What follows belongs to an exercise in optimizing a design on an open flow for small area; a production flow would make more cautious choices.
In this exercise RTL edits were held to simulation tests only and were not proved equivalent to the original.
Some runs may be left out. An edit can pass the tests and still lose a function that they never use.
No driver is modelled on the clock port, so clock power and skew are understated where the tree is cut down; a real chip needs a root buffer or a tree.

### flow/design.v
`timescale 1ns / 1ps
module led_segment(
    input clk,    
	input rst,
	output reg digit_select,   
	output reg  [6:0] seg_led
    );
	wire [7:0] value;
	wire [3:0] display;
	reg clk_divider;   
	integer cnt_select;  
	integer counter;  
    integer counter_display;   
    localparam select_timer_value = 99;   
	localparam div_value = 6249;    
assign value[7:4] = counter_display/10;     
assign value[3:0] = counter_display % 10;   
assign display = digit_select ? value[7:4] : value[3:0];
always @(posedge clk or posedge rst) begin
    if (rst)
      cnt_select <= 0;
    else if(cnt_select == select_timer_value)
      cnt_select <= 0;
	else 
	  cnt_select <= cnt_select + 1;
	end
always @(posedge clk or posedge rst) begin
    if (rst)
       digit_select <= 1'b0;
    else if(cnt_select == select_timer_value)
       digit_select <= ~digit_select;
	end	
always @(posedge clk or posedge rst) begin
    if (rst)
      counter <= 0;
    else if(counter == div_value)
      counter <= 0;
	else 
	  counter <= counter + 1;
	end
always @(posedge clk or posedge rst) begin
    if (rst)
      clk_divider <= 1'b0;
    else if(counter == div_value)
      clk_divider <= ~clk_divider;
	else 
	  clk_divider <= clk_divider;
	end
always @(posedge clk or posedge rst) begin
    if (rst)
      counter_display <= 0;
    else if (counter == div_value && !clk_divider) begin
      if (counter_display == 99)
	    counter_display <= 0;
	  else
        counter_display <= counter_display + 1;
    end
	end
always @(display or seg_led) begin
	case (display)
            4'h0:		seg_led <= 7'b0111111;
			4'h1:		seg_led <= 7'b0000110;
			4'h2:		seg_led <= 7'b1011011;
			4'h3:		seg_led <= 7'b1001111;
			4'h4:		seg_led <= 7'b1100110;
			4'h5:		seg_led <= 7'b1101101;
			4'h6:		seg_led <= 7'b1111101;
			4'h7:		seg_led <= 7'b0000111;
			4'h8:		seg_led <= 7'b1111111;
			4'h9:		seg_led <= 7'b1101111;
	default: seg_led <= 7'b1111110;
	endcase
 end
  endmodule
`timescale 1ns / 1ps
module seg_led_top(
    input  clk,
	input  rst,
	output digit_select,
	output [6:0]seg_led	
    );
led_segment seg(
   .clk          (clk),
   .rst          (rst),
   .digit_select (digit_select),
   .seg_led      (seg_led)
);	
  endmodule
### flow/run.sh
#!/bin/bash
# synth_recipe.tcl (not shown) runs the flow's synth.tcl, then flattens the netlist and writes it again
# the make line also repeats each setting of config.mk as NAME=value (left out here)
make -C /OpenROAD-flow-scripts/flow DESIGN_CONFIG=/design/flow/config.mk WORK_HOME=/design/flow/orfs CLKGATE_MAP_FILE= SYNTH_SCRIPT=/design/flow/synth_recipe.tcl finish
### flow/config.mk
export PLATFORM = sky130hd
export DESIGN_NAME = seg_led_top
export DESIGN_NICKNAME = seg_led_top
export VERILOG_FILES = /design/flow/design.v
export SDC_FILE = /design/flow/constraint.sdc
export NUM_CORES = 4
export LEC_CHECK = 0
export CAP_MARGIN = 20
export CORE_MARGIN = 2
export CORE_UTILIZATION = 40
export SLEW_MARGIN = 20
### flow/constraint.sdc
create_clock -name core_clock -period 40.0 [get_ports {clk}]
set_input_delay 8.0000 -clock core_clock [delete_from_list [all_inputs] [get_ports {clk}]]
set_output_delay 8.0000 -clock core_clock [all_outputs]
set_load 0.01 [all_outputs]
==> run_1/gates.png <==
Scale: 3 px per um.
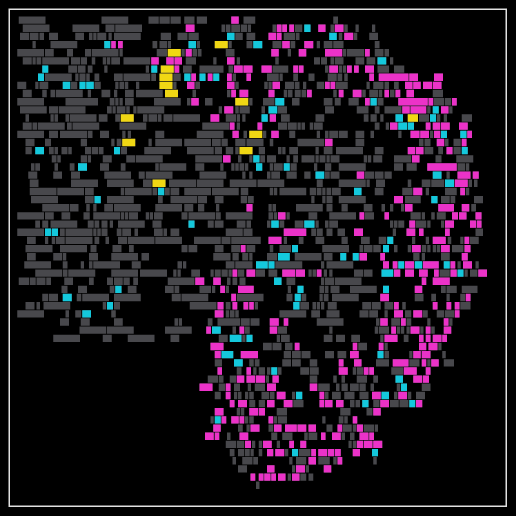
- magenta: aoi and oai cells (cells 280)
- cyan: and/or cells (cells 84; where widely spread)
- yellow: fa/ha/maj cells (cells 13)

==> run_1/layers.png <==
Scale: 3 px per um.
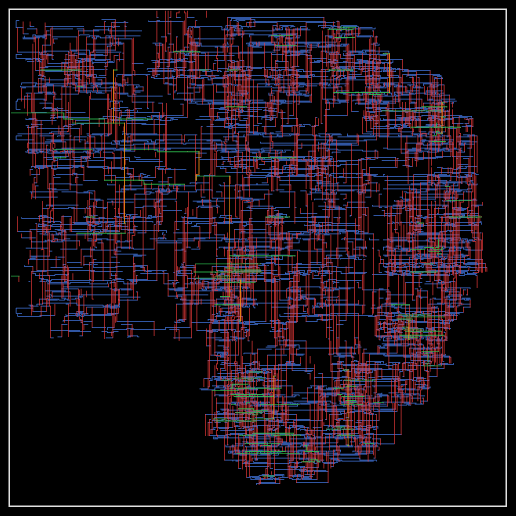
- green: M3 (wire length 908 um)
- orange: M4 (wire length 184 um)
- red: M2 (wire length 12,100 um)
- blue: M1 (wire length 12,400 um)
vias: 9,836
GRT Overall Usage: 0.187

==> key figures, run 1 <==
CTS
  – CTS resizes: 0
  – Post-CTS Setup Inserts: 0
  – Clock buffer count from CTS: 9
  – Clock slew at reported path FFs: 0.07 ns
  – CTS tree: built
  – Clk sinks: 98
  – Clock Latency Late Sink: 0.36 ns

Die
  – Die W: 165 um
  – DIE AREA: 27,300 sq um
  – Die H: 165 um
  – # rows: 59
  – Core area: 25,800 sq um

Drt
  – Routed vias/inst: 6.12
  – DRT Pass-1 Iters: 6
  – DR top layer: met4

Setup path
  – Top delay family on crit path: compound AO/OA/AOI/OAI gates
  – Critical Path AT: 15.98 ns
  – WP buf/inv: 3
  – CP Capture Type: primary output
  – Crit path required time: 32.00 ns

Logic synthesis
  – Mapped Area: 10,400 sq um
  – Yosys cell types: 117
  – Average cell area after synthesis: 7.95 sq um
  – Ranking of synthesized cells by area: dfrtp_1 (24%), xnor2_1 (9.3%), nand2_1 (4.9%), nor2_1 (4.5%), xor2_1 (4.0%)
  – Cells after synthesis: 1,307
  – Synth top area share: 0.236
  – Number of flops mapped to enable cells by yosys: 0
  – Simple-Gate Fraction of Synth Area: 0.287
  – Synth Area in XOR/XNOR: 0.143
  – Most common cell in the netlist: nand2_1

Final layout
  – Biggest regs: seg.cnt_select (32), seg.counter (32), seg.counter_display (32)
  – Post-route insts no fill: 1,607
  – Share of layout cells above drive strength 1: 0.0881
  – Filler cell count: 2,562
  – Nets: 1,281
  – Utilization after layout: 0.427

STA
  – Final Max Tran Viols: 0
  – Hold slack: 0.486 ns
  – Crit share post-route: 0.599
  – Slew @ Worst Pin: 1.04 ns
  – Final setup fails: 0
  – Max-slew headroom: 0.303
  – Max Clk Rate: 0.0417 GHz

Placed design
  – Placer Congestion: 0.875

Outcome
  – Status: no timing/DRC/antenna violations

Global routing
  – Total gr overflow: 0
  – Largest net degree at the start of global routing: 54
==> run_1/route_heat.png <==
Scale: 2 px per um. The die is cut into 33 by 33 equal tiles; dark purple is low, yellow is high, scaled to the fullest tile. Values are wire area over tile area, all layers added.
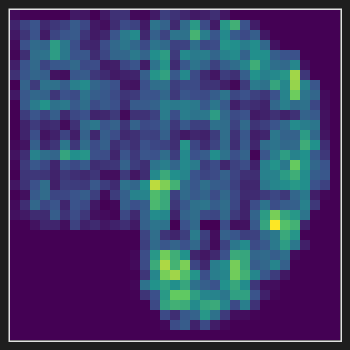
- mean over tiles: 0.15
- fullest tile: 0.71
- tiles over half the peak: 8.1%
- emptiest ninth of the die: bottom left
Avg WL per Cell: 16.0 um
detailed-route wire length: 25,600 um

run 1: final timing paths:
path / start / endpoint / slack (ns) / cells past startpoint
setup reg to reg: seg.counter[14] / seg.counter_display[29] / 36.71 / 10
min in group asynchronous: rst / seg.cnt_select[21] / 8.05 / 2
hold reg to reg: seg.cnt_select[0] / seg.cnt_select[0] / 0.49 / 1
max in group asynchronous: rst / seg.counter_display[21] / 30.86 / 3
setup / recovery: seg.counter_display[0] / seg_led[0] / 16.02 / 49
hold / removal: seg.cnt_select[0] / seg.cnt_select[0] / 0.49 / 1
run 1: final cells by class:
type / count / area (sq um) / area share
clock buffer: 9 / 225 / 0.0205
clock inverter: 7 / 97.6 / 0.00888
inverter: 30 / 115 / 0.0105
multi-input combinational: 1109 / 7520 / 0.684
sequential: 98 / 2450 / 0.223
tap: 335 / 419 / 0.0381
timing repair buffer: 19 / 165 / 0.0150
==> run 2, diff against run 1 <==
==> flow/design.v (replaced) <==
module led_segment(
    input clk,
    input rst,
    output digit_select,
    output reg [6:0] seg_led
    );
    reg [5:0] c;
    reg [7:0] q;
    reg [3:0] units, tens;
    wire c_wrap = (c == 6'd49);
    wire q_wrap = (q == 8'd249);
    wire step   = c_wrap & q_wrap;
    always @(posedge clk or posedge rst) begin
        if (rst) c <= 6'd0;
        else if (c_wrap) c <= 6'd0;
        else c <= c + 6'd1;
    end
    always @(posedge clk or posedge rst) begin
        if (rst) q <= 8'd125;
        else if (c_wrap) begin
            if (q_wrap) q <= 8'd0;
            else q <= q + 8'd1;
        end
    end
    always @(posedge clk or posedge rst) begin
        if (rst) begin
            units <= 4'd0;
            tens  <= 4'd0;
        end else if (step) begin
            if (units == 4'd9) begin
                units <= 4'd0;
                tens  <= (tens == 4'd9) ? 4'd0 : tens + 4'd1;
            end else
                units <= units + 4'd1;
        end
    end
    wire [7:0] q1 = q + 8'd1;
    assign digit_select = units[0] ^ ~q1[1];
    wire [3:0] display = digit_select ? tens : units;
    always @(*) begin
        case (display)
            4'h0: seg_led = 7'b0111111;
            4'h1: seg_led = 7'b0000110;
            4'h2: seg_led = 7'b1011011;
            4'h3: seg_led = 7'b1001111;
            4'h4: seg_led = 7'b1100110;
            4'h5: seg_led = 7'b1101101;
            4'h6: seg_led = 7'b1111101;
            4'h7: seg_led = 7'b0000111;
            4'h8: seg_led = 7'b1111111;
            4'h9: seg_led = 7'b1101111;
            default: seg_led = 7'b1111110;
        endcase
    end
endmodule
module seg_led_top(
    input  clk,
    input  rst,
    output digit_select,
    output [6:0] seg_led
    );
led_segment seg(
   .clk          (clk),
   .rst          (rst),
   .digit_select (digit_select),
   .seg_led      (seg_led)
);
endmodule
==> run_2/route_heat.png <==
Scale: 6 px per um. The die is cut into 13 by 13 equal tiles; dark purple is low, yellow is high, scaled to the fullest tile. Values are wire area over tile area, all layers added.
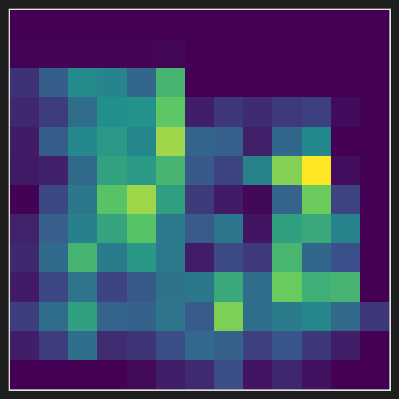
- emptiest ninth of the die: top right
- fullest tile: 0.37
- mean over tiles: 0.090
- tiles over half the peak: 16%
detailed-route wire length: 2360 um
GRT Overall Usage: 0.134

==> run_2/layers.png <==
Scale: 8 px per um.
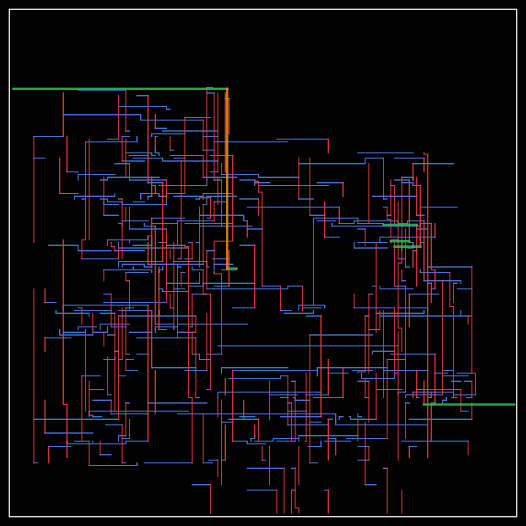
- blue: M1 (wire length 1,100 um)
- orange: M4 (wire length 22.4 um)
- green: M3 (wire length 48.8 um)
- red: M2 (wire length 1,190 um)

==> run_2/m2.png <==
Scale: 8 px per um.
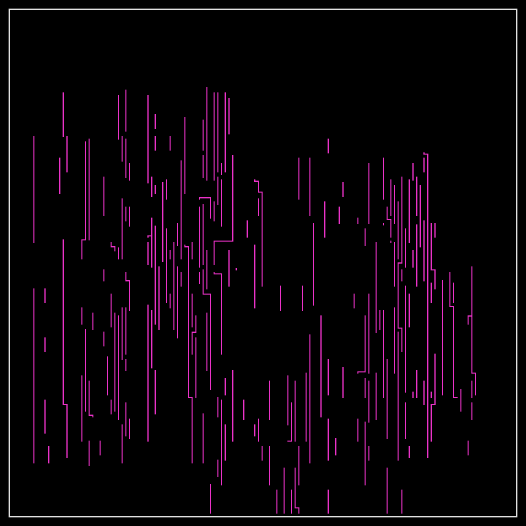
- nets with wire on the layer: 131
- wire length on this layer: 1,190 um
- share of all routed wire: 51%
- longest straight run: 37.9 um
- main direction: vertical

==> run 2 against run 1 <==
Largest cell class unchanged. First-iteration DRC count down 97%. Critical endpoint is now seg_led[6]. Still clean. Hold slack better by 0.020 ns.
==> key figures, run 2 <==
Setup path
  – CP startpoint: seg.q[0]
  – WP buf/inv: 2
  – CP Capture Type: primary output
  – Reg2reg start: seg.q[0]
  – Worst path depth: 8
  – CP endpoint: seg_led[6]
  – R2R Setup Slk: 38.12 ns
  – Top delay family on crit path: multiplexers

Final layout
  – Utilization after layout: 0.463
  – Non-clk invs: 10
  – Nets: 165
  – Top cell category: multi-input gates
  – Layout non-clock buf frac: 0.0579
  – Register Area: 558 sq um
  – Non-clk bufs: 9
  – Seq/total area: 0.359
  – Share of layout cells above drive strength 1: 0.0987
  – Filler cell count: 337
  – Comb_multi_in: 107

CTS
  – Clock slew at reported path FFs: 0.12 ns
  – Clock Latency Late Sink: 0.31 ns
  – Post-CTS Setup Inserts: 0
  – Clock buffer count from CTS: 3

Outcome
  – Status: no timing/DRC/antenna violations

Min path
  – Hold path endpoint: seg.c[0]
  – HP Start: seg.c[0]
  – Worst hold path cell count: 1

Logic synthesis
  – Most common cell in the netlist: dfrtp_1
  – Yosys cell types: 41
  – Ranking of synthesized cells by area: dfrtp_1 (29%), dfstp_2 (11%), ha_1 (8.9%), xnor2_1 (5.6%), nand2_1 (3.7%)
  – Average cell area after synthesis: 9.75 sq um
  – Cells after synthesis: 144
  – Synth top area share: 0.285

Die
  – DIE AREA: 4000 sq um
  – Die W: 63.2 um
  – Die H: 63.2 um
  – Tap Count: 46

Drt
  – Routed vias/inst: 5.07
  – DRT Pass-1 Iters: 4

STA
  – Slew @ Worst Pin: 0.844 ns
  – Final Max Tran Viols: 0

Global routing
  – Total gr overflow: 0
==> run 2: metrics by stage <==
stage / std cells
floorplan: 144
detailed placement: 194
CTS: 198
global route: 198
global placement: 194
finish: 198
==> run 2: kinds of logic after synthesis <==
family,share of synthesized area
AO/OA/AOI/OAI,0.0722
XOR/XNOR,0.0945
adder cells (fa/ha/maj),0.0891
buffers and inverters,0.0419
flip-flops,0.398
multiplexers,0.0793
AND/OR/NAND/NOR,0.226
==> run 2: routing by layer <==
layer,wire length (um),part of all wire
met1,1100,0.46
met2,1190,0.50
met3,48,0.020
met4,22,0.0093
met5,0,0
==> run 3, diff against run 2 <==
==> flow/flow/run.sh (new file) <==
#!/bin/bash
# Own layout flow: the standard ORFS flow (standard.sh), with two changes:
#  - synthesis runs the standard flow's own synthesis script, but maps the combinational
#    logic with an area-oriented ABC script (flow/area.abc); registers are
#    mapped exactly as in the standard synthesis, before ABC runs;
#  - the port buffers are the smallest buffer cell.
set -euo pipefail
W=$(pwd)
F=$W/flow
# synthesis script: the standard flow's, with the ABC script swapped in
cat > $W/my_synth.tcl <<EOT
set ::my_abc_script $F/area.abc
proc my_fix_abc {n1 n2 op} {
  set i [lsearch -exact \$::abc_args -script]
  if { \$i >= 0 } { set ::abc_args [lreplace \$::abc_args [expr {\$i+1}] [expr {\$i+1}] \$::my_abc_script] }
}
trace add variable ::abc_args write my_fix_abc
source $W/synth_recipe.tcl
EOT
bash standard.sh SYNTH_SCRIPT=$W/my_synth.tcl ADDER_MAP_FILE= synth > $W/synth.log 2>&1
bash standard.sh SYNTH_SCRIPT=$W/my_synth.tcl ADDER_MAP_FILE= \
  "BUFFER_PORTS_ARGS=-buffer_cell sky130_fd_sc_hd__buf_1" finish > $W/layout.log 2>&1
==> flow/flow/area.abc (new file) <==
strash
dc2
dch -f
amap
topo
==> flow/standard.sh (new file) <==
#!/bin/bash
# synth_recipe.tcl (not shown) runs the flow's synth.tcl, then flattens the netlist and writes it again
# the make line also repeats each setting of config.mk as NAME=value (left out here)
make -C /OpenROAD-flow-scripts/flow DESIGN_CONFIG=/design/flow/config.mk WORK_HOME=/design/flow/orfs CLKGATE_MAP_FILE= SYNTH_SCRIPT=/design/flow/synth_recipe.tcl "${@:-finish}"
removed: flow/run.sh
==> run_3/ff_map.png <==
Scale: 8 px per um.
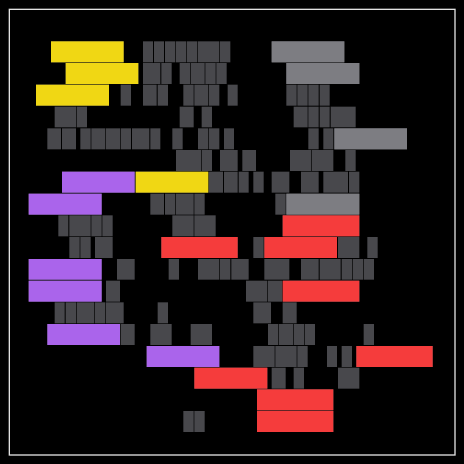
- purple: seg.c (sequential cells 6)
- yellow: seg.units (sequential cells 4; where top left)
- red: seg.q (sequential cells 8)

==> run_3/m2.png <==
Scale: 8 px per um.
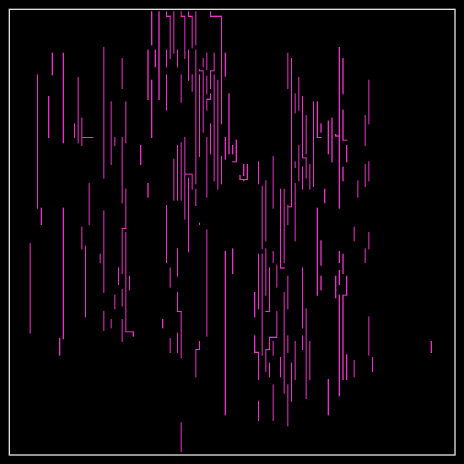
- share of all routed wire: 48%
- wire length on this layer: 895 um
- longest straight run: 20.4 um
grt met2 use: 0.233
detailed-route wire length: 1880 um
vias: 850

==> run_3/cts.png <==
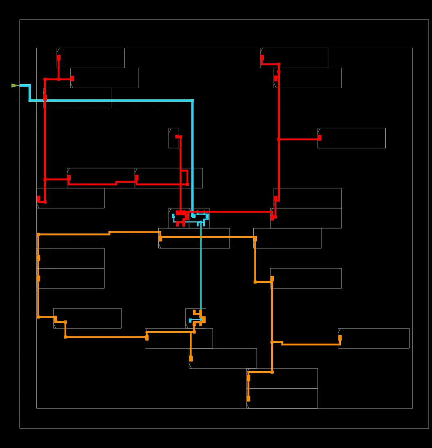
clock root buffer: clkbuf_4
H-tree depth: 1
clock buffer count from CTS: 3
Seq cells: 22
clk sinks: 22

==> run 3 against run 2 <==
Still clean. Clock skew decreased by 0.010 ns. Die area down 23%. Final cell count shrank 14%. Hold slack got worse by 0.017 ns. Non-clock buffer count grew 2. Flip-flop and latch count is the same. Design area fell by 25%. Setup slack better by 0.22 ns. Critical endpoint is now seg_led[0]. Highest routed layer unchanged.
==> key figures, run 3 <==
Logic synthesis
  – Most common cell in the netlist: nor2_1
  – Area share of fa/ha/maj cells after synthesis: 0
  – Compound-Gate Fraction of Synth Area: 0.178
  – Number of flops mapped to enable cells by yosys: 0
  – Simple-Gate Fraction of Synth Area: 0.204
  – Average cell area after synthesis: 8.50 sq um
  – Synth Area in XOR/XNOR: 0.00824

Setup path
  – Reg2reg start: seg.c[3]
  – Worst reg-to-reg path cell count: 11
  – WP buf/inv: 4
  – RR Endpoint: seg.tens[3]
  – CP startpoint: seg.q[0]

Drt
  – DRT Pass-1 Iters: 4

Die
  – DIE AREA: 3080 sq um
  – Die W: 55.5 um
  – # rows: 18

Global routing
  – GRT Overall Usage: 0.135

Min path
  – HP Start: seg.q[7]
  – Hold path endpoint: seg.q[7]
  – Worst hold path cell count: 1

Final layout
  – Filler cell count: 235
  – Biggest regs: seg.q (8), seg.c (6)

Outcome
  – Status: no timing/DRC/antenna violations

STA
  – Hold slack: 0.489 ns
  – Max Clk Rate: 0.0914 GHz

CTS
  – Clock slew at reported path FFs: 0.12 ns
  – CTS resizes: 0
  – CTS tree: built
  – Clock Latency Late Sink: 0.30 ns
## run 3: per-stage QoR
step	utilization	instances	area (sq um)
after global routing	0.470	170	1170
after CTS	0.470	170	1170
after detailed placement	0.459	166	1150
final	0.470	170	1170
after global placement	0.459	166	1150
after floorplan	-	125	1060
## run 3: per-layer routing
metal,GRT usage,up-vias,part of all wire
met1,0.172,387,0.50
met2,0.233,3,0.48
met4,0.0418,0,0.0080
met5,0,-,0
met3,0.0211,2,0.014
li1,-,458,-
## run 3: worst max path at each step
stage / endpoint / slack (ns)
6_report: seg_led[0] / 29.06
5_1_grt: seg_led[0] / 28.81
4_1_cts: seg_led[0] / 29.04
3_5_place_dp: seg_led[0] / 29.44
2_1_floorplan: seg_led[0] / 29.61
3_3_place_gp: seg_led[0] / 29.60
## run 3: cell type report
type / count / area (sq um) / area share
Clock buffer: 4 / 26.3 / 0.0224
Inverter: 24 / 90.1 / 0.0767
Sequential cell: 22 / 558 / 0.475
Multi-Input combinational cell: 79 / 414 / 0.353
Timing Repair Buffer: 11 / 48.8 / 0.0415
Tap cell: 30 / 37.5 / 0.0319
## Run 4: files that changed since run 3, shown whole
removed: flow/flow/area.abc
==> flow/design.v <==
module led_segment(
    input clk,
    input rst,
    output digit_select,
    output reg [6:0] seg_led
    );
    reg [5:0] c;
    reg [7:0] qs;
    reg [3:0] u, t;
    wire cw = c[0] & ~c[1] & ~c[2] & ~c[3] & c[4];
    wire cfb = ~(c[0] ^ c[5]) ^ cw;
    always @(posedge clk or posedge rst) begin
        if (rst) c <= 6'd35;
        else c <= {c[4:0], cfb};
    end
    wire [7:0] q = qs ^ 8'h83;
    wire [8:0] k;
    assign k[0] = cw;
    genvar i;
    generate for (i = 0; i < 8; i = i + 1) begin : qc
        assign k[i+1] = k[i] & q[i];
    end endgenerate
    wire step = k[8];
    wire [7:0] qn = (q ^ k[7:0]) | {5'b0, step, step, 1'b0};
    always @(posedge clk or posedge rst) begin
        if (rst) qs <= 8'd0;
        else qs <= qn ^ 8'h83;
    end
    wire e0 = step & u[0];
    wire cu = e0 & u[3];
    always @(posedge clk or posedge rst) begin
        if (rst) u <= 4'd0;
        else u <= u ^ {e0 & (u[3] | (u[1] & u[2])), e0 & u[1], e0 & ~u[3], step};
    end
    wire e1 = cu & t[0];
    always @(posedge clk or posedge rst) begin
        if (rst) t <= 4'd0;
        else t <= t ^ {e1 & (t[3] | (t[1] & t[2])), e1 & t[1], e1 & ~t[3], cu};
    end
    assign digit_select = u[0] ^ q[1] ^ q[0];
    wire [3:0] display = digit_select ? t : u;
    always @(*) begin
        case (display)
            4'h0: seg_led = 7'b0111111;
            4'h1: seg_led = 7'b0000110;
            4'h2: seg_led = 7'b1011011;
            4'h3: seg_led = 7'b1001111;
            4'h4: seg_led = 7'b1100110;
            4'h5: seg_led = 7'b1101101;
            4'h6: seg_led = 7'b1111101;
            4'h7: seg_led = 7'b0000111;
            4'h8: seg_led = 7'b1111111;
            4'h9: seg_led = 7'b1101111;
            default: seg_led = 7'bxxxxxxx;
        endcase
    end
endmodule
module seg_led_top(
    input  clk,
    input  rst,
    output digit_select,
    output [6:0] seg_led
    );
led_segment seg(
   .clk          (clk),
   .rst          (rst),
   .digit_select (digit_select),
   .seg_led      (seg_led)
);
endmodule
==> flow/flow/run.sh <==
#!/bin/bash
# Own layout flow: the standard ORFS flow (standard.sh), with two changes:
#  - synthesis runs the standard flow's own synthesis script (synth_recipe.tcl), but maps the
#    combinational logic with area-oriented ABC scripts (flow/abc/*.abc) in
#    place of ORFS's speed script; each script is tried and the smallest
#    netlist is kept. Registers are mapped before ABC runs, exactly as in the
#    standard synthesis;
#  - the port buffers are the smallest buffer cell (buf_1);
#  - clock tree synthesis takes its arguments from flow/cts_args.txt, if present.
# Each tool's output goes to a log file of its own in this folder.
set -euo pipefail
W=$(pwd)
F=$W/flow
R=$W/orfs/results/sky130hd/seg_led_top/base
REP=$W/orfs/reports/sky130hd/seg_led_top/base
cat > $W/my_synth.tcl <<EOT
set ::my_abc_script \$::env(MY_ABC_SCRIPT)
proc my_fix_abc {n1 n2 op} {
  set i [lsearch -exact \$::abc_args -script]
  if { \$i >= 0 } { set ::abc_args [lreplace \$::abc_args [expr {\$i+1}] [expr {\$i+1}] \$::my_abc_script] }
}
trace add variable ::abc_args write my_fix_abc
source $W/synth_recipe.tcl
EOT
best=""; bestarea=""
for s in $F/abc/*.abc; do
  n=$(basename $s .abc)
  rm -rf $W/orfs
  MY_ABC_SCRIPT=$s bash standard.sh SYNTH_SCRIPT=$W/my_synth.tcl ADDER_MAP_FILE= synth > $W/synth_$n.log 2>&1 || continue
  a=$(awk '/Chip area for module/ {print $NF}' $REP/synth_stat.txt)
  echo "$n $a" >> $W/synth_areas.txt
  if [[ -z "$best" ]] || awk -v a=$a -v b=$bestarea 'BEGIN{exit !(a<b)}'; then best=$s; bestarea=$a; fi
done
echo "best $best $bestarea" >> $W/synth_areas.txt
rm -rf $W/orfs
MY_ABC_SCRIPT=$best bash standard.sh SYNTH_SCRIPT=$W/my_synth.tcl ADDER_MAP_FILE= synth > $W/synth.log 2>&1
EXTRA=()
if [[ -f $F/cts_args.txt ]]; then EXTRA+=("CTS_ARGS=$(cat $F/cts_args.txt)"); fi
MY_ABC_SCRIPT=$best bash standard.sh SYNTH_SCRIPT=$W/my_synth.tcl ADDER_MAP_FILE= \
  "BUFFER_PORTS_ARGS=-buffer_cell sky130_fd_sc_hd__buf_1" "${EXTRA[@]}" finish > $W/layout.log 2>&1
==> flow/flow/abc/dch_amap.abc <==
strash
dc2
dch -f
amap
topo
==> flow/flow/abc/dch_amap2.abc <==
strash
dc2
dch -f
amap
strash
dch -f
amap
topo
==> flow/flow/abc/deepsyn_nf.abc <==
strash
&get -n
&deepsyn -T 10
&put
dch -f
&get -n
&nf -a -R 1000 -E 10
&put
topo
==> flow/flow/abc/ds30_amap.abc <==
strash
&get -n
&deepsyn -T 30 -S 1
&put
dch -f
amap
topo
==> flow/flow/abc/ds30_map.abc <==
strash
&get -n
&deepsyn -T 30 -S 3
&put
map -a
amap
topo
==> flow/flow/cts_args.txt <==
-buf_list sky130_fd_sc_hd__clkbuf_8 -root_buf sky130_fd_sc_hd__clkbuf_8 -sink_clustering_enable -sink_clustering_size 30 -sink_clustering_max_diameter 300 -dont_use_dummy_load -repair_clock_nets
==> run_4/route_heat.png <==
Scale: 8 px per um. The die is cut into 10 by 10 equal tiles; dark purple is low, yellow is high, scaled to the fullest tile. Values are wire area over tile area, all layers added.
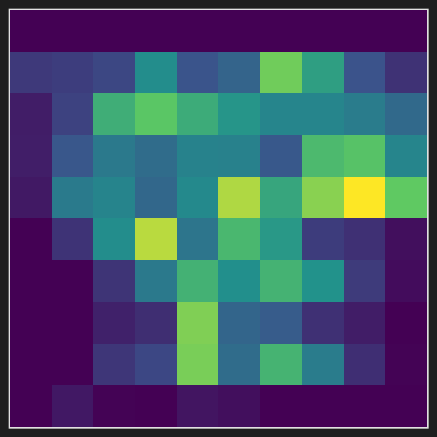
- fullest tile: 0.31
- densest ninth of the die: middle
- nearly empty tiles: 26%
- mean over tiles: 0.090
GRT Overall Usage: 0.146
Avg WL per Cell: 10.7 um
vias: 702

==> run_4/m2.png <==
Scale: 10 px per um.
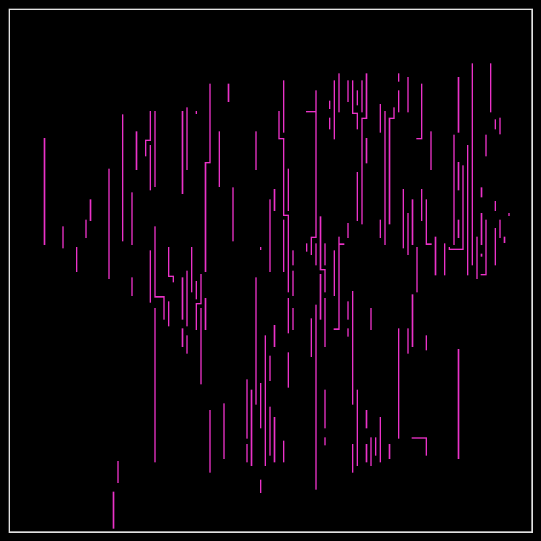
- wire length on this layer: 699 um
- longest straight run: 20.1 um
- share of all routed wire: 45%
- nets with wire on the layer: 99

==> run_4/ff_map.png <==
Scale: 10 px per um.
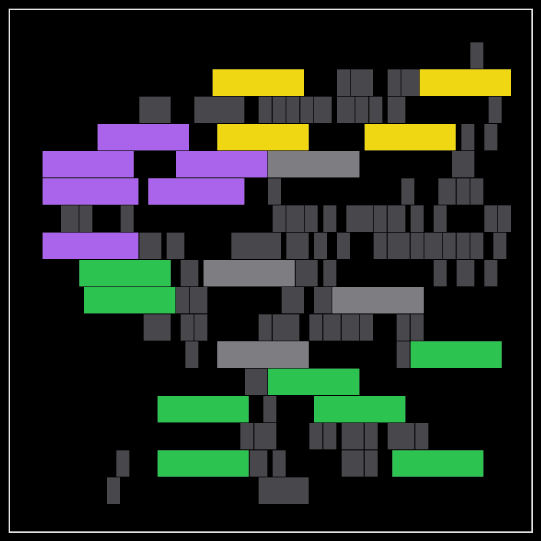
- green: seg.qs (sequential cells 8)
- purple: seg.c (sequential cells 6)
- yellow: seg.t (sequential cells 4)
- not coloured: 4

==> run 4 against run 3 <==
Non-clock buffer count shrank 2. Critical path depth increased by 2. Global-route usage rose by 1.1 points. Wire length down 18%. Clock-buffer cell count fell by 1.
==> key figures, run 4 <==
Drt
  – DRT Pass-1 Iters: 4
  – Detailed-route wire length: 1540 um
  – Routed vias/inst: 4.91

CTS
  – Clk sinks: 22
  – CTS resizes: 0

Die
  – Die W: 52.1 um
  – DIE AREA: 2720 sq um
  – Tap Count: 28

STA
  – Final setup fails: 0
  – Slew @ Worst Pin: 0.740 ns
  – Crit share post-route: 0.265

Outcome
  – Status: no timing/DRC/antenna violations

Logic synthesis
  – Ranking of synthesized cells by area: dfrtp_1 (51%), nor2_1 (12%), dfstp_2 (8.5%), clkinv_1 (4.0%), a21oi_1 (3.8%)
  – Average cell area after synthesis: 9.00 sq um
  – Most common cell in the netlist: nor2_1

Final layout
  – Register Area: 554 sq um
  – Share of layout cells above drive strength 1: 0.0522
  – Layout non-clock buf frac: 0.0326
  – Footprint of the multi-input gates: 335 sq um
  – Biggest regs: seg.qs (8), seg.c (6)
  – Non-clk invs: 10
  – Seq/total area: 0.534

Setup path
  – Reg2reg start: seg.c[3]
  – WP buf/inv: 2
  – CP endpoint: seg_led[1]

Min path
  – HP Start: seg.c[0]
[run 4: changes by cell type in the layout (fill, tap and decap cells not counted), sizes merged, moves of 3 or more]
cell    before  now
dfstp        6    3
nor4         4    0
dfrtp       16   19
nor2        25   29
a211oi       6    0
clkinv      24   10
nor2b        0    3
[run 4: cells by family after synthesis]
kind of cell,count (synthesis),share of synthesized area
and+or+nand+nor,53,0.251
AOI/OAI and AO/OA,18,0.111
buffers and inverters,10,0.0405
DFF,22,0.598
[run 4: through the flow]
| stage | utilization | cells | hold WS, ns | instance area, sq um |
|---|---|---|---|---|
| 6_report | 0.469 | 143 | 0.374 | 1040 |
| 5_1_grt | 0.469 | 143 | 0.383 | 1040 |
| 4_1_cts | 0.469 | 143 | 0.377 | 1040 |
| 3_5_place_dp | 0.450 | 140 | 0.362 | 996 |
| 3_3_place_gp | 0.450 | 140 | 0.364 | 996 |
| 2_1_floorplan | - | 103 | 0.347 | 927 |
[run 4: per-layer routing]
layer,share of wire,track usage,vias up
met4,0.030,0.103,0
li1,-,-,361
met1,0.48,0.177,324
met3,0.036,0.0345,5
met5,0,0,-
met2,0.45,0.226,12
==> run 5, diff against run 4 <==
--- a/flow/flow/run.sh
+++ b/flow/flow/run.sh
@@ -1,3 +1,3 @@
 #!/bin/bash
-# Own layout flow: the standard ORFS flow (standard.sh), with two changes:
+# Own layout flow: the standard ORFS flow (standard.sh), with these changes:
 #  - synthesis runs the standard flow's own synthesis script (synth_recipe.tcl), but maps the
@@ -13,4 +13,2 @@
 F=$W/flow
-R=$W/orfs/results/sky130hd/seg_led_top/base
-REP=$W/orfs/reports/sky130hd/seg_led_top/base
 cat > $W/my_synth.tcl <<EOT
@@ -28,6 +26,9 @@
   rm -rf $W/orfs
-  MY_ABC_SCRIPT=$s bash standard.sh SYNTH_SCRIPT=$W/my_synth.tcl ADDER_MAP_FILE= synth > $W/synth_$n.log 2>&1 || continue
-  a=$(awk '/Chip area for module/ {print $NF}' $REP/synth_stat.txt)
-  echo "$n $a" >> $W/synth_areas.txt
-  if [[ -z "$best" ]] || awk -v a=$a -v b=$bestarea 'BEGIN{exit !(a<b)}'; then best=$s; bestarea=$a; fi
+  if MY_ABC_SCRIPT=$s bash standard.sh SYNTH_SCRIPT=$W/my_synth.tcl ADDER_MAP_FILE= synth > $W/synth_$n.log 2>&1; then
+    a=$(awk '/Chip area for module/ {print $NF}' $W/orfs/reports/sky130hd/seg_led_top/base/synth_stat.txt)
+    echo "$n $a" >> $W/synth_areas.txt
+    if [[ -z "$best" ]] || awk -v a=$a -v b=$bestarea 'BEGIN{exit !(a<b)}'; then
+      best=$n; bestarea=$a; rm -rf $W/orfs_best; mv $W/orfs $W/orfs_best
+    fi
+  fi
 done
@@ -35,6 +36,6 @@
 rm -rf $W/orfs
-MY_ABC_SCRIPT=$best bash standard.sh SYNTH_SCRIPT=$W/my_synth.tcl ADDER_MAP_FILE= synth > $W/synth.log 2>&1
+mv $W/orfs_best $W/orfs
 EXTRA=()
 if [[ -f $F/cts_args.txt ]]; then EXTRA+=("CTS_ARGS=$(cat $F/cts_args.txt)"); fi
-MY_ABC_SCRIPT=$best bash standard.sh SYNTH_SCRIPT=$W/my_synth.tcl ADDER_MAP_FILE= \
+MY_ABC_SCRIPT=$F/abc/$best.abc bash standard.sh SYNTH_SCRIPT=$W/my_synth.tcl ADDER_MAP_FILE= \
   "BUFFER_PORTS_ARGS=-buffer_cell sky130_fd_sc_hd__buf_1" "${EXTRA[@]}" finish > $W/layout.log 2>&1
==> flow/flow/cts_args.txt (replaced) <==
-buf_list sky130_fd_sc_hd__clkbuf_4 -root_buf sky130_fd_sc_hd__clkbuf_4 -sink_clustering_enable -sink_clustering_size 30 -sink_clustering_max_diameter 300 -dont_use_dummy_load -repair_clock_nets
--- a/flow/config.mk
+++ b/flow/config.mk
@@ -8,4 +8,4 @@
 export CAP_MARGIN = 20
-export CORE_MARGIN = 2
-export CORE_UTILIZATION = 40
+export CORE_AREA = 4 4 64 64
+export DIE_AREA = 0 0 68 68
 export SLEW_MARGIN = 20
==> run_5/route_heat.png <==
Scale: 6 px per um. The die is cut into 14 by 14 equal tiles; dark purple is low, yellow is high, scaled to the fullest tile. Values are wire area over tile area, all layers added.
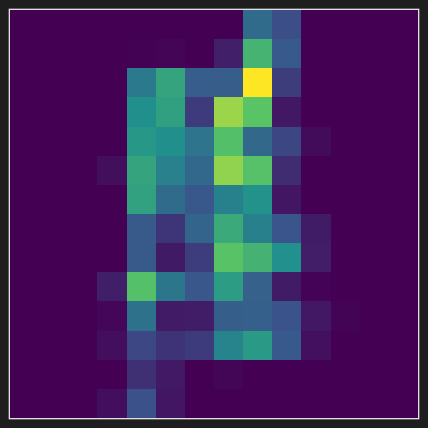
- nearly empty tiles: 60%
- mean over tiles: 0.057
- emptiest ninth of the die: bottom right
- fullest tile: 0.42
- densest ninth of the die: middle
- tiles over half the peak: 9.7%

==> run_5/layers.png <==
Scale: 6 px per um.
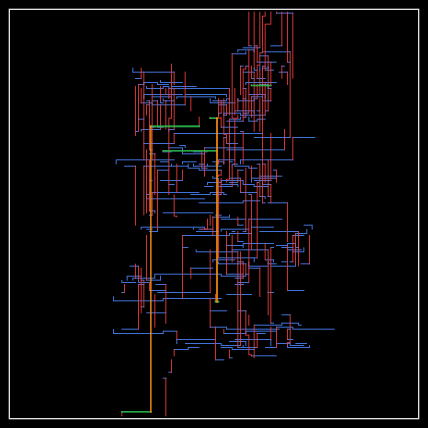
- orange: M4 (wire length 78.2 um)
- red: M2 (wire length 803 um)
- green: M3 (wire length 26.4 um)
- blue: M1 (wire length 745 um)

==> run_5/m2.png <==
Scale: 6 px per um.
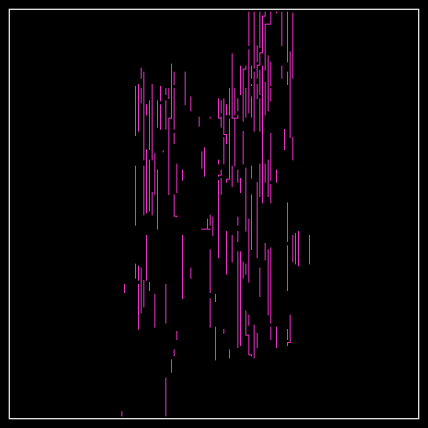
- longest straight run: 22.8 um
- main direction: vertical
vias: 715
grt met2 use: 0.140
detailed-route wire length: 1650 um

==> run 5 against run 4 <==
Wire length is 7.5% higher. Final cell count is 13% higher. Critical path depth unchanged. Sequential share of layout area fell by 0.19 points. Flip-flop and latch count did not move. Critical endpoint unchanged.
==> key figures, run 5 <==
Global routing
  – GRT Overall Usage: 0.0868
  – Busiest grt layer: met2
  – Met1 usage: 0.0930
  – Largest net degree at the start of global routing: 23

Die
  – Die H: 68 um
  – Core area: 3420 sq um
  – # rows: 21

CTS
  – Clock root buffer: clkbuf_4
  – H-tree depth: 1

STA
  – Slew @ Worst Pin: 0.763 ns
  – Max Clk Rate: 0.0935 GHz
  – Hold slack: 0.387 ns
  – Crit share post-route: 0.267

Drt
  – Metal3 WL: 26 um
  – Met2 WL: 802 um
  – Avg WL per Cell: 10.3 um
  – DR top layer: met4

Setup path
  – Crit path required time: 32.00 ns
  – CP Capture Type: primary output

Min path
  – Worst hold path cell count: 0
  – HP Start: seg.c[0]
  – Hold path endpoint: seg.c[1]

Outcome
  – Status: no timing/DRC/antenna violations

Logic synthesis
  – Cells after synthesis: 103
  – Area share of fa/ha/maj cells after synthesis: 0
  – Compound-Gate Fraction of Synth Area: 0.111

Final layout
  – Biggest regs: seg.qs (8), seg.c (6)
  – Nets: 119
## run 5: cell count changes in the layout (fill, tap and decap cells not counted)
cell,before,now
clkbuf_4,0,3
clkbuf_8,3,0
## run 5: final cells by class
class | count | area (sq um)
fillers | 366 | 2370
flip-flops and latches | 22 | 554
multi-input cells | 71 | 335
well taps | 46 | 57.6
inverters | 10 | 37.5
repair buffers | 9 | 33.8
clock buffers | 3 | 22.5
## run 5: worst max path at each step
| stage | end | slack, ns | cells past startpoint |
|---|---|---|---|
| 2_1_floorplan | seg_led[1] | 29.88 | 11 |
| 3_3_place_gp | seg_led[1] | 29.82 | 13 |
| 3_5_place_dp | seg_led[1] | 29.68 | 13 |
| 4_1_cts | seg_led[1] | 29.31 | 13 |
| 5_1_grt | seg_led[1] | 28.97 | 12 |
| 6_report | seg_led[1] | 29.30 | 13 |
## run 5: critical path, delay by kind of cell (launching register included)
family	cells	cell delay (ns)
buffers and inverters	2	0.22
AO/OA/AOI/OAI	4	0.94
AND/OR/NAND/NOR	7	0.79
flip-flops	1	0.43
==> run 6, diff against run 5 <==
--- a/flow/flow/run.sh
+++ b/flow/flow/run.sh
@@ -8,4 +8,3 @@
 #  - the port buffers are the smallest buffer cell (buf_1);
-#  - clock tree synthesis takes its arguments from flow/cts_args.txt, if present.
-# Each tool's output goes to a log file of its own in this folder.
+#  - clock tree synthesis takes its arguments from flow/cts_args.txt, if present;
 set -euo pipefail
@@ -39,2 +38,3 @@
 if [[ -f $F/cts_args.txt ]]; then EXTRA+=("CTS_ARGS=$(cat $F/cts_args.txt)"); fi
+if [[ -f $F/drop_root.tcl ]]; then EXTRA+=("POST_CTS_TCL=$F/drop_root.tcl"); fi
 MY_ABC_SCRIPT=$F/abc/$best.abc bash standard.sh SYNTH_SCRIPT=$W/my_synth.tcl ADDER_MAP_FILE= \
==> flow/flow/drop_root.tcl (new file) <==
set blk [ord::get_db_block]
set clk_net [[$blk findBTerm clk] getNet]
set root ""
foreach it [$clk_net getITerms] {
  if {[[$it getMTerm] getIoType] eq "INPUT"} { set root [$it getInst] }
}
set root_out ""
foreach it [$root getITerms] {
  if {[[$it getMTerm] getIoType] eq "OUTPUT"} { set root_out [$it getNet] }
}
set loads {}
foreach it [$root_out getITerms] {
  if {[$it getInst] ne $root} { lappend loads $it }
}
if {[llength $loads] <= 4} {
  foreach it $loads { $it disconnect; $it connect $clk_net }
  foreach it [$root getITerms] { if {[$it getNet] ne "NULL"} { $it disconnect } }
  odb::dbInst_destroy $root
  odb::dbNet_destroy $root_out
  puts "drop_root: the clock port now drives [llength $loads] buffers directly"
}
detailed_placement
check_placement -verbose
estimate_parasitics -placement
report_clock_skew
==> run_6/ff_map.png <==
Scale: 6 px per um.
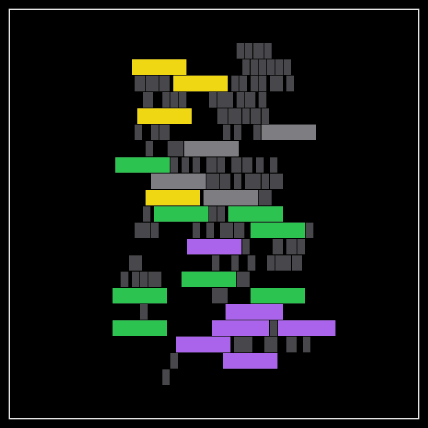
- yellow: seg.t (sequential cells 4; where top middle)
- green: seg.qs (sequential cells 8; where middle)
- purple: seg.c (sequential cells 6; where bottom middle)
Seq/total area: 0.536
utilization after layout: 0.303
Register Area: 554 sq um

==> run_6/m2.png <==
Scale: 6 px per um.
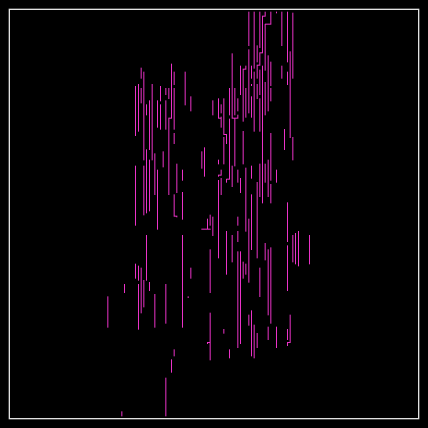
- nets with wire on the layer: 102
- share of all routed wire: 50%
- main direction: vertical
detailed-route wire length: 1610 um
vias: 706

==> run_6/layers.png <==
Scale: 6 px per um.
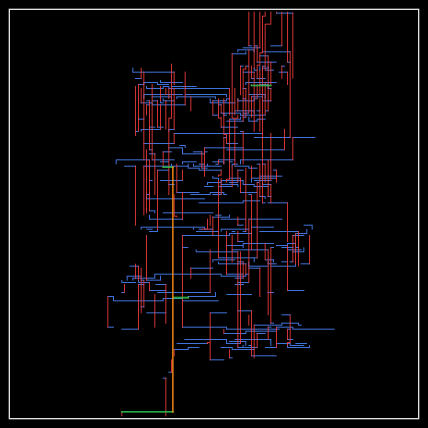
- blue: M1 (wire length 747 um)
- red: M2 (wire length 808 um)
- green: M3 (wire length 15.9 um)
- orange: M4 (wire length 40.8 um)

==> run 6 against run 5 <==
Still clean on timing, DRC and antenna. Final cell count shrank 0.62%. First-iteration DRC count shrank 14%. Sequential share of layout area grew 0.39 points. Critical path depth is the same. Synthesized cell count is the same. Hold slack is essentially flat. Clock-buffer cell count shrank 1.
==> key figures, run 6 <==
Min path
  – Hold path endpoint: seg.c[1]
  – HP Start: seg.c[0]
  – Worst hold path cell count: 0

Final layout
  – Biggest regs: seg.qs (8), seg.c (6)
  – Filler cell count: 366
  – Cell area after layout: 1030 sq um
  – Footprint of the multi-input gates: 335 sq um

Drt
  – DRT Pass-1 Iters: 4
  – Metal3 WL: 15 um
  – Avg WL per Cell: 10.1 um

Logic synthesis
  – Compound-Gate Fraction of Synth Area: 0.111
  – Largest family of logic cells by synthesized area: simple AND/OR/NAND/NOR gates
  – Average cell area after synthesis: 9.00 sq um
  – Synth top area share: 0.513
  – Most common cell in the netlist: nor2_1
  – Yosys cell types: 17
  – Synth Area in XOR/XNOR: 0
  – Mapped Area: 927 sq um
  – Number of flops mapped to enable cells by yosys: 0
  – Area share of fa/ha/maj cells after synthesis: 0

Die
  – Die H: 68 um
  – # rows: 21
  – DIE AREA: 4620 sq um
  – Die W: 68 um

Setup path
  – RR Endpoint: seg.t[2]
  – Reg2reg start: seg.c[3]
  – CP Capture Type: primary output
  – Crit path required time: 32.00 ns
  – Worst reg-to-reg path cell count: 12

STA
  – Crit share post-route: 0.264
  – Max-slew headroom: 0.487
  – Final Max Tran Viols: 0

Outcome
  – Status: no timing/DRC/antenna violations

Global routing
  – GRT Overall Usage: 0.0796
  – Met1 usage: 0.0930

Placed design
  – Placed Area: 1020 sq um
  – Placed insts: 158

CTS
  – Clock Latency Late Sink: 0.17 ns
  – Clk sinks: 22
run 6: cell count changes in the layout (fill, tap and decap cells not counted):
cell,previous run,this run
clkbuf_4,3,2
run 6: cell families after synthesis:
group,count (synthesis)
AO/OA/AOI/OAI,18
buffers and inverters,10
AND/OR/NAND/NOR,53
flip-flops,22
run 6: area by class of cell:
cell class	instances	area share
clock buffers	2	0.0145
inverters	10	0.0363
multi-input cells	71	0.324
flip-flops and latches	22	0.536
well taps	46	0.0557
repair buffers	9	0.0327
run 6: worst max path at each step:
stage / start / end / slack (ns)
2_1_floorplan: seg.qs[0] / seg_led[1] / 29.88
3_3_place_gp: seg.qs[0] / seg_led[1] / 29.82
3_5_place_dp: seg.qs[0] / seg_led[1] / 29.68
5_1_grt: seg.qs[0] / seg_led[1] / 29.12
6_report: seg.qs[0] / seg_led[1] / 29.45
run 6: per-stage QoR:
step	hold slack, ns
floorplan	0.347
finish	0.387
global placement	0.354
detailed placement	0.361
global route	0.395
==> run 7, diff against run 6 <==
--- a/flow/flow/run.sh
+++ b/flow/flow/run.sh
@@ -4,5 +4,5 @@
 #    combinational logic with area-oriented ABC scripts (flow/abc/*.abc) in
-#    place of ORFS's speed script; each script is tried and the smallest
-#    netlist is kept. Registers are mapped before ABC runs, exactly as in the
-#    standard synthesis;
+#    place of ORFS's speed script; each script is tried (4 at a time, each in a
+#    work folder of its own) and the smallest netlist is kept. Registers are
+#    mapped before ABC runs, exactly as in the standard synthesis;
 #  - the port buffers are the smallest buffer cell (buf_1);
@@ -21,2 +21,14 @@
 EOT
+try_synth() {
+  local s=$1 n=$(basename $1 .abc)
+  MY_ABC_SCRIPT=$s bash standard.sh WORK_HOME=$W/try_$n SYNTH_SCRIPT=$W/my_synth.tcl ADDER_MAP_FILE= synth \
+    > $W/synth_$n.log 2>&1 || true
+}
+running=0
+for s in $F/abc/*.abc; do
+  try_synth $s &
+  running=$((running+1))
+  if (( running >= 4 )); then wait -n || true; running=$((running-1)); fi
+done
+wait || true
 best=""; bestarea=""
@@ -24,10 +36,7 @@
   n=$(basename $s .abc)
-  rm -rf $W/orfs
-  if MY_ABC_SCRIPT=$s bash standard.sh SYNTH_SCRIPT=$W/my_synth.tcl ADDER_MAP_FILE= synth > $W/synth_$n.log 2>&1; then
-    a=$(awk '/Chip area for module/ {print $NF}' $W/orfs/reports/sky130hd/seg_led_top/base/synth_stat.txt)
-    echo "$n $a" >> $W/synth_areas.txt
-    if [[ -z "$best" ]] || awk -v a=$a -v b=$bestarea 'BEGIN{exit !(a<b)}'; then
-      best=$n; bestarea=$a; rm -rf $W/orfs_best; mv $W/orfs $W/orfs_best
-    fi
-  fi
+  st=$W/try_$n/reports/sky130hd/seg_led_top/base/synth_stat.txt
+  [[ -f $W/try_$n/results/sky130hd/seg_led_top/base/1_synth.odb && -f $st ]] || continue
+  a=$(awk '/Chip area for module/ {print $NF}' $st)
+  echo "$n $a" >> $W/synth_areas.txt
+  if [[ -z "$best" ]] || awk -v a=$a -v b=$bestarea 'BEGIN{exit !(a<b)}'; then best=$n; bestarea=$a; fi
 done
@@ -35,3 +44,4 @@
 rm -rf $W/orfs
-mv $W/orfs_best $W/orfs
+mv $W/try_$best $W/orfs
+for d in $W/try_*; do [[ -d $d ]] && rm -rf $d; done
 EXTRA=()
==> flow/flow/abc/deepsyn_amap_1.abc (new file) <==
strash
&get -n
&deepsyn -T 40 -S 1
&put
dch -f
amap
topo
==> flow/flow/abc/deepsyn_amap_2.abc (new file) <==
strash
&get -n
&deepsyn -T 40 -S 2
&put
dch -f
amap
topo
==> flow/flow/abc/deepsyn_amap_3.abc (new file) <==
strash
&get -n
&deepsyn -T 40 -S 3
&put
dch -f
amap
topo
==> flow/flow/abc/deepsyn_amap_4.abc (new file) <==
strash
&get -n
&deepsyn -T 40 -S 4
&put
dch -f
amap
topo
==> flow/flow/abc/deepsyn_amap_5.abc (new file) <==
strash
&get -n
&deepsyn -T 40 -S 5
&put
dch -f
amap
topo
==> flow/flow/abc/deepsyn_amap_6.abc (new file) <==
strash
&get -n
&deepsyn -T 40 -S 6
&put
dch -f
amap
topo
==> flow/flow/abc/deepsyn_amap_7.abc (new file) <==
strash
&get -n
&deepsyn -T 40 -S 7
&put
dch -f
amap
topo
==> flow/flow/abc/deepsyn_amap_8.abc (new file) <==
strash
&get -n
&deepsyn -T 40 -S 8
&put
dch -f
amap
topo
==> flow/flow/abc/deepsyn_map_1.abc (new file) <==
strash
&get -n
&deepsyn -T 40 -S 1
&put
dch -f
map -a
topo
==> flow/flow/abc/deepsyn_map_2.abc (new file) <==
strash
&get -n
&deepsyn -T 40 -S 2
&put
dch -f
map -a
topo
==> flow/flow/abc/deepsyn_nf_1.abc (new file) <==
strash
&get -n
&deepsyn -T 40 -S 1
&put
dch -f
&get -n
&nf -a -R 1000 -E 10
&put
topo
==> flow/flow/abc/deepsyn_nf_2.abc (new file) <==
strash
&get -n
&deepsyn -T 40 -S 2
&put
dch -f
&get -n
&nf -a -R 1000 -E 10
&put
topo
removed: flow/flow/abc/deepsyn_nf.abc
removed: flow/flow/abc/ds30_amap.abc
removed: flow/flow/abc/ds30_map.abc
==> run_7/route_heat.png <==
Scale: 6 px per um. The die is cut into 14 by 14 equal tiles; dark purple is low, yellow is high, scaled to the fullest tile. Values are wire area over tile area, all layers added.
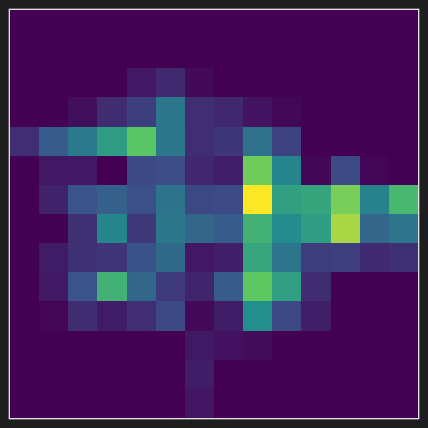
- densest ninth of the die: middle
- nearly empty tiles: 53%
- fullest tile: 0.42
- emptiest ninth of the die: top right
detailed-route wire length: 1630 um
vias: 689

==> run_7/layers.png <==
Scale: 6 px per um.
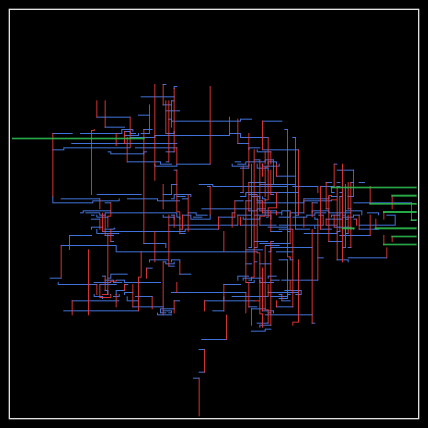
- green: M3 (wire length 71.1 um)
- red: M2 (wire length 751 um)
- blue: M1 (wire length 804 um)

==> run_7/m2.png <==
Scale: 6 px per um.
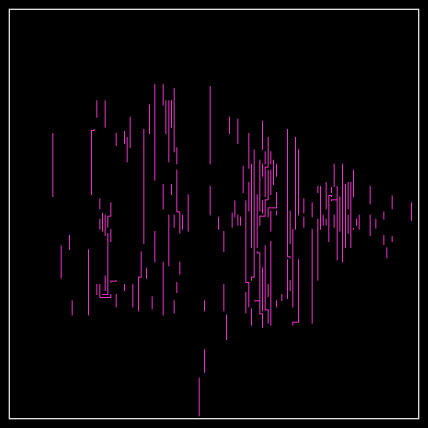
- main direction: vertical
- longest straight run: 21.2 um
- share of all routed wire: 46%
- wire length on this layer: 751 um
grt met2 use: 0.134

==> run 7 against run 6 <==
Still clean on timing, DRC and antenna. Core utilization down 0.15 points. Register-to-register slack better by 0.10 ns. Design area down 0.48%. Critical path type unchanged. Largest cell class unchanged. Flip-flop and latch count unchanged.
==> key figures, run 7 <==
Outcome
  – Status: no timing/DRC/antenna violations

Final layout
  – Biggest regs: seg.qs (8), seg.c (6)
  – Utilization after layout: 0.301
  – Register Area: 554 sq um

Logic synthesis
  – Yosys cell types: 17
  – Cells after synthesis: 99
  – Synth top area share: 0.516
  – Ranking of synthesized cells by area: dfrtp_1 (52%), nor2_1 (10%), dfstp_2 (8.5%), nand2_1 (3.7%), a21oi_1 (3.3%)
  – Most common cell in the netlist: nor2_1
  – Average cell area after synthesis: 9.31 sq um

STA
  – Final setup fails: 0
  – Max-slew headroom: 0.471
  – Crit share post-route: 0.263

Setup path
  – Crit path required time: 32.00 ns
  – Critical Path AT: 2.53 ns
  – Top delay family on crit path: simple AND/OR/NAND/NOR gates
  – WP buf/inv: 1
  – RR Endpoint: seg.t[2]

Min path
  – HP Start: seg.c[4]
  – Worst hold path cell count: 0

Global routing
  – Largest net degree at the start of global routing: 23
  – GRT Overall Usage: 0.0768

Placed design
  – Placed insts: 154
  – Placed Area: 1010 sq um

Die
  – Core area: 3420 sq um
  – Die W: 68 um

CTS
  – Clock slew at reported path FFs: 0.12 ns
## run 7: cell types whose count changed after synthesis
cell	delta
nor2_1	-4
clkinv_1	-3
a21oi_1	-1
a22oi_1	+1
and2_0	+1
and3_1	+1
o21a_1	+1
o21ai_0	+1
o22ai_1	-1
## run 7: routing by layer
layer  track usage  up-vias  share of wire
met3        0.0164        0          0.044
met2         0.134       11           0.46
met5             0        -              0
li1              -      353              -
met1        0.0969      325           0.49
met4        0.0174        0              0
## run 7: cell type report
type | instances | area share
Clock buffer | 2 | 0.0146
Timing Repair Buffer | 9 | 0.0328
Tap cell | 46 | 0.0560
Sequential cell | 22 | 0.539
Multi-Input combinational cell | 70 | 0.332
Inverter | 7 | 0.0255
## run 7: cells by family (layout without fill, tap and decap cells)
logic type             Yosys count  after routing  synth area share
AO/OA/AOI/OAI                   19             19             0.121
AND/OR/NAND/NOR                 51             51             0.250
flip-flops                      22             22             0.601
buffers and inverters            7             18            0.0285
## run 7: worst reg2reg max path: cells and delay by family, from the launching register on
kind | cells | cell delay (ns)
compound gates | 1 | 0.12
flops | 1 | 0.40
simple gates | 10 | 2.34
==> run 8, diff against run 7 <==
--- a/flow/design.v
+++ b/flow/design.v
@@ -7,4 +7,7 @@
     reg [5:0] c;
-    reg [7:0] qs;
-    reg [3:0] u, t;
+    reg q0n, x, q7n;
+    reg [6:2] qm;
+    reg [3:1] u;
+    reg [3:0] t;
+    reg ds;
     wire cw = c[0] & ~c[1] & ~c[2] & ~c[3] & c[4];
@@ -15,20 +18,35 @@
     end
-    wire [7:0] q = qs ^ 8'h83;
-    wire [8:0] k;
-    assign k[0] = cw;
+    wire q0 = ~q0n;
+    wire [7:2] qh = {~q7n, qm};
+    wire [8:2] k;
+    wire k1 = cw & q0;
+    assign k[2] = k1 & ~x;           
     genvar i;
-    generate for (i = 0; i < 8; i = i + 1) begin : qc
-        assign k[i+1] = k[i] & q[i];
+    generate for (i = 2; i < 8; i = i + 1) begin : qc
+        assign k[i+1] = k[i] & qh[i];
     end endgenerate
     wire step = k[8];
-    wire [7:0] qn = (q ^ k[7:0]) | {5'b0, step, step, 1'b0};
+    wire tog = cw & q0n;             
+    wire [7:2] qhn = (qh ^ k[7:2]) | {5'b0, step};
     always @(posedge clk or posedge rst) begin
-        if (rst) qs <= 8'd0;
-        else qs <= qn ^ 8'h83;
+        if (rst) begin
+            q0n <= 1'b0;
+            x   <= 1'b0;
+            qm  <= 5'd0;
+            q7n <= 1'b0;
+            ds  <= 1'b0;
+        end else begin
+            q0n <= q0n ^ cw;
+            x   <= (x ^ tog) | step;
+            qm  <= qhn[6:2];
+            q7n <= ~qhn[7];
+            ds  <= ds ^ tog;
+        end
     end
-    wire e0 = step & u[0];
+    assign digit_select = ds;
+    wire e0 = step & ds;
     wire cu = e0 & u[3];
     always @(posedge clk or posedge rst) begin
-        if (rst) u <= 4'd0;
-        else u <= u ^ {e0 & (u[3] | (u[1] & u[2])), e0 & u[1], e0 & ~u[3], step};
+        if (rst) u <= 3'd0;
+        else u <= u ^ {e0 & (u[3] | (u[1] & u[2])), e0 & u[1], e0 & ~u[3]};
     end
@@ -39,4 +57,3 @@
     end
-    assign digit_select = u[0] ^ q[1] ^ q[0];
-    wire [3:0] display = digit_select ? t : u;
+    wire [3:0] display = ds ? t : {u, x};
     always @(*) begin
==> flow/flow/abc/deepsyn_amap_10.abc (new file) <==
strash
&get -n
&deepsyn -T 40 -S 10
&put
dch -f
amap
topo
==> flow/flow/abc/deepsyn_amap_11.abc (new file) <==
strash
&get -n
&deepsyn -T 40 -S 11
&put
dch -f
amap
topo
==> flow/flow/abc/deepsyn_amap_12.abc (new file) <==
strash
&get -n
&deepsyn -T 40 -S 12
&put
dch -f
amap
topo
==> flow/flow/abc/deepsyn_amap_9.abc (new file) <==
strash
&get -n
&deepsyn -T 40 -S 9
&put
dch -f
amap
topo
removed: flow/flow/abc/deepsyn_map_1.abc
removed: flow/flow/abc/deepsyn_map_2.abc
==> run_8/m2.png <==
Scale: 6 px per um.
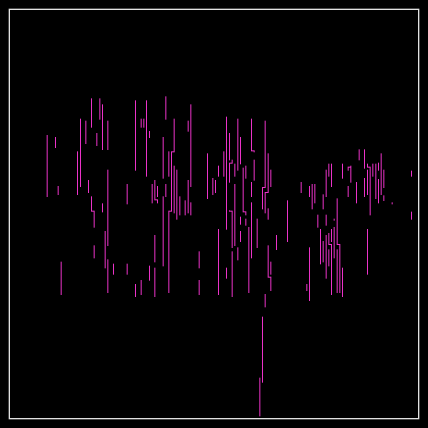
- share of all routed wire: 44%
- wire length on this layer: 650 um
detailed-route wire length: 1470 um
vias: 652

==> run_8/route_heat.png <==
Scale: 6 px per um. The die is cut into 14 by 14 equal tiles; dark purple is low, yellow is high, scaled to the fullest tile. Values are wire area over tile area, all layers added.
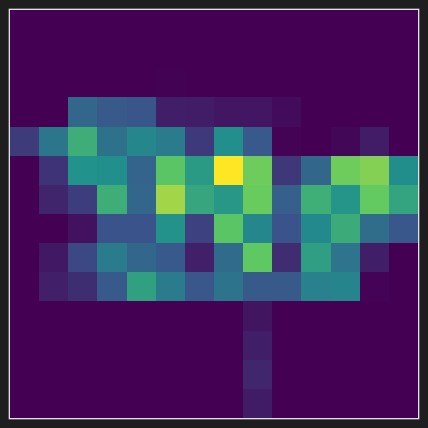
- mean over tiles: 0.051
- tiles over half the peak: 12%
- emptiest ninth of the die: top right
- nearly empty tiles: 58%

==> run_8/layers.png <==
Scale: 6 px per um.
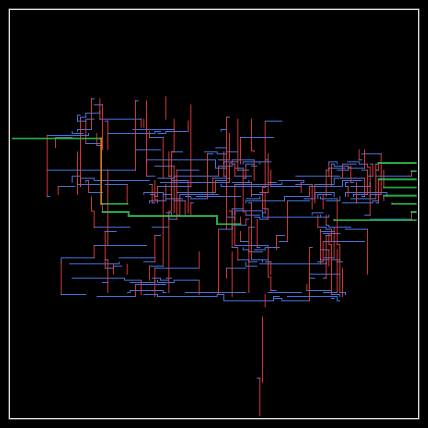
- blue: M1 (wire length 728 um)
- red: M2 (wire length 650 um)
- orange: M4 (wire length 10.9 um)
- green: M3 (wire length 86.0 um)
GRT Overall Usage: 0.0755
Avg WL per Cell: 9.70 um

==> run 8 against run 7 <==
Final cell count down 2.6%. Area after synthesis shrank 2.4%. Global-route usage decreased by 0.14 points. Clock skew shrank 0.0048 ns. Non-clock buffer count stayed put. Setup slack improved by 0.32 ns. Clock-buffer cell count unchanged. Die area unchanged. Sequential share of layout area is 1.2 points higher. First-iteration DRC count is 44% lower. Hold slack worse by 0.0076 ns. Critical endpoint is now seg_led[2].
==> key figures, run 8 <==
Outcome
  – Status: no timing/DRC/antenna violations

Global routing
  – Largest net degree at the start of global routing: 23
  – Grt met2 use: 0.131
  – Total gr overflow: 0

Logic synthesis
  – Cells after synthesis: 95
  – Most common cell in the netlist: nor2_1
  – Average cell area after synthesis: 9.47 sq um
  – Synth top area share: 0.529
  – Mapped Area: 900 sq um
  – Number of flops mapped to enable cells by yosys: 0

Die
  – # rows: 21
  – Core area: 3420 sq um
  – DIE AREA: 4620 sq um
  – Die H: 68 um

STA
  – Max Clk Rate: 0.0979 GHz
  – Crit share post-route: 0.255
  – Final setup fails: 0
  – Max-slew headroom: 0.504
  – Final Max Tran Viols: 0

CTS
  – Clock Latency Late Sink: 0.17 ns
  – Clock slew at reported path FFs: 0.11 ns
  – Clk sinks: 22

Final layout
  – Nets: 110
  – Share of layout cells above drive strength 1: 0.0472
  – Biggest regs: seg.c (6), seg.qm (5), seg.t (4)
  – Post-route insts no fill: 152

Setup path
  – CP startpoint: seg.ds
  – Reg2reg start: seg.c[1]
  – Critical Path AT: 2.21 ns
  – Worst reg-to-reg path cell count: 14
  – R2R Setup Slk: 36.89 ns
  – RR Endpoint: seg.t[3]

Min path
  – Hold path endpoint: seg.c[1]
  – Worst hold path cell count: 0

Drt
  – DR top layer: met4
  – Routed vias/inst: 4.29
  – Metal3 WL: 85 um
  – DRT Pass-1 Iters: 2
  – Met2 WL: 650 um

Placed design
  – Placed insts: 150
  – Placer Congestion: 0.739
-- run 8: changes by cell type in the layout (fill, tap and decap cells not counted), moves of 2 or more --
cell	delta
a22oi_1	-3
o22ai_1	+6
o21ai_0	-4
nor2b_1	-3
nor3_1	-2
clkinv_1	+6
nor2_1	-4
-- run 8: kinds of logic (layout without fill, tap and decap cells) --
family / count (synthesis) / in the layout / synth area share
buffers and inverters: 13 / 24 / 0.0542
AOI/OAI and AO/OA: 20 / 20 / 0.134
and+or+nand+nor: 40 / 40 / 0.196
DFF: 22 / 22 / 0.616
-- run 8: per-stage QoR --
stage	instance area, sq um	hold WS, ns	utilization
after detailed placement	991	0.356	0.290
final	1010	0.376	0.295
after floorplan	900	0.347	-
after global placement	991	0.351	0.290
after global routing	1010	0.390	0.295
-- run 8: worst max-delay path, delay by kind of cell (launching register included) --
kind,cells,cell delay [ns]
AOI/OAI and AO/OA,2,0.57
buffers and inverters,3,0.42
DFF,1,0.49
and+or+nand+nor,5,0.55
-- run 8: area by class of cell --
class,count,area [sq um]
Inverter,13,48.8
Tap cell,46,57.6
Sequential cell,22,554
Timing Repair Buffer,9,33.8
Multi-Input combinational cell,60,297
Fill cell,377,2410
Clock buffer,2,15.0
==> run 9, diff against run 8 <==
--- a/flow/design.v
+++ b/flow/design.v
@@ -9,4 +9,2 @@
     reg [6:2] qm;
-    reg [3:1] u;
-    reg [3:0] t;
     reg ds;
@@ -46,26 +44,31 @@
     assign digit_select = ds;
-    wire e0 = step & ds;
-    wire cu = e0 & u[3];
+    reg [2:0] uv, tv;
+    reg t0;
+    wire e0 = step & ds;              
+    wire cu = e0 & uv[2] & ~uv[1];    
+    wire e1 = cu & t0;                
     always @(posedge clk or posedge rst) begin
-        if (rst) u <= 3'd0;
-        else u <= u ^ {e0 & (u[3] | (u[1] & u[2])), e0 & u[1], e0 & ~u[3]};
+        if (rst) begin
+            uv <= 3'd0;
+            tv <= 3'd0;
+            t0 <= 1'b0;
+        end else begin
+            if (e0) uv <= {uv[1:0], ~(uv[2] | uv[1])};
+            if (e1) tv <= {tv[1:0], ~(tv[2] | tv[1])};
+            t0 <= t0 ^ cu;
+        end
     end
-    wire e1 = cu & t[0];
-    always @(posedge clk or posedge rst) begin
-        if (rst) t <= 4'd0;
-        else t <= t ^ {e1 & (t[3] | (t[1] & t[2])), e1 & t[1], e1 & ~t[3], cu};
-    end
-    wire [3:0] display = ds ? t : {u, x};
+    wire [3:0] display = ds ? {tv, t0} : {uv, x};
     always @(*) begin
         case (display)
-            4'h0: seg_led = 7'b0111111;
-            4'h1: seg_led = 7'b0000110;
-            4'h2: seg_led = 7'b1011011;
-            4'h3: seg_led = 7'b1001111;
-            4'h4: seg_led = 7'b1100110;
-            4'h5: seg_led = 7'b1101101;
-            4'h6: seg_led = 7'b1111101;
-            4'h7: seg_led = 7'b0000111;
-            4'h8: seg_led = 7'b1111111;
-            4'h9: seg_led = 7'b1101111;
+            4'b000_0: seg_led = 7'b0111111;
+            4'b000_1: seg_led = 7'b0000110;
+            4'b001_0: seg_led = 7'b1011011;
+            4'b001_1: seg_led = 7'b1001111;
+            4'b011_0: seg_led = 7'b1100110;
+            4'b011_1: seg_led = 7'b1101101;
+            4'b110_0: seg_led = 7'b1111101;
+            4'b110_1: seg_led = 7'b0000111;
+            4'b100_0: seg_led = 7'b1111111;
+            4'b100_1: seg_led = 7'b1101111;
             default: seg_led = 7'bxxxxxxx;
==> run_9/layers.png <==
Scale: 6 px per um.
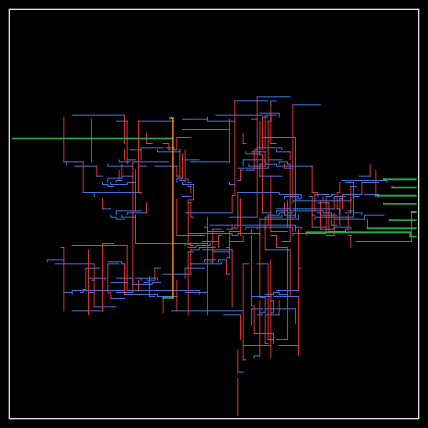
- red: M2 (wire length 687 um)
- green: M3 (wire length 81.6 um)
- blue: M1 (wire length 672 um)
- orange: M4 (wire length 29.9 um)

==> run_9/ff_map.png <==
Scale: 6 px per um.
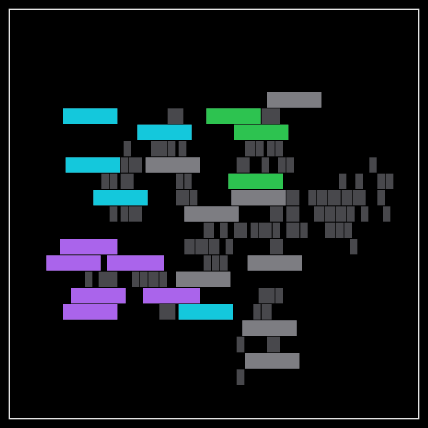
- purple: seg.c (sequential cells 6)
- green: seg.tv (sequential cells 3)
- cyan: seg.qm (sequential cells 5)
- not coloured: 8

==> run_9/m2.png <==
Scale: 6 px per um.
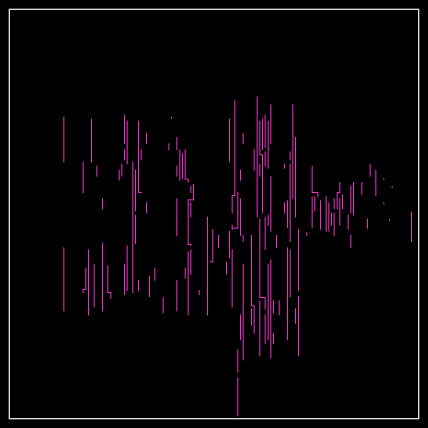
- nets with wire on the layer: 89
- wire length on this layer: 687 um
- main direction: vertical
- longest straight run: 21.8 um
- share of all routed wire: 47%

==> run 9 against run 8 <==
Register-to-register slack lost 0.11 ns. Via count down 1.7%. Die area is the same. Design area shrank 1.4%. First-iteration DRC count rose by 100%. Non-clock buffer count did not move. Flip-flop and latch count stayed put. Hold slack gained 0.012 ns. Clock skew fell by 0.0013 ns. Critical path type unchanged. Critical endpoint is now seg_led[3].
==> key figures, run 9 <==
Drt
  – Routed vias/inst: 4.33
  – Detailed-route wire length: 1470 um
  – Vias: 641
  – Avg WL per Cell: 9.93 um

Die
  – Die H: 68 um
  – DIE AREA: 4620 sq um
  – Core area: 3420 sq um
  – Die W: 68 um

Logic synthesis
  – Mapped Area: 886 sq um
  – Average cell area after synthesis: 9.73 sq um
  – Yosys cell types: 17
  – Ranking of synthesized cells by area: dfrtp_1 (54%), dfstp_2 (8.9%), nor2_1 (8.1%), o22ai_1 (4.9%), clkinv_1 (4.2%)
  – Cells after synthesis: 91
  – Ys async rst share: 1.00
  – Number of flops mapped to enable cells by yosys: 0

Min path
  – HP Start: seg.c[3]
  – Hold path endpoint: seg.c[4]
  – Worst hold path cell count: 0

Global routing
  – Busiest grt layer: met2
  – Largest net degree at the start of global routing: 23
  – Met1 usage: 0.0816
  – Grt met2 use: 0.132

STA
  – Crit share post-route: 0.249
  – Slew @ Worst Pin: 0.762 ns
  – Max Clk Rate: 0.100 GHz

Final layout
  – Share of layout cells above drive strength 1: 0.0490
  – Cell area after layout: 992 sq um
  – Register Area: 554 sq um
  – Utilization after layout: 0.290
  – Nets: 106
  – Footprint of the multi-input gates: 294 sq um

Placed design
  – Placed Area: 977 sq um
  – Placer Congestion: 0.862

Setup path
  – Crit path required time: 32.00 ns
  – Critical Path AT: 1.98 ns
  – R2R Setup Slk: 36.78 ns
  – Reg2reg start: seg.c[1]
  – Worst reg-to-reg path cell count: 17
  – RR Endpoint: seg.tv[1]

CTS
  – Clock slew at reported path FFs: 0.11 ns
  – Clk sinks: 22
  – Clock Latency Late Sink: 0.16 ns

Outcome
  – Status: no timing/DRC/antenna violations
## run 9: layout make-up
cell class | count | share of cell area
clock buffer | 2 | 0.0151
tap | 46 | 0.0580
inverter | 10 | 0.0378
sequential | 22 | 0.559
timing repair buffer | 9 | 0.0340
multi-input combinational | 59 | 0.296
## run 9: cell families (layout without fill, tap and decap cells)
group	count (synthesis)	count (layout)	share of synthesized area
compound gates	21	21	0.138
buf+inv	10	21	0.0424
flops	22	22	0.626
simple gates	38	38	0.194
## run 9: per-layer routing
layer | vias to the layer above | wire length, um | share of wire
met3 | 3 | 81 | 0.055
met4 | 0 | 29 | 0.020
met2 | 10 | 686 | 0.47
met1 | 297 | 672 | 0.46
met5 | - | 0 | 0
li1 | 331 | - | -
## run 9: worst max path at each step
stage	end	slack, ns	cells after the start
detailed placement	seg_led[3]	30.24	7
global placement	seg_led[3]	30.37	7
floorplan	seg_led[3]	30.34	6
global route	seg_led[3]	29.77	7
finish	seg_led[3]	30.02	7
==> run 10, diff against run 9 <==
--- a/flow/design.v
+++ b/flow/design.v
@@ -46,5 +46,12 @@
     reg t0;
-    wire e0 = step & ds;              
-    wire cu = e0 & uv[2] & ~uv[1];    
-    wire e1 = cu & t0;                
+    wire uvn0 = ((~uv[0] & ~uv[1]) | (uv[0] & uv[1]));
+    wire uvn1 = ((~uv[2]));
+    wire uvn2 = ((uv[0] & ~uv[2]));
+    wire tvn0 = ((~tv[0] & ~tv[1]) | (tv[0] & tv[1]));
+    wire tvn1 = ((~tv[2]));
+    wire tvn2 = ((tv[0] & ~tv[2]));
+    wire u9 = ((~uv[0] & uv[1]));
+    wire e0 = step & ds;
+    wire cu = e0 & u9;
+    wire e1 = cu & t0;
     always @(posedge clk or posedge rst) begin
@@ -55,4 +62,4 @@
         end else begin
-            if (e0) uv <= {uv[1:0], ~(uv[2] | uv[1])};
-            if (e1) tv <= {tv[1:0], ~(tv[2] | tv[1])};
+            if (e0) uv <= {uvn2, uvn1, uvn0};
+            if (e1) tv <= {tvn2, tvn1, tvn0};
             t0 <= t0 ^ cu;
@@ -60,18 +67,4 @@
     end
-    wire [3:0] display = ds ? {tv, t0} : {uv, x};
-    always @(*) begin
-        case (display)
-            4'b000_0: seg_led = 7'b0111111;
-            4'b000_1: seg_led = 7'b0000110;
-            4'b001_0: seg_led = 7'b1011011;
-            4'b001_1: seg_led = 7'b1001111;
-            4'b011_0: seg_led = 7'b1100110;
-            4'b011_1: seg_led = 7'b1101101;
-            4'b110_0: seg_led = 7'b1111101;
-            4'b110_1: seg_led = 7'b0000111;
-            4'b100_0: seg_led = 7'b1111111;
-            4'b100_1: seg_led = 7'b1101111;
-            default: seg_led = 7'bxxxxxxx;
-        endcase
-    end
+    wire [3:0] d = ds ? {tv, t0} : {uv, x};
+    always @(*) seg_led = {((~d[0] & d[1]) | (d[2])), ((~d[0] & ~d[2]) | (d[3])), ~((d[0]) | (d[1] & d[3])), ~((~d[0] & d[1] & d[3]) | (d[0] & ~d[2])), ~((~d[0] & d[2] & ~d[3])), ((~d[0] & d[2]) | (d[0] & ~d[3]) | (~d[1])), ~((~d[0] & d[1] & d[3]) | (d[0] & ~d[1] & ~d[2]))};
 endmodule
==> run_10/ff_map.png <==
Scale: 6 px per um.
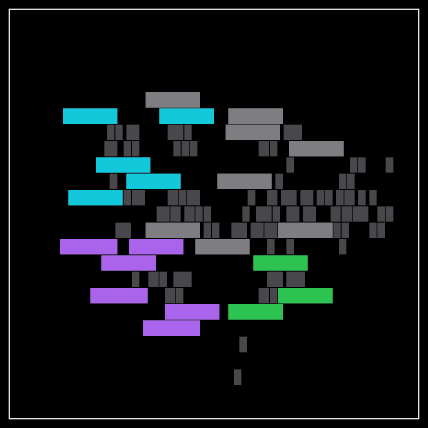
- cyan: seg.qm (sequential cells 5)
- purple: seg.c (sequential cells 6)
- green: seg.tv (sequential cells 3)
Seq/total area: 0.565
utilization after layout: 0.287

==> run_10/route_heat.png <==
Scale: 6 px per um. The die is cut into 14 by 14 equal tiles; dark purple is low, yellow is high, scaled to the fullest tile. Values are wire area over tile area, all layers added.
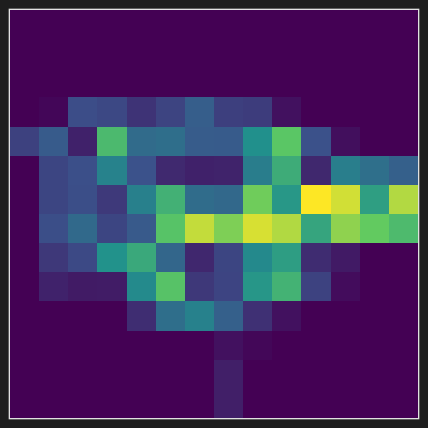
- nearly empty tiles: 54%
- tiles over half the peak: 13%
- mean over tiles: 0.049
- fullest tile: 0.29

==> run_10/m2.png <==
Scale: 6 px per um.
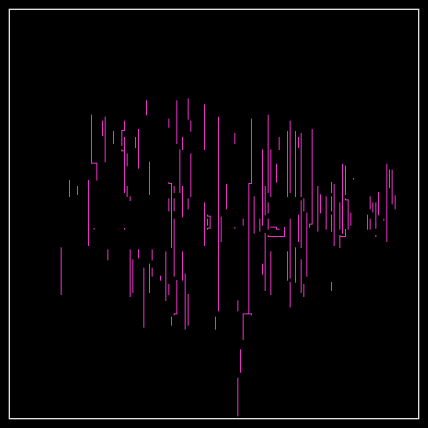
- wire length on this layer: 636 um
- main direction: vertical
- share of all routed wire: 44%
- longest straight run: 32.3 um

==> run 10 against run 9 <==
Sequential share of layout area increased by 0.64 points. Flip-flop and latch count unchanged. Hold slack got worse by 0.027 ns. Die area unchanged. First-iteration DRC count increased by 20%. Clock skew increased by 0.015 ns. Non-clock buffer count unchanged. Area after synthesis decreased by 1.3%. Final cell count decreased by 2.0%. Global-route usage decreased by 0.34 points. Setup slack improved by 0.18 ns. Critical path type unchanged. Largest cell class unchanged.
==> key figures, run 10 <==
Drt
  – Detailed-route wire length: 1430 um
  – Avg WL per Cell: 9.88 um
  – Routed vias/inst: 4.27
  – Met2 WL: 635 um
  – Metal3 WL: 79 um
  – WL met1: 701 um

STA
  – Max-slew headroom: 0.496
  – Crit share post-route: 0.245
  – Slew @ Worst Pin: 0.751 ns
  – Max Clk Rate: 0.102 GHz

Setup path
  – Top delay family on crit path: compound AO/OA/AOI/OAI gates
  – CP startpoint: seg.ds

Logic synthesis
  – Ys async rst share: 1.00
  – Synth top area share: 0.544
  – Number of flops mapped to enable cells by yosys: 0
  – Average cell area after synthesis: 9.94 sq um

Die
  – Die H: 68 um
  – Core area: 3420 sq um

Final layout
  – Nets: 103
  – Filler cell count: 364
  – Cell area after layout: 981 sq um
  – Biggest regs: seg.c (6), seg.qm (5)
  – Share of layout cells above drive strength 1: 0.0505

Outcome
  – Status: no timing/DRC/antenna violations

Min path
  – Worst hold path cell count: 0

CTS
  – Clock Latency Late Sink: 0.18 ns

Global routing
  – Busiest grt layer: met2
  – Grt met2 use: 0.117
  – GRT Overall Usage: 0.0706
  – Largest net degree at the start of global routing: 23
  – Met1 usage: 0.0888
run 10: cell count changes after synthesis, sizes merged, moves of 2 or more:
cell,change
nor2b,-2
nand2,+3
clkinv,-3
o22ai,-2
a22o,+2
a21o,+2
a21oi,-3
run 10: path summary, 6_finish.rpt:
| path | to | slack, ns |
|---|---|---|
| max | seg_led[0] | 30.20 |
| min | seg.c[4] | 0.36 |
| max reg2reg | seg.tv[0] | 36.96 |
| min reg2reg | seg.c[4] | 0.36 |
| max in group asynchronous | seg.c[0] | 31.79 |
| min in group asynchronous | seg.c[4] | 7.82 |
run 10: cells by family (layout without fill, tap and decap cells):
kind of cell,Yosys count,in the layout,share of synthesized area
buffers and inverters,7,18,0.0300
flip-flops,22,22,0.634
AND/OR/NAND/NOR,38,38,0.186
AO/OA/AOI/OAI,21,21,0.150
run 10: area by class of cell:
class / instances / area (sq um) / share of cell area
clock buffer: 2 / 15.0 / 0.0153
inverter: 7 / 26.3 / 0.0268
multi-input combinational: 59 / 294 / 0.300
sequential: 22 / 554 / 0.565
tap: 46 / 57.6 / 0.0587
timing repair buffer: 9 / 33.8 / 0.0344
==> run 11, diff against run 10 <==
--- a/flow/design.v
+++ b/flow/design.v
@@ -11,5 +11,5 @@
     wire cw = c[0] & ~c[1] & ~c[2] & ~c[3] & c[4];
-    wire cfb = ~(c[0] ^ c[5]) ^ cw;
+    wire cfb = ~(c[4] ^ c[5]) ^ cw;
     always @(posedge clk or posedge rst) begin
-        if (rst) c <= 6'd35;
+        if (rst) c <= 6'd34;
         else c <= {c[4:0], cfb};
==> run_11/layers.png <==
Scale: 6 px per um.
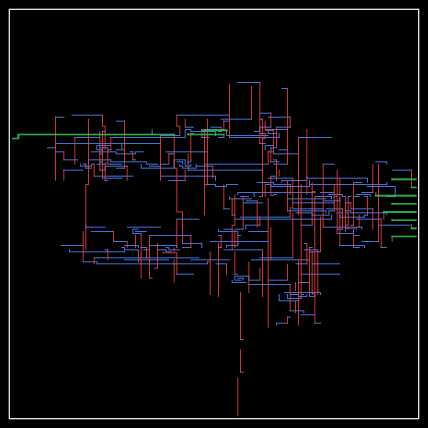
- green: M3 (wire length 66.7 um)
- red: M2 (wire length 652 um)
- blue: M1 (wire length 745 um)

==> run_11/m2.png <==
Scale: 6 px per um.
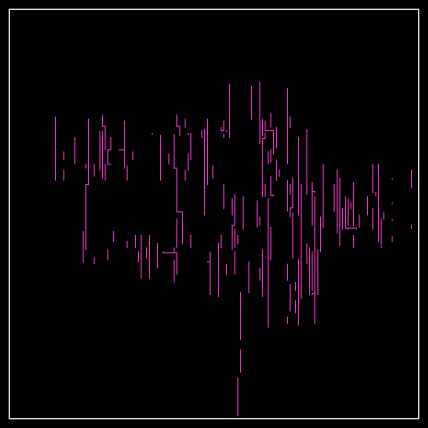
- main direction: vertical
- nets with wire on the layer: 88
detailed-route wire length: 1460 um
vias: 628

==> run_11/route_heat.png <==
Scale: 6 px per um. The die is cut into 14 by 14 equal tiles; dark purple is low, yellow is high, scaled to the fullest tile. Values are wire area over tile area, all layers added.
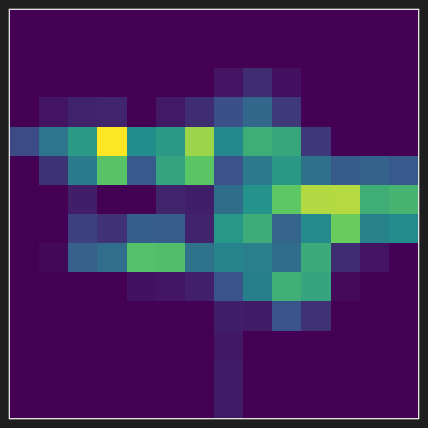
- emptiest ninth of the die: bottom left
- fullest tile: 0.32
- nearly empty tiles: 57%
Avg WL per Cell: 10.1 um
GRT Overall Usage: 0.0713

==> run 11 against run 10 <==
Sequential share of layout area about the same. Synthesized cell count unchanged. Hold slack better by 0.016 ns. Critical endpoint unchanged. Largest cell class unchanged.
==> key figures, run 11 <==
Final layout
  – Share of layout cells above drive strength 1: 0.0404
  – Non-clk bufs: 9
  – Nets: 103
  – Fraction of area in multi-input gates: 0.299
  – Footprint of the multi-input gates: 293 sq um
  – Non-clk invs: 7
  – Clkbuf count: 2
  – Seq cells: 22
  – Register Area: 553 sq um
  – Seq/total area: 0.565
  – Top cell category: flip-flops and latches
  – Layout non-clock buf frac: 0.0345

Drt
  – Metal3 WL: 66 um
  – Met2 WL: 652 um
  – Routed vias/inst: 4.33
  – DRT Pass-1 Iters: 4
  – DR top layer: met3

Logic synthesis
  – Yosys cell types: 17
  – Synth top area share: 0.574
  – Ranking of synthesized cells by area: dfrtp_1 (57%), nor2_1 (8.6%), dfstp_2 (6.0%), nand2_1 (4.7%), o22ai_1 (3.6%)
  – Largest family of logic cells by synthesized area: simple AND/OR/NAND/NOR gates
  – Average cell area after synthesis: 9.91 sq um
  – Ys async rst share: 1.00
  – Cells after synthesis: 88
  – Number of flops mapped to enable cells by yosys: 0
  – Area share of fa/ha/maj cells after synthesis: 0
  – Mapped Area: 872 sq um
  – Compound-Gate Fraction of Synth Area: 0.151
  – Post-synthesis mux area share: 0

Die
  – Tap Count: 46
  – Die H: 68 um
  – # rows: 21
  – Die W: 68 um

STA
  – Slew @ Worst Pin: 0.771 ns
  – Crit share post-route: 0.246
  – Final Max Tran Viols: 0
  – Final setup fails: 0
  – Max-slew headroom: 0.483
  – Max Clk Rate: 0.101 GHz

Global routing
  – Grt met2 use: 0.126
  – Largest net degree at the start of global routing: 23
  – Routing usage on met3: 0.0197
  – Total gr overflow: 0
  – Met1 usage: 0.0858
  – Busiest grt layer: met2

Setup path
  – CP Capture Type: primary output
  – WP buf/inv: 2
  – R2R Setup Slk: 36.83 ns
  – Crit path required time: 32.00 ns

CTS
  – Clock slew at reported path FFs: 0.12 ns
  – Clk sinks: 22
  – Clock Latency Late Sink: 0.17 ns

Outcome
  – Status: no timing/DRC/antenna violations

Placed design
  – Placer Congestion: 0.725
## run 11: cell types whose count changed after synthesis, sizes merged
cell	previous run	this run
a21oi	4	5
and3b	1	0
dfrtp	19	20
dfstp	3	2
nand4b	0	1
nor2	19	20
nor3	2	1
o21ai	5	4
## run 11: metrics by stage
step,utilization,instance area (sq um),worst slack [ns],hold slack [ns],cells
2_1_floorplan,-,872,30.52,0.345,88
3_3_place_gp,0.282,963,30.54,0.348,143
3_5_place_dp,0.282,963,30.37,0.352,143
5_1_grt,0.286,978,29.93,0.394,145
6_report,0.286,978,30.15,0.377,145
## run 11: final timing paths
kind / startpoint / endpoint / depth (start not counted)
min in group asynchronous: rst / seg.uv[0] / 2
min: seg.c[3] / seg.c[4] / 0
max in group asynchronous: rst / seg.x / 2
max reg2reg: seg.c[1] / seg.tv[2] / 17
max: seg.ds / seg_led[0] / 6
min reg2reg: seg.c[3] / seg.c[4] / 0
==> run 12, diff against run 11 <==
--- a/flow/design.v
+++ b/flow/design.v
@@ -17,3 +17,3 @@
     wire q0 = ~q0n;
-    wire [7:2] qh = {~q7n, qm};
+    wire [7:2] qh = {~q7n, qm ^ 5'b00101};
     wire [8:2] k;
@@ -32,3 +32,3 @@
             x   <= 1'b0;
-            qm  <= 5'd0;
+            qm  <= 5'b00101;
             q7n <= 1'b0;
@@ -38,3 +38,3 @@
             x   <= (x ^ tog) | step;
-            qm  <= qhn[6:2];
+            qm  <= qhn[6:2] ^ 5'b00101;
             q7n <= ~qhn[7];
==> run_12/m2.png <==
Scale: 6 px per um.
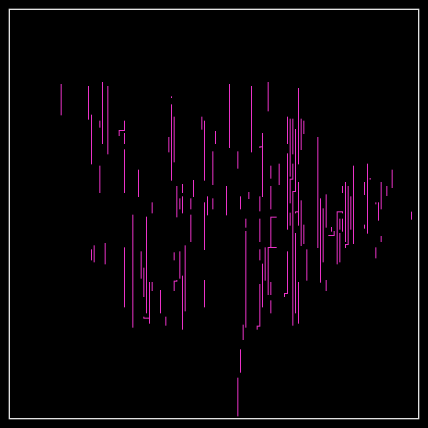
- share of all routed wire: 46%
- main direction: vertical
- longest straight run: 22.3 um
- nets with wire on the layer: 84
vias: 595
detailed-route wire length: 1440 um
grt met2 use: 0.126

==> run_12/ff_map.png <==
Scale: 6 px per um.
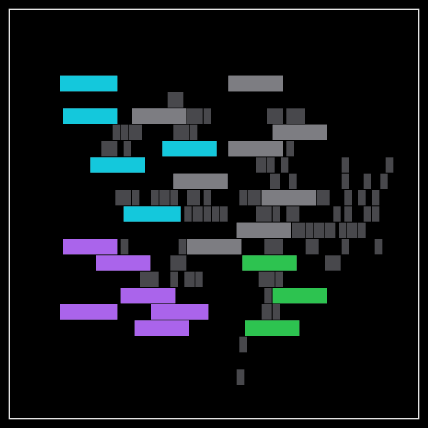
- green: seg.tv (sequential cells 3)
- purple: seg.c (sequential cells 6)
- cyan: seg.qm (sequential cells 5)
utilization after layout: 0.285
Seq/total area: 0.571
Register Area: 556 sq um

==> run_12/layers.png <==
Scale: 6 px per um.
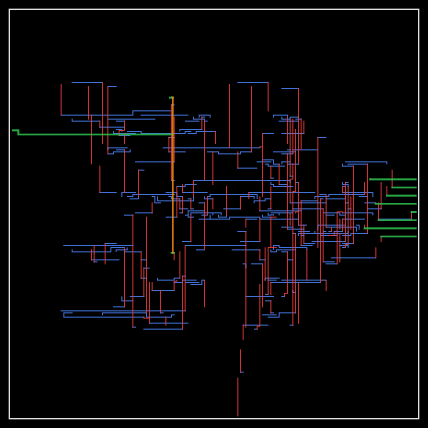
- orange: M4 (wire length 25.8 um)
- red: M2 (wire length 665 um)
- blue: M1 (wire length 679 um)
- green: M3 (wire length 72.0 um)

==> run 12 against run 11 <==
Critical path depth unchanged. Clock skew about the same. Wire length decreased by 1.5%. Register-to-register slack about the same. Core utilization decreased by 0.18 points. Critical endpoint unchanged. Still clean on timing, DRC and antenna.
==> key figures, run 12 <==
STA
  – Max-slew headroom: 0.482
  – Hold slack: 0.382 ns
  – Crit share post-route: 0.246
  – Final Max Tran Viols: 0
  – Max Clk Rate: 0.102 GHz
  – Fin worst setup slack: 30.15 ns

Final layout
  – Fraction of area in multi-input gates: 0.296
  – Nets: 100
  – Post-route insts no fill: 142
  – Cell area after layout: 972 sq um
  – Footprint of the multi-input gates: 288 sq um
  – Layout non-clock buf frac: 0.0347
  – Filler cell count: 365
  – Non-clk bufs: 9
  – Share of layout cells above drive strength 1: 0.0625

Drt
  – Routed vias/inst: 4.19
  – DR top layer: met4
  – DRT Pass-1 Iters: 4
  – WL met1: 678 um
  – Avg WL per Cell: 10.1 um

Setup path
  – CP Capture Type: primary output
  – Top delay family on crit path: compound AO/OA/AOI/OAI gates
  – Critical Path AT: 1.85 ns
  – Worst reg-to-reg path cell count: 19
  – Worst path depth: 6
  – R2R Setup Slk: 36.83 ns
  – WP buf/inv: 2
  – RR Endpoint: seg.tv[2]

Die
  – Core area: 3420 sq um
  – Die W: 68 um
  – Tap Count: 46
  – # rows: 21
  – Die H: 68 um
  – DIE AREA: 4620 sq um

Placed design
  – DP Worst Slack: 30.36 ns
  – Placer Congestion: 0.765

Global routing
  – Met1 usage: 0.0826
  – Busiest grt layer: met2
  – Total gr overflow: 0
  – Routing usage on met3: 0.0148
  – Largest net degree at the start of global routing: 23

Logic synthesis
  – Average cell area after synthesis: 10.2 sq um
  – Most common cell in the netlist: nor2_1

Min path
  – HP Start: seg.c[3]
  – Hold path endpoint: seg.c[4]

Outcome
  – Status: no timing/DRC/antenna violations
run 12: cell types whose count changed in the layout (fill, tap and decap cells not counted), moves of 2 or more:
cell / delta
a21o_1: +2
and3_1: -2
dfrtp_1: -2
dfstp_2: +2
run 12: logic make-up after synthesis:
family,count (synthesis),synth area share
buf+inv,6,0.0260
simple gates,34,0.160
compound gates,23,0.172
flops,22,0.642
run 12: worst reg2reg max path, cell delays in order, from the launching register on:
cell      delay (ns)
dfstp_2         0.55
nor2_1          0.04
nand4b_1        0.11
clkinv_1        0.11
nand2_1         0.10
clkinv_1        0.11
nor2_1          0.14
nand2_1         0.08
nor2_1          0.16
nand2_1         0.11
nor2_1          0.16
and2_0          0.21
nand2_1         0.10
nor2_1          0.23
nand2_1         0.17
nor2_1          0.18
nor3_1          0.09
nand2_1         0.15
nor2_1          0.07
a22o_1          0.20
==> run 13, diff against run 12 <==
--- a/flow/design.v
+++ b/flow/design.v
@@ -7,3 +7,4 @@
     reg [5:0] c;
-    reg q0n, x, q7n;
+    reg q0n, xs, q7n;
+    wire x = ~xs;
     reg [6:2] qm;
@@ -31,3 +32,3 @@
             q0n <= 1'b0;
-            x   <= 1'b0;
+            xs  <= 1'b1;
             qm  <= 5'b00101;
@@ -37,3 +38,3 @@
             q0n <= q0n ^ cw;
-            x   <= (x ^ tog) | step;
+            xs  <= ~((x ^ tog) | step);
             qm  <= qhn[6:2] ^ 5'b00101;
==> run_13/layers.png <==
Scale: 6 px per um.
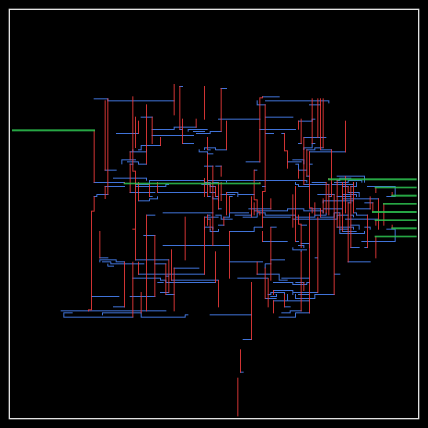
- red: M2 (wire length 659 um)
- green: M3 (wire length 90.8 um)
- blue: M1 (wire length 654 um)

==> run_13/ff_map.png <==
Scale: 6 px per um.
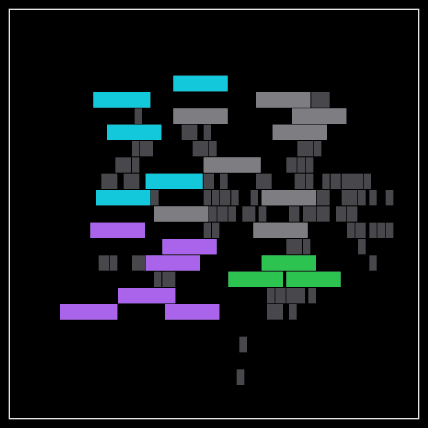
- cyan: seg.qm (sequential cells 5)
- green: seg.tv (sequential cells 3)
- purple: seg.c (sequential cells 6)
- not coloured: 8

==> run_13/route_heat.png <==
Scale: 6 px per um. The die is cut into 14 by 14 equal tiles; dark purple is low, yellow is high, scaled to the fullest tile. Values are wire area over tile area, all layers added.
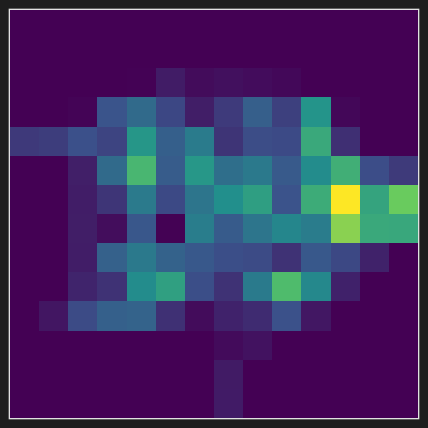
- tiles over half the peak: 8.2%
- mean over tiles: 0.048
- fullest tile: 0.34
- densest ninth of the die: right middle

==> run 13 against run 12 <==
First-iteration DRC count down 21%. Clock-buffer cell count unchanged. Via count shrank 0.67%.
==> key figures, run 13 <==
Die
  – DIE AREA: 4620 sq um
  – Core area: 3420 sq um
  – Die W: 68 um
  – Die H: 68 um

Min path
  – HP Start: seg.c[2]
  – Worst hold path cell count: 0

Setup path
  – Worst path depth: 6
  – R2R Setup Slk: 36.87 ns
  – WP buf/inv: 1
  – Crit path required time: 32.00 ns
  – Reg2reg start: seg.c[2]

Logic synthesis
  – Synth top area share: 0.494
  – Mapped Area: 861 sq um
  – Average cell area after synthesis: 10.5 sq um
  – Ranking of synthesized cells by area: dfrtp_1 (49%), dfstp_2 (15%), nor2_1 (7.4%), nand2_1 (3.9%), a21o_1 (3.5%)
  – Ys async rst share: 1.00

Drt
  – Avg WL per Cell: 10.1 um
  – Routed vias/inst: 4.25
  – DRT Pass-1 Iters: 3

Global routing
  – Met1 usage: 0.0826
  – GRT Overall Usage: 0.0709
  – Busiest grt layer: met2
  – Routing usage on met3: 0.0312

Outcome
  – Status: no timing/DRC/antenna violations

STA
  – Crit share post-route: 0.245
  – Hold slack: 0.393 ns
  – Fin worst setup slack: 30.20 ns

Final layout
  – Share of layout cells above drive strength 1: 0.0753
  – Biggest regs: seg.c (6), seg.qm (5)
  – Nets: 97
  – Register Area: 557 sq um

CTS
  – Clk sinks: 22
  – Clock slew at reported path FFs: 0.11 ns
run 13: cell count changes after synthesis, sizes merged, moves of 2 or more:
cell | before | now
clkinv | 6 | 4
nand2 | 11 | 9
nand3 | 0 | 2
nor2 | 19 | 17
run 13: worst max path at each step:
stage | start | endpoint | slack [ns]
3_5_place_dp | seg.xs | seg_led[0] | 30.44
2_1_floorplan | seg.ds | seg_led[0] | 30.57
3_3_place_gp | seg.xs | seg_led[0] | 30.55
6_report | seg.xs | seg_led[0] | 30.20
5_1_grt | seg.xs | seg_led[0] | 29.99
run 13: final cells by class:
cell class,instances,share of cell area
Timing Repair Buffer,9,0.0349
Sequential cell,22,0.576
Inverter,4,0.0155
Clock buffer,2,0.0155
Multi-Input combinational cell,56,0.299
Tap cell,46,0.0595
run 13: layer usage:
metal	share of wire	wire length [um]	up-vias
li1	-	-	307
met1	0.47	654	273
met2	0.47	658	11
met3	0.064	90	0
met4	0	0	0
met5	0	0	-
run 13: cells by family (layout without fill, tap and decap cells):
kind of cell,after synthesis,in the layout,synth area share
simple gates,32,32,0.153
buf+inv,4,15,0.0174
flops,22,22,0.647
compound gates,24,24,0.183

## Gallery

Metal layers overlaid.
Plate I
Scale: 8 px per um.
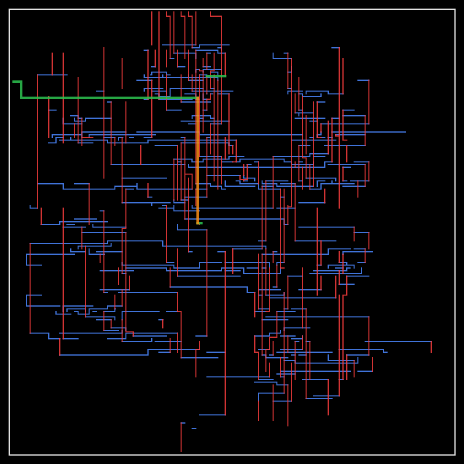
Plate II
Scale: 6 px per um.
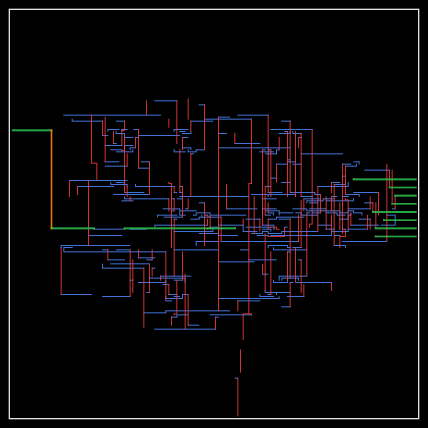
Plate III
Scale: 10 px per um.
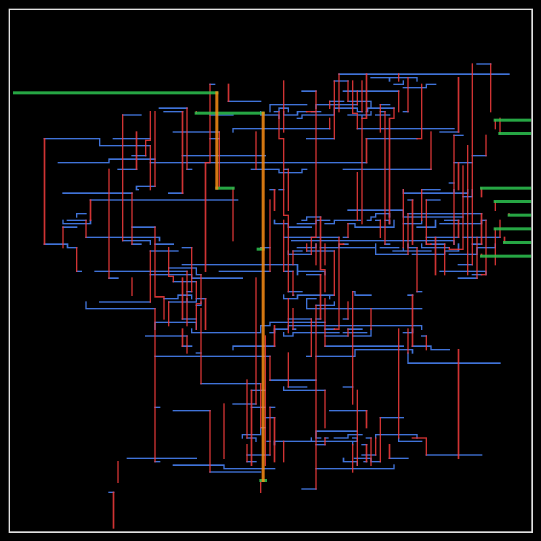
The one with the most wire is Plate I.
- run 10 = Plate II
- run 3 = Plate I
- run 4 = Plate III


==> notes/layouts.md <==
Pictures saved along the way, in no particular order.

Register map, names as in the netlist.
shot_01.png
Scale: 6 px per um.
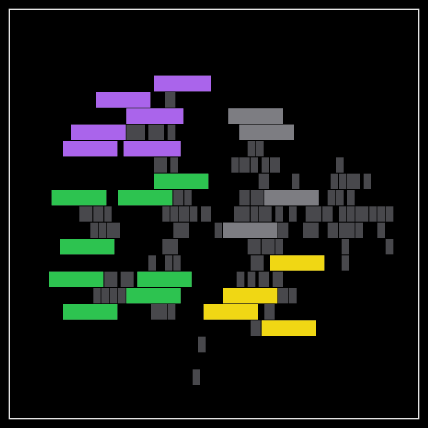
shot_02.png
Scale: 6 px per um.
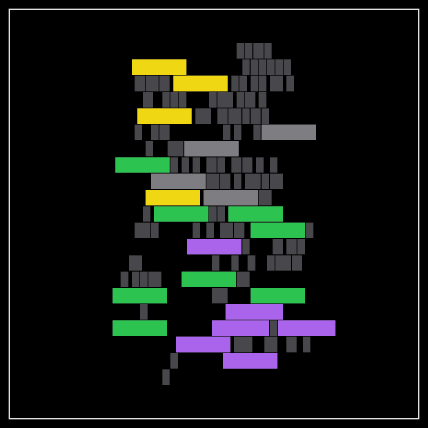
shot_03.png
Scale: 6 px per um.
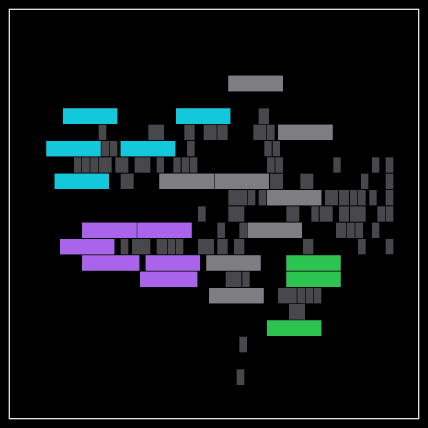
shot_04.png
Scale: 8 px per um.
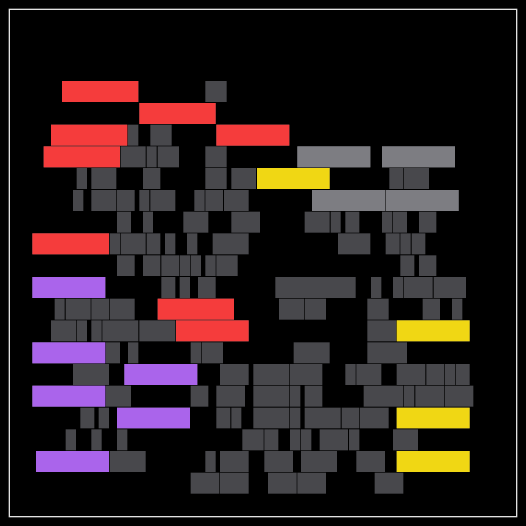
shot_05.png
Scale: 6 px per um.
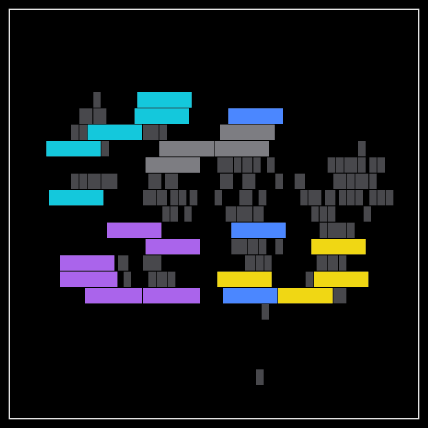
| picture | from |
|---|---|
| shot_03.png | run 11 |
| shot_02.png | run 5 |
| shot_05.png | run 8 |
| shot_04.png | run 2 |
| shot_01.png | run 7 |
The one with the most cells is shot_04.png.
The one with the smallest die is shot_04.png.

-- static timing again, ports no longer ideal --
In the flow no input, the clock included, has a driving cell. The finished layouts below were timed again as built, in two steps. Step 1: set_driving_cell puts a clkbuf_16 on clk and a buf_2 on each other input, an assumption about the parent block. Step 2 moves the port delays by t, midway between the first and last clock arrival at a register: inputs arrive t later, outputs are due t later. That takes back most of the time a late clock gives input paths. Three values: ideal ports, drivers, drivers and shift; two values: the first two.
| run | shift t [ns] | slack for setup (ns) | worst setup path after step 2 | worst slew at a driven data input, ns | cell pins on the clock port's net |
|---|---|---|---|---|---|
| run 1 | 0.389 | 16.020 / 15.985 / 16.373 | register to output | 0.03 | 1 |
| run 2 | 0.322 | 28.845 / 28.823 / 29.144 | register to output | 0.03 | 1 |
| run 3 | 0.318 | 29.061 / 29.039 / 29.356 | register to output | 0.03 | 1 |
| run 4 | 0.277 | 29.392 / 29.371 / 29.648 | register to output | 0.03 | 1 |
| run 5 | 0.329 | 29.304 / 29.279 / 29.608 | register to output | 0.03 | 1 |
| run 6 | 0.193 | 29.449 / 29.422 / 29.615 | register to output | 0.03 | 2 |
| run 7 | 0.194 | 29.466 / 29.442 / 29.636 | register to output | 0.03 | 2 |
| run 8 | 0.194 | 29.789 / 29.762 / 29.955 | register to output | 0.03 | 2 |
| run 9 | 0.190 | 30.020 / 29.994 / 30.183 | register to output | 0.03 | 2 |
| run 10 | 0.191 | 30.199 / 30.174 / 30.365 | register to output | 0.03 | 2 |
| run 11 | 0.190 | 30.147 / 30.122 / 30.312 | register to output | 0.03 | 2 |
| run 12 | 0.191 | 30.153 / 30.127 / 30.318 | register to output | 0.03 | 2 |
| run 13 | 0.189 | 30.200 / 30.176 / 30.365 | register to output | 0.03 | 2 |
After both steps every run listed still meets setup and hold.
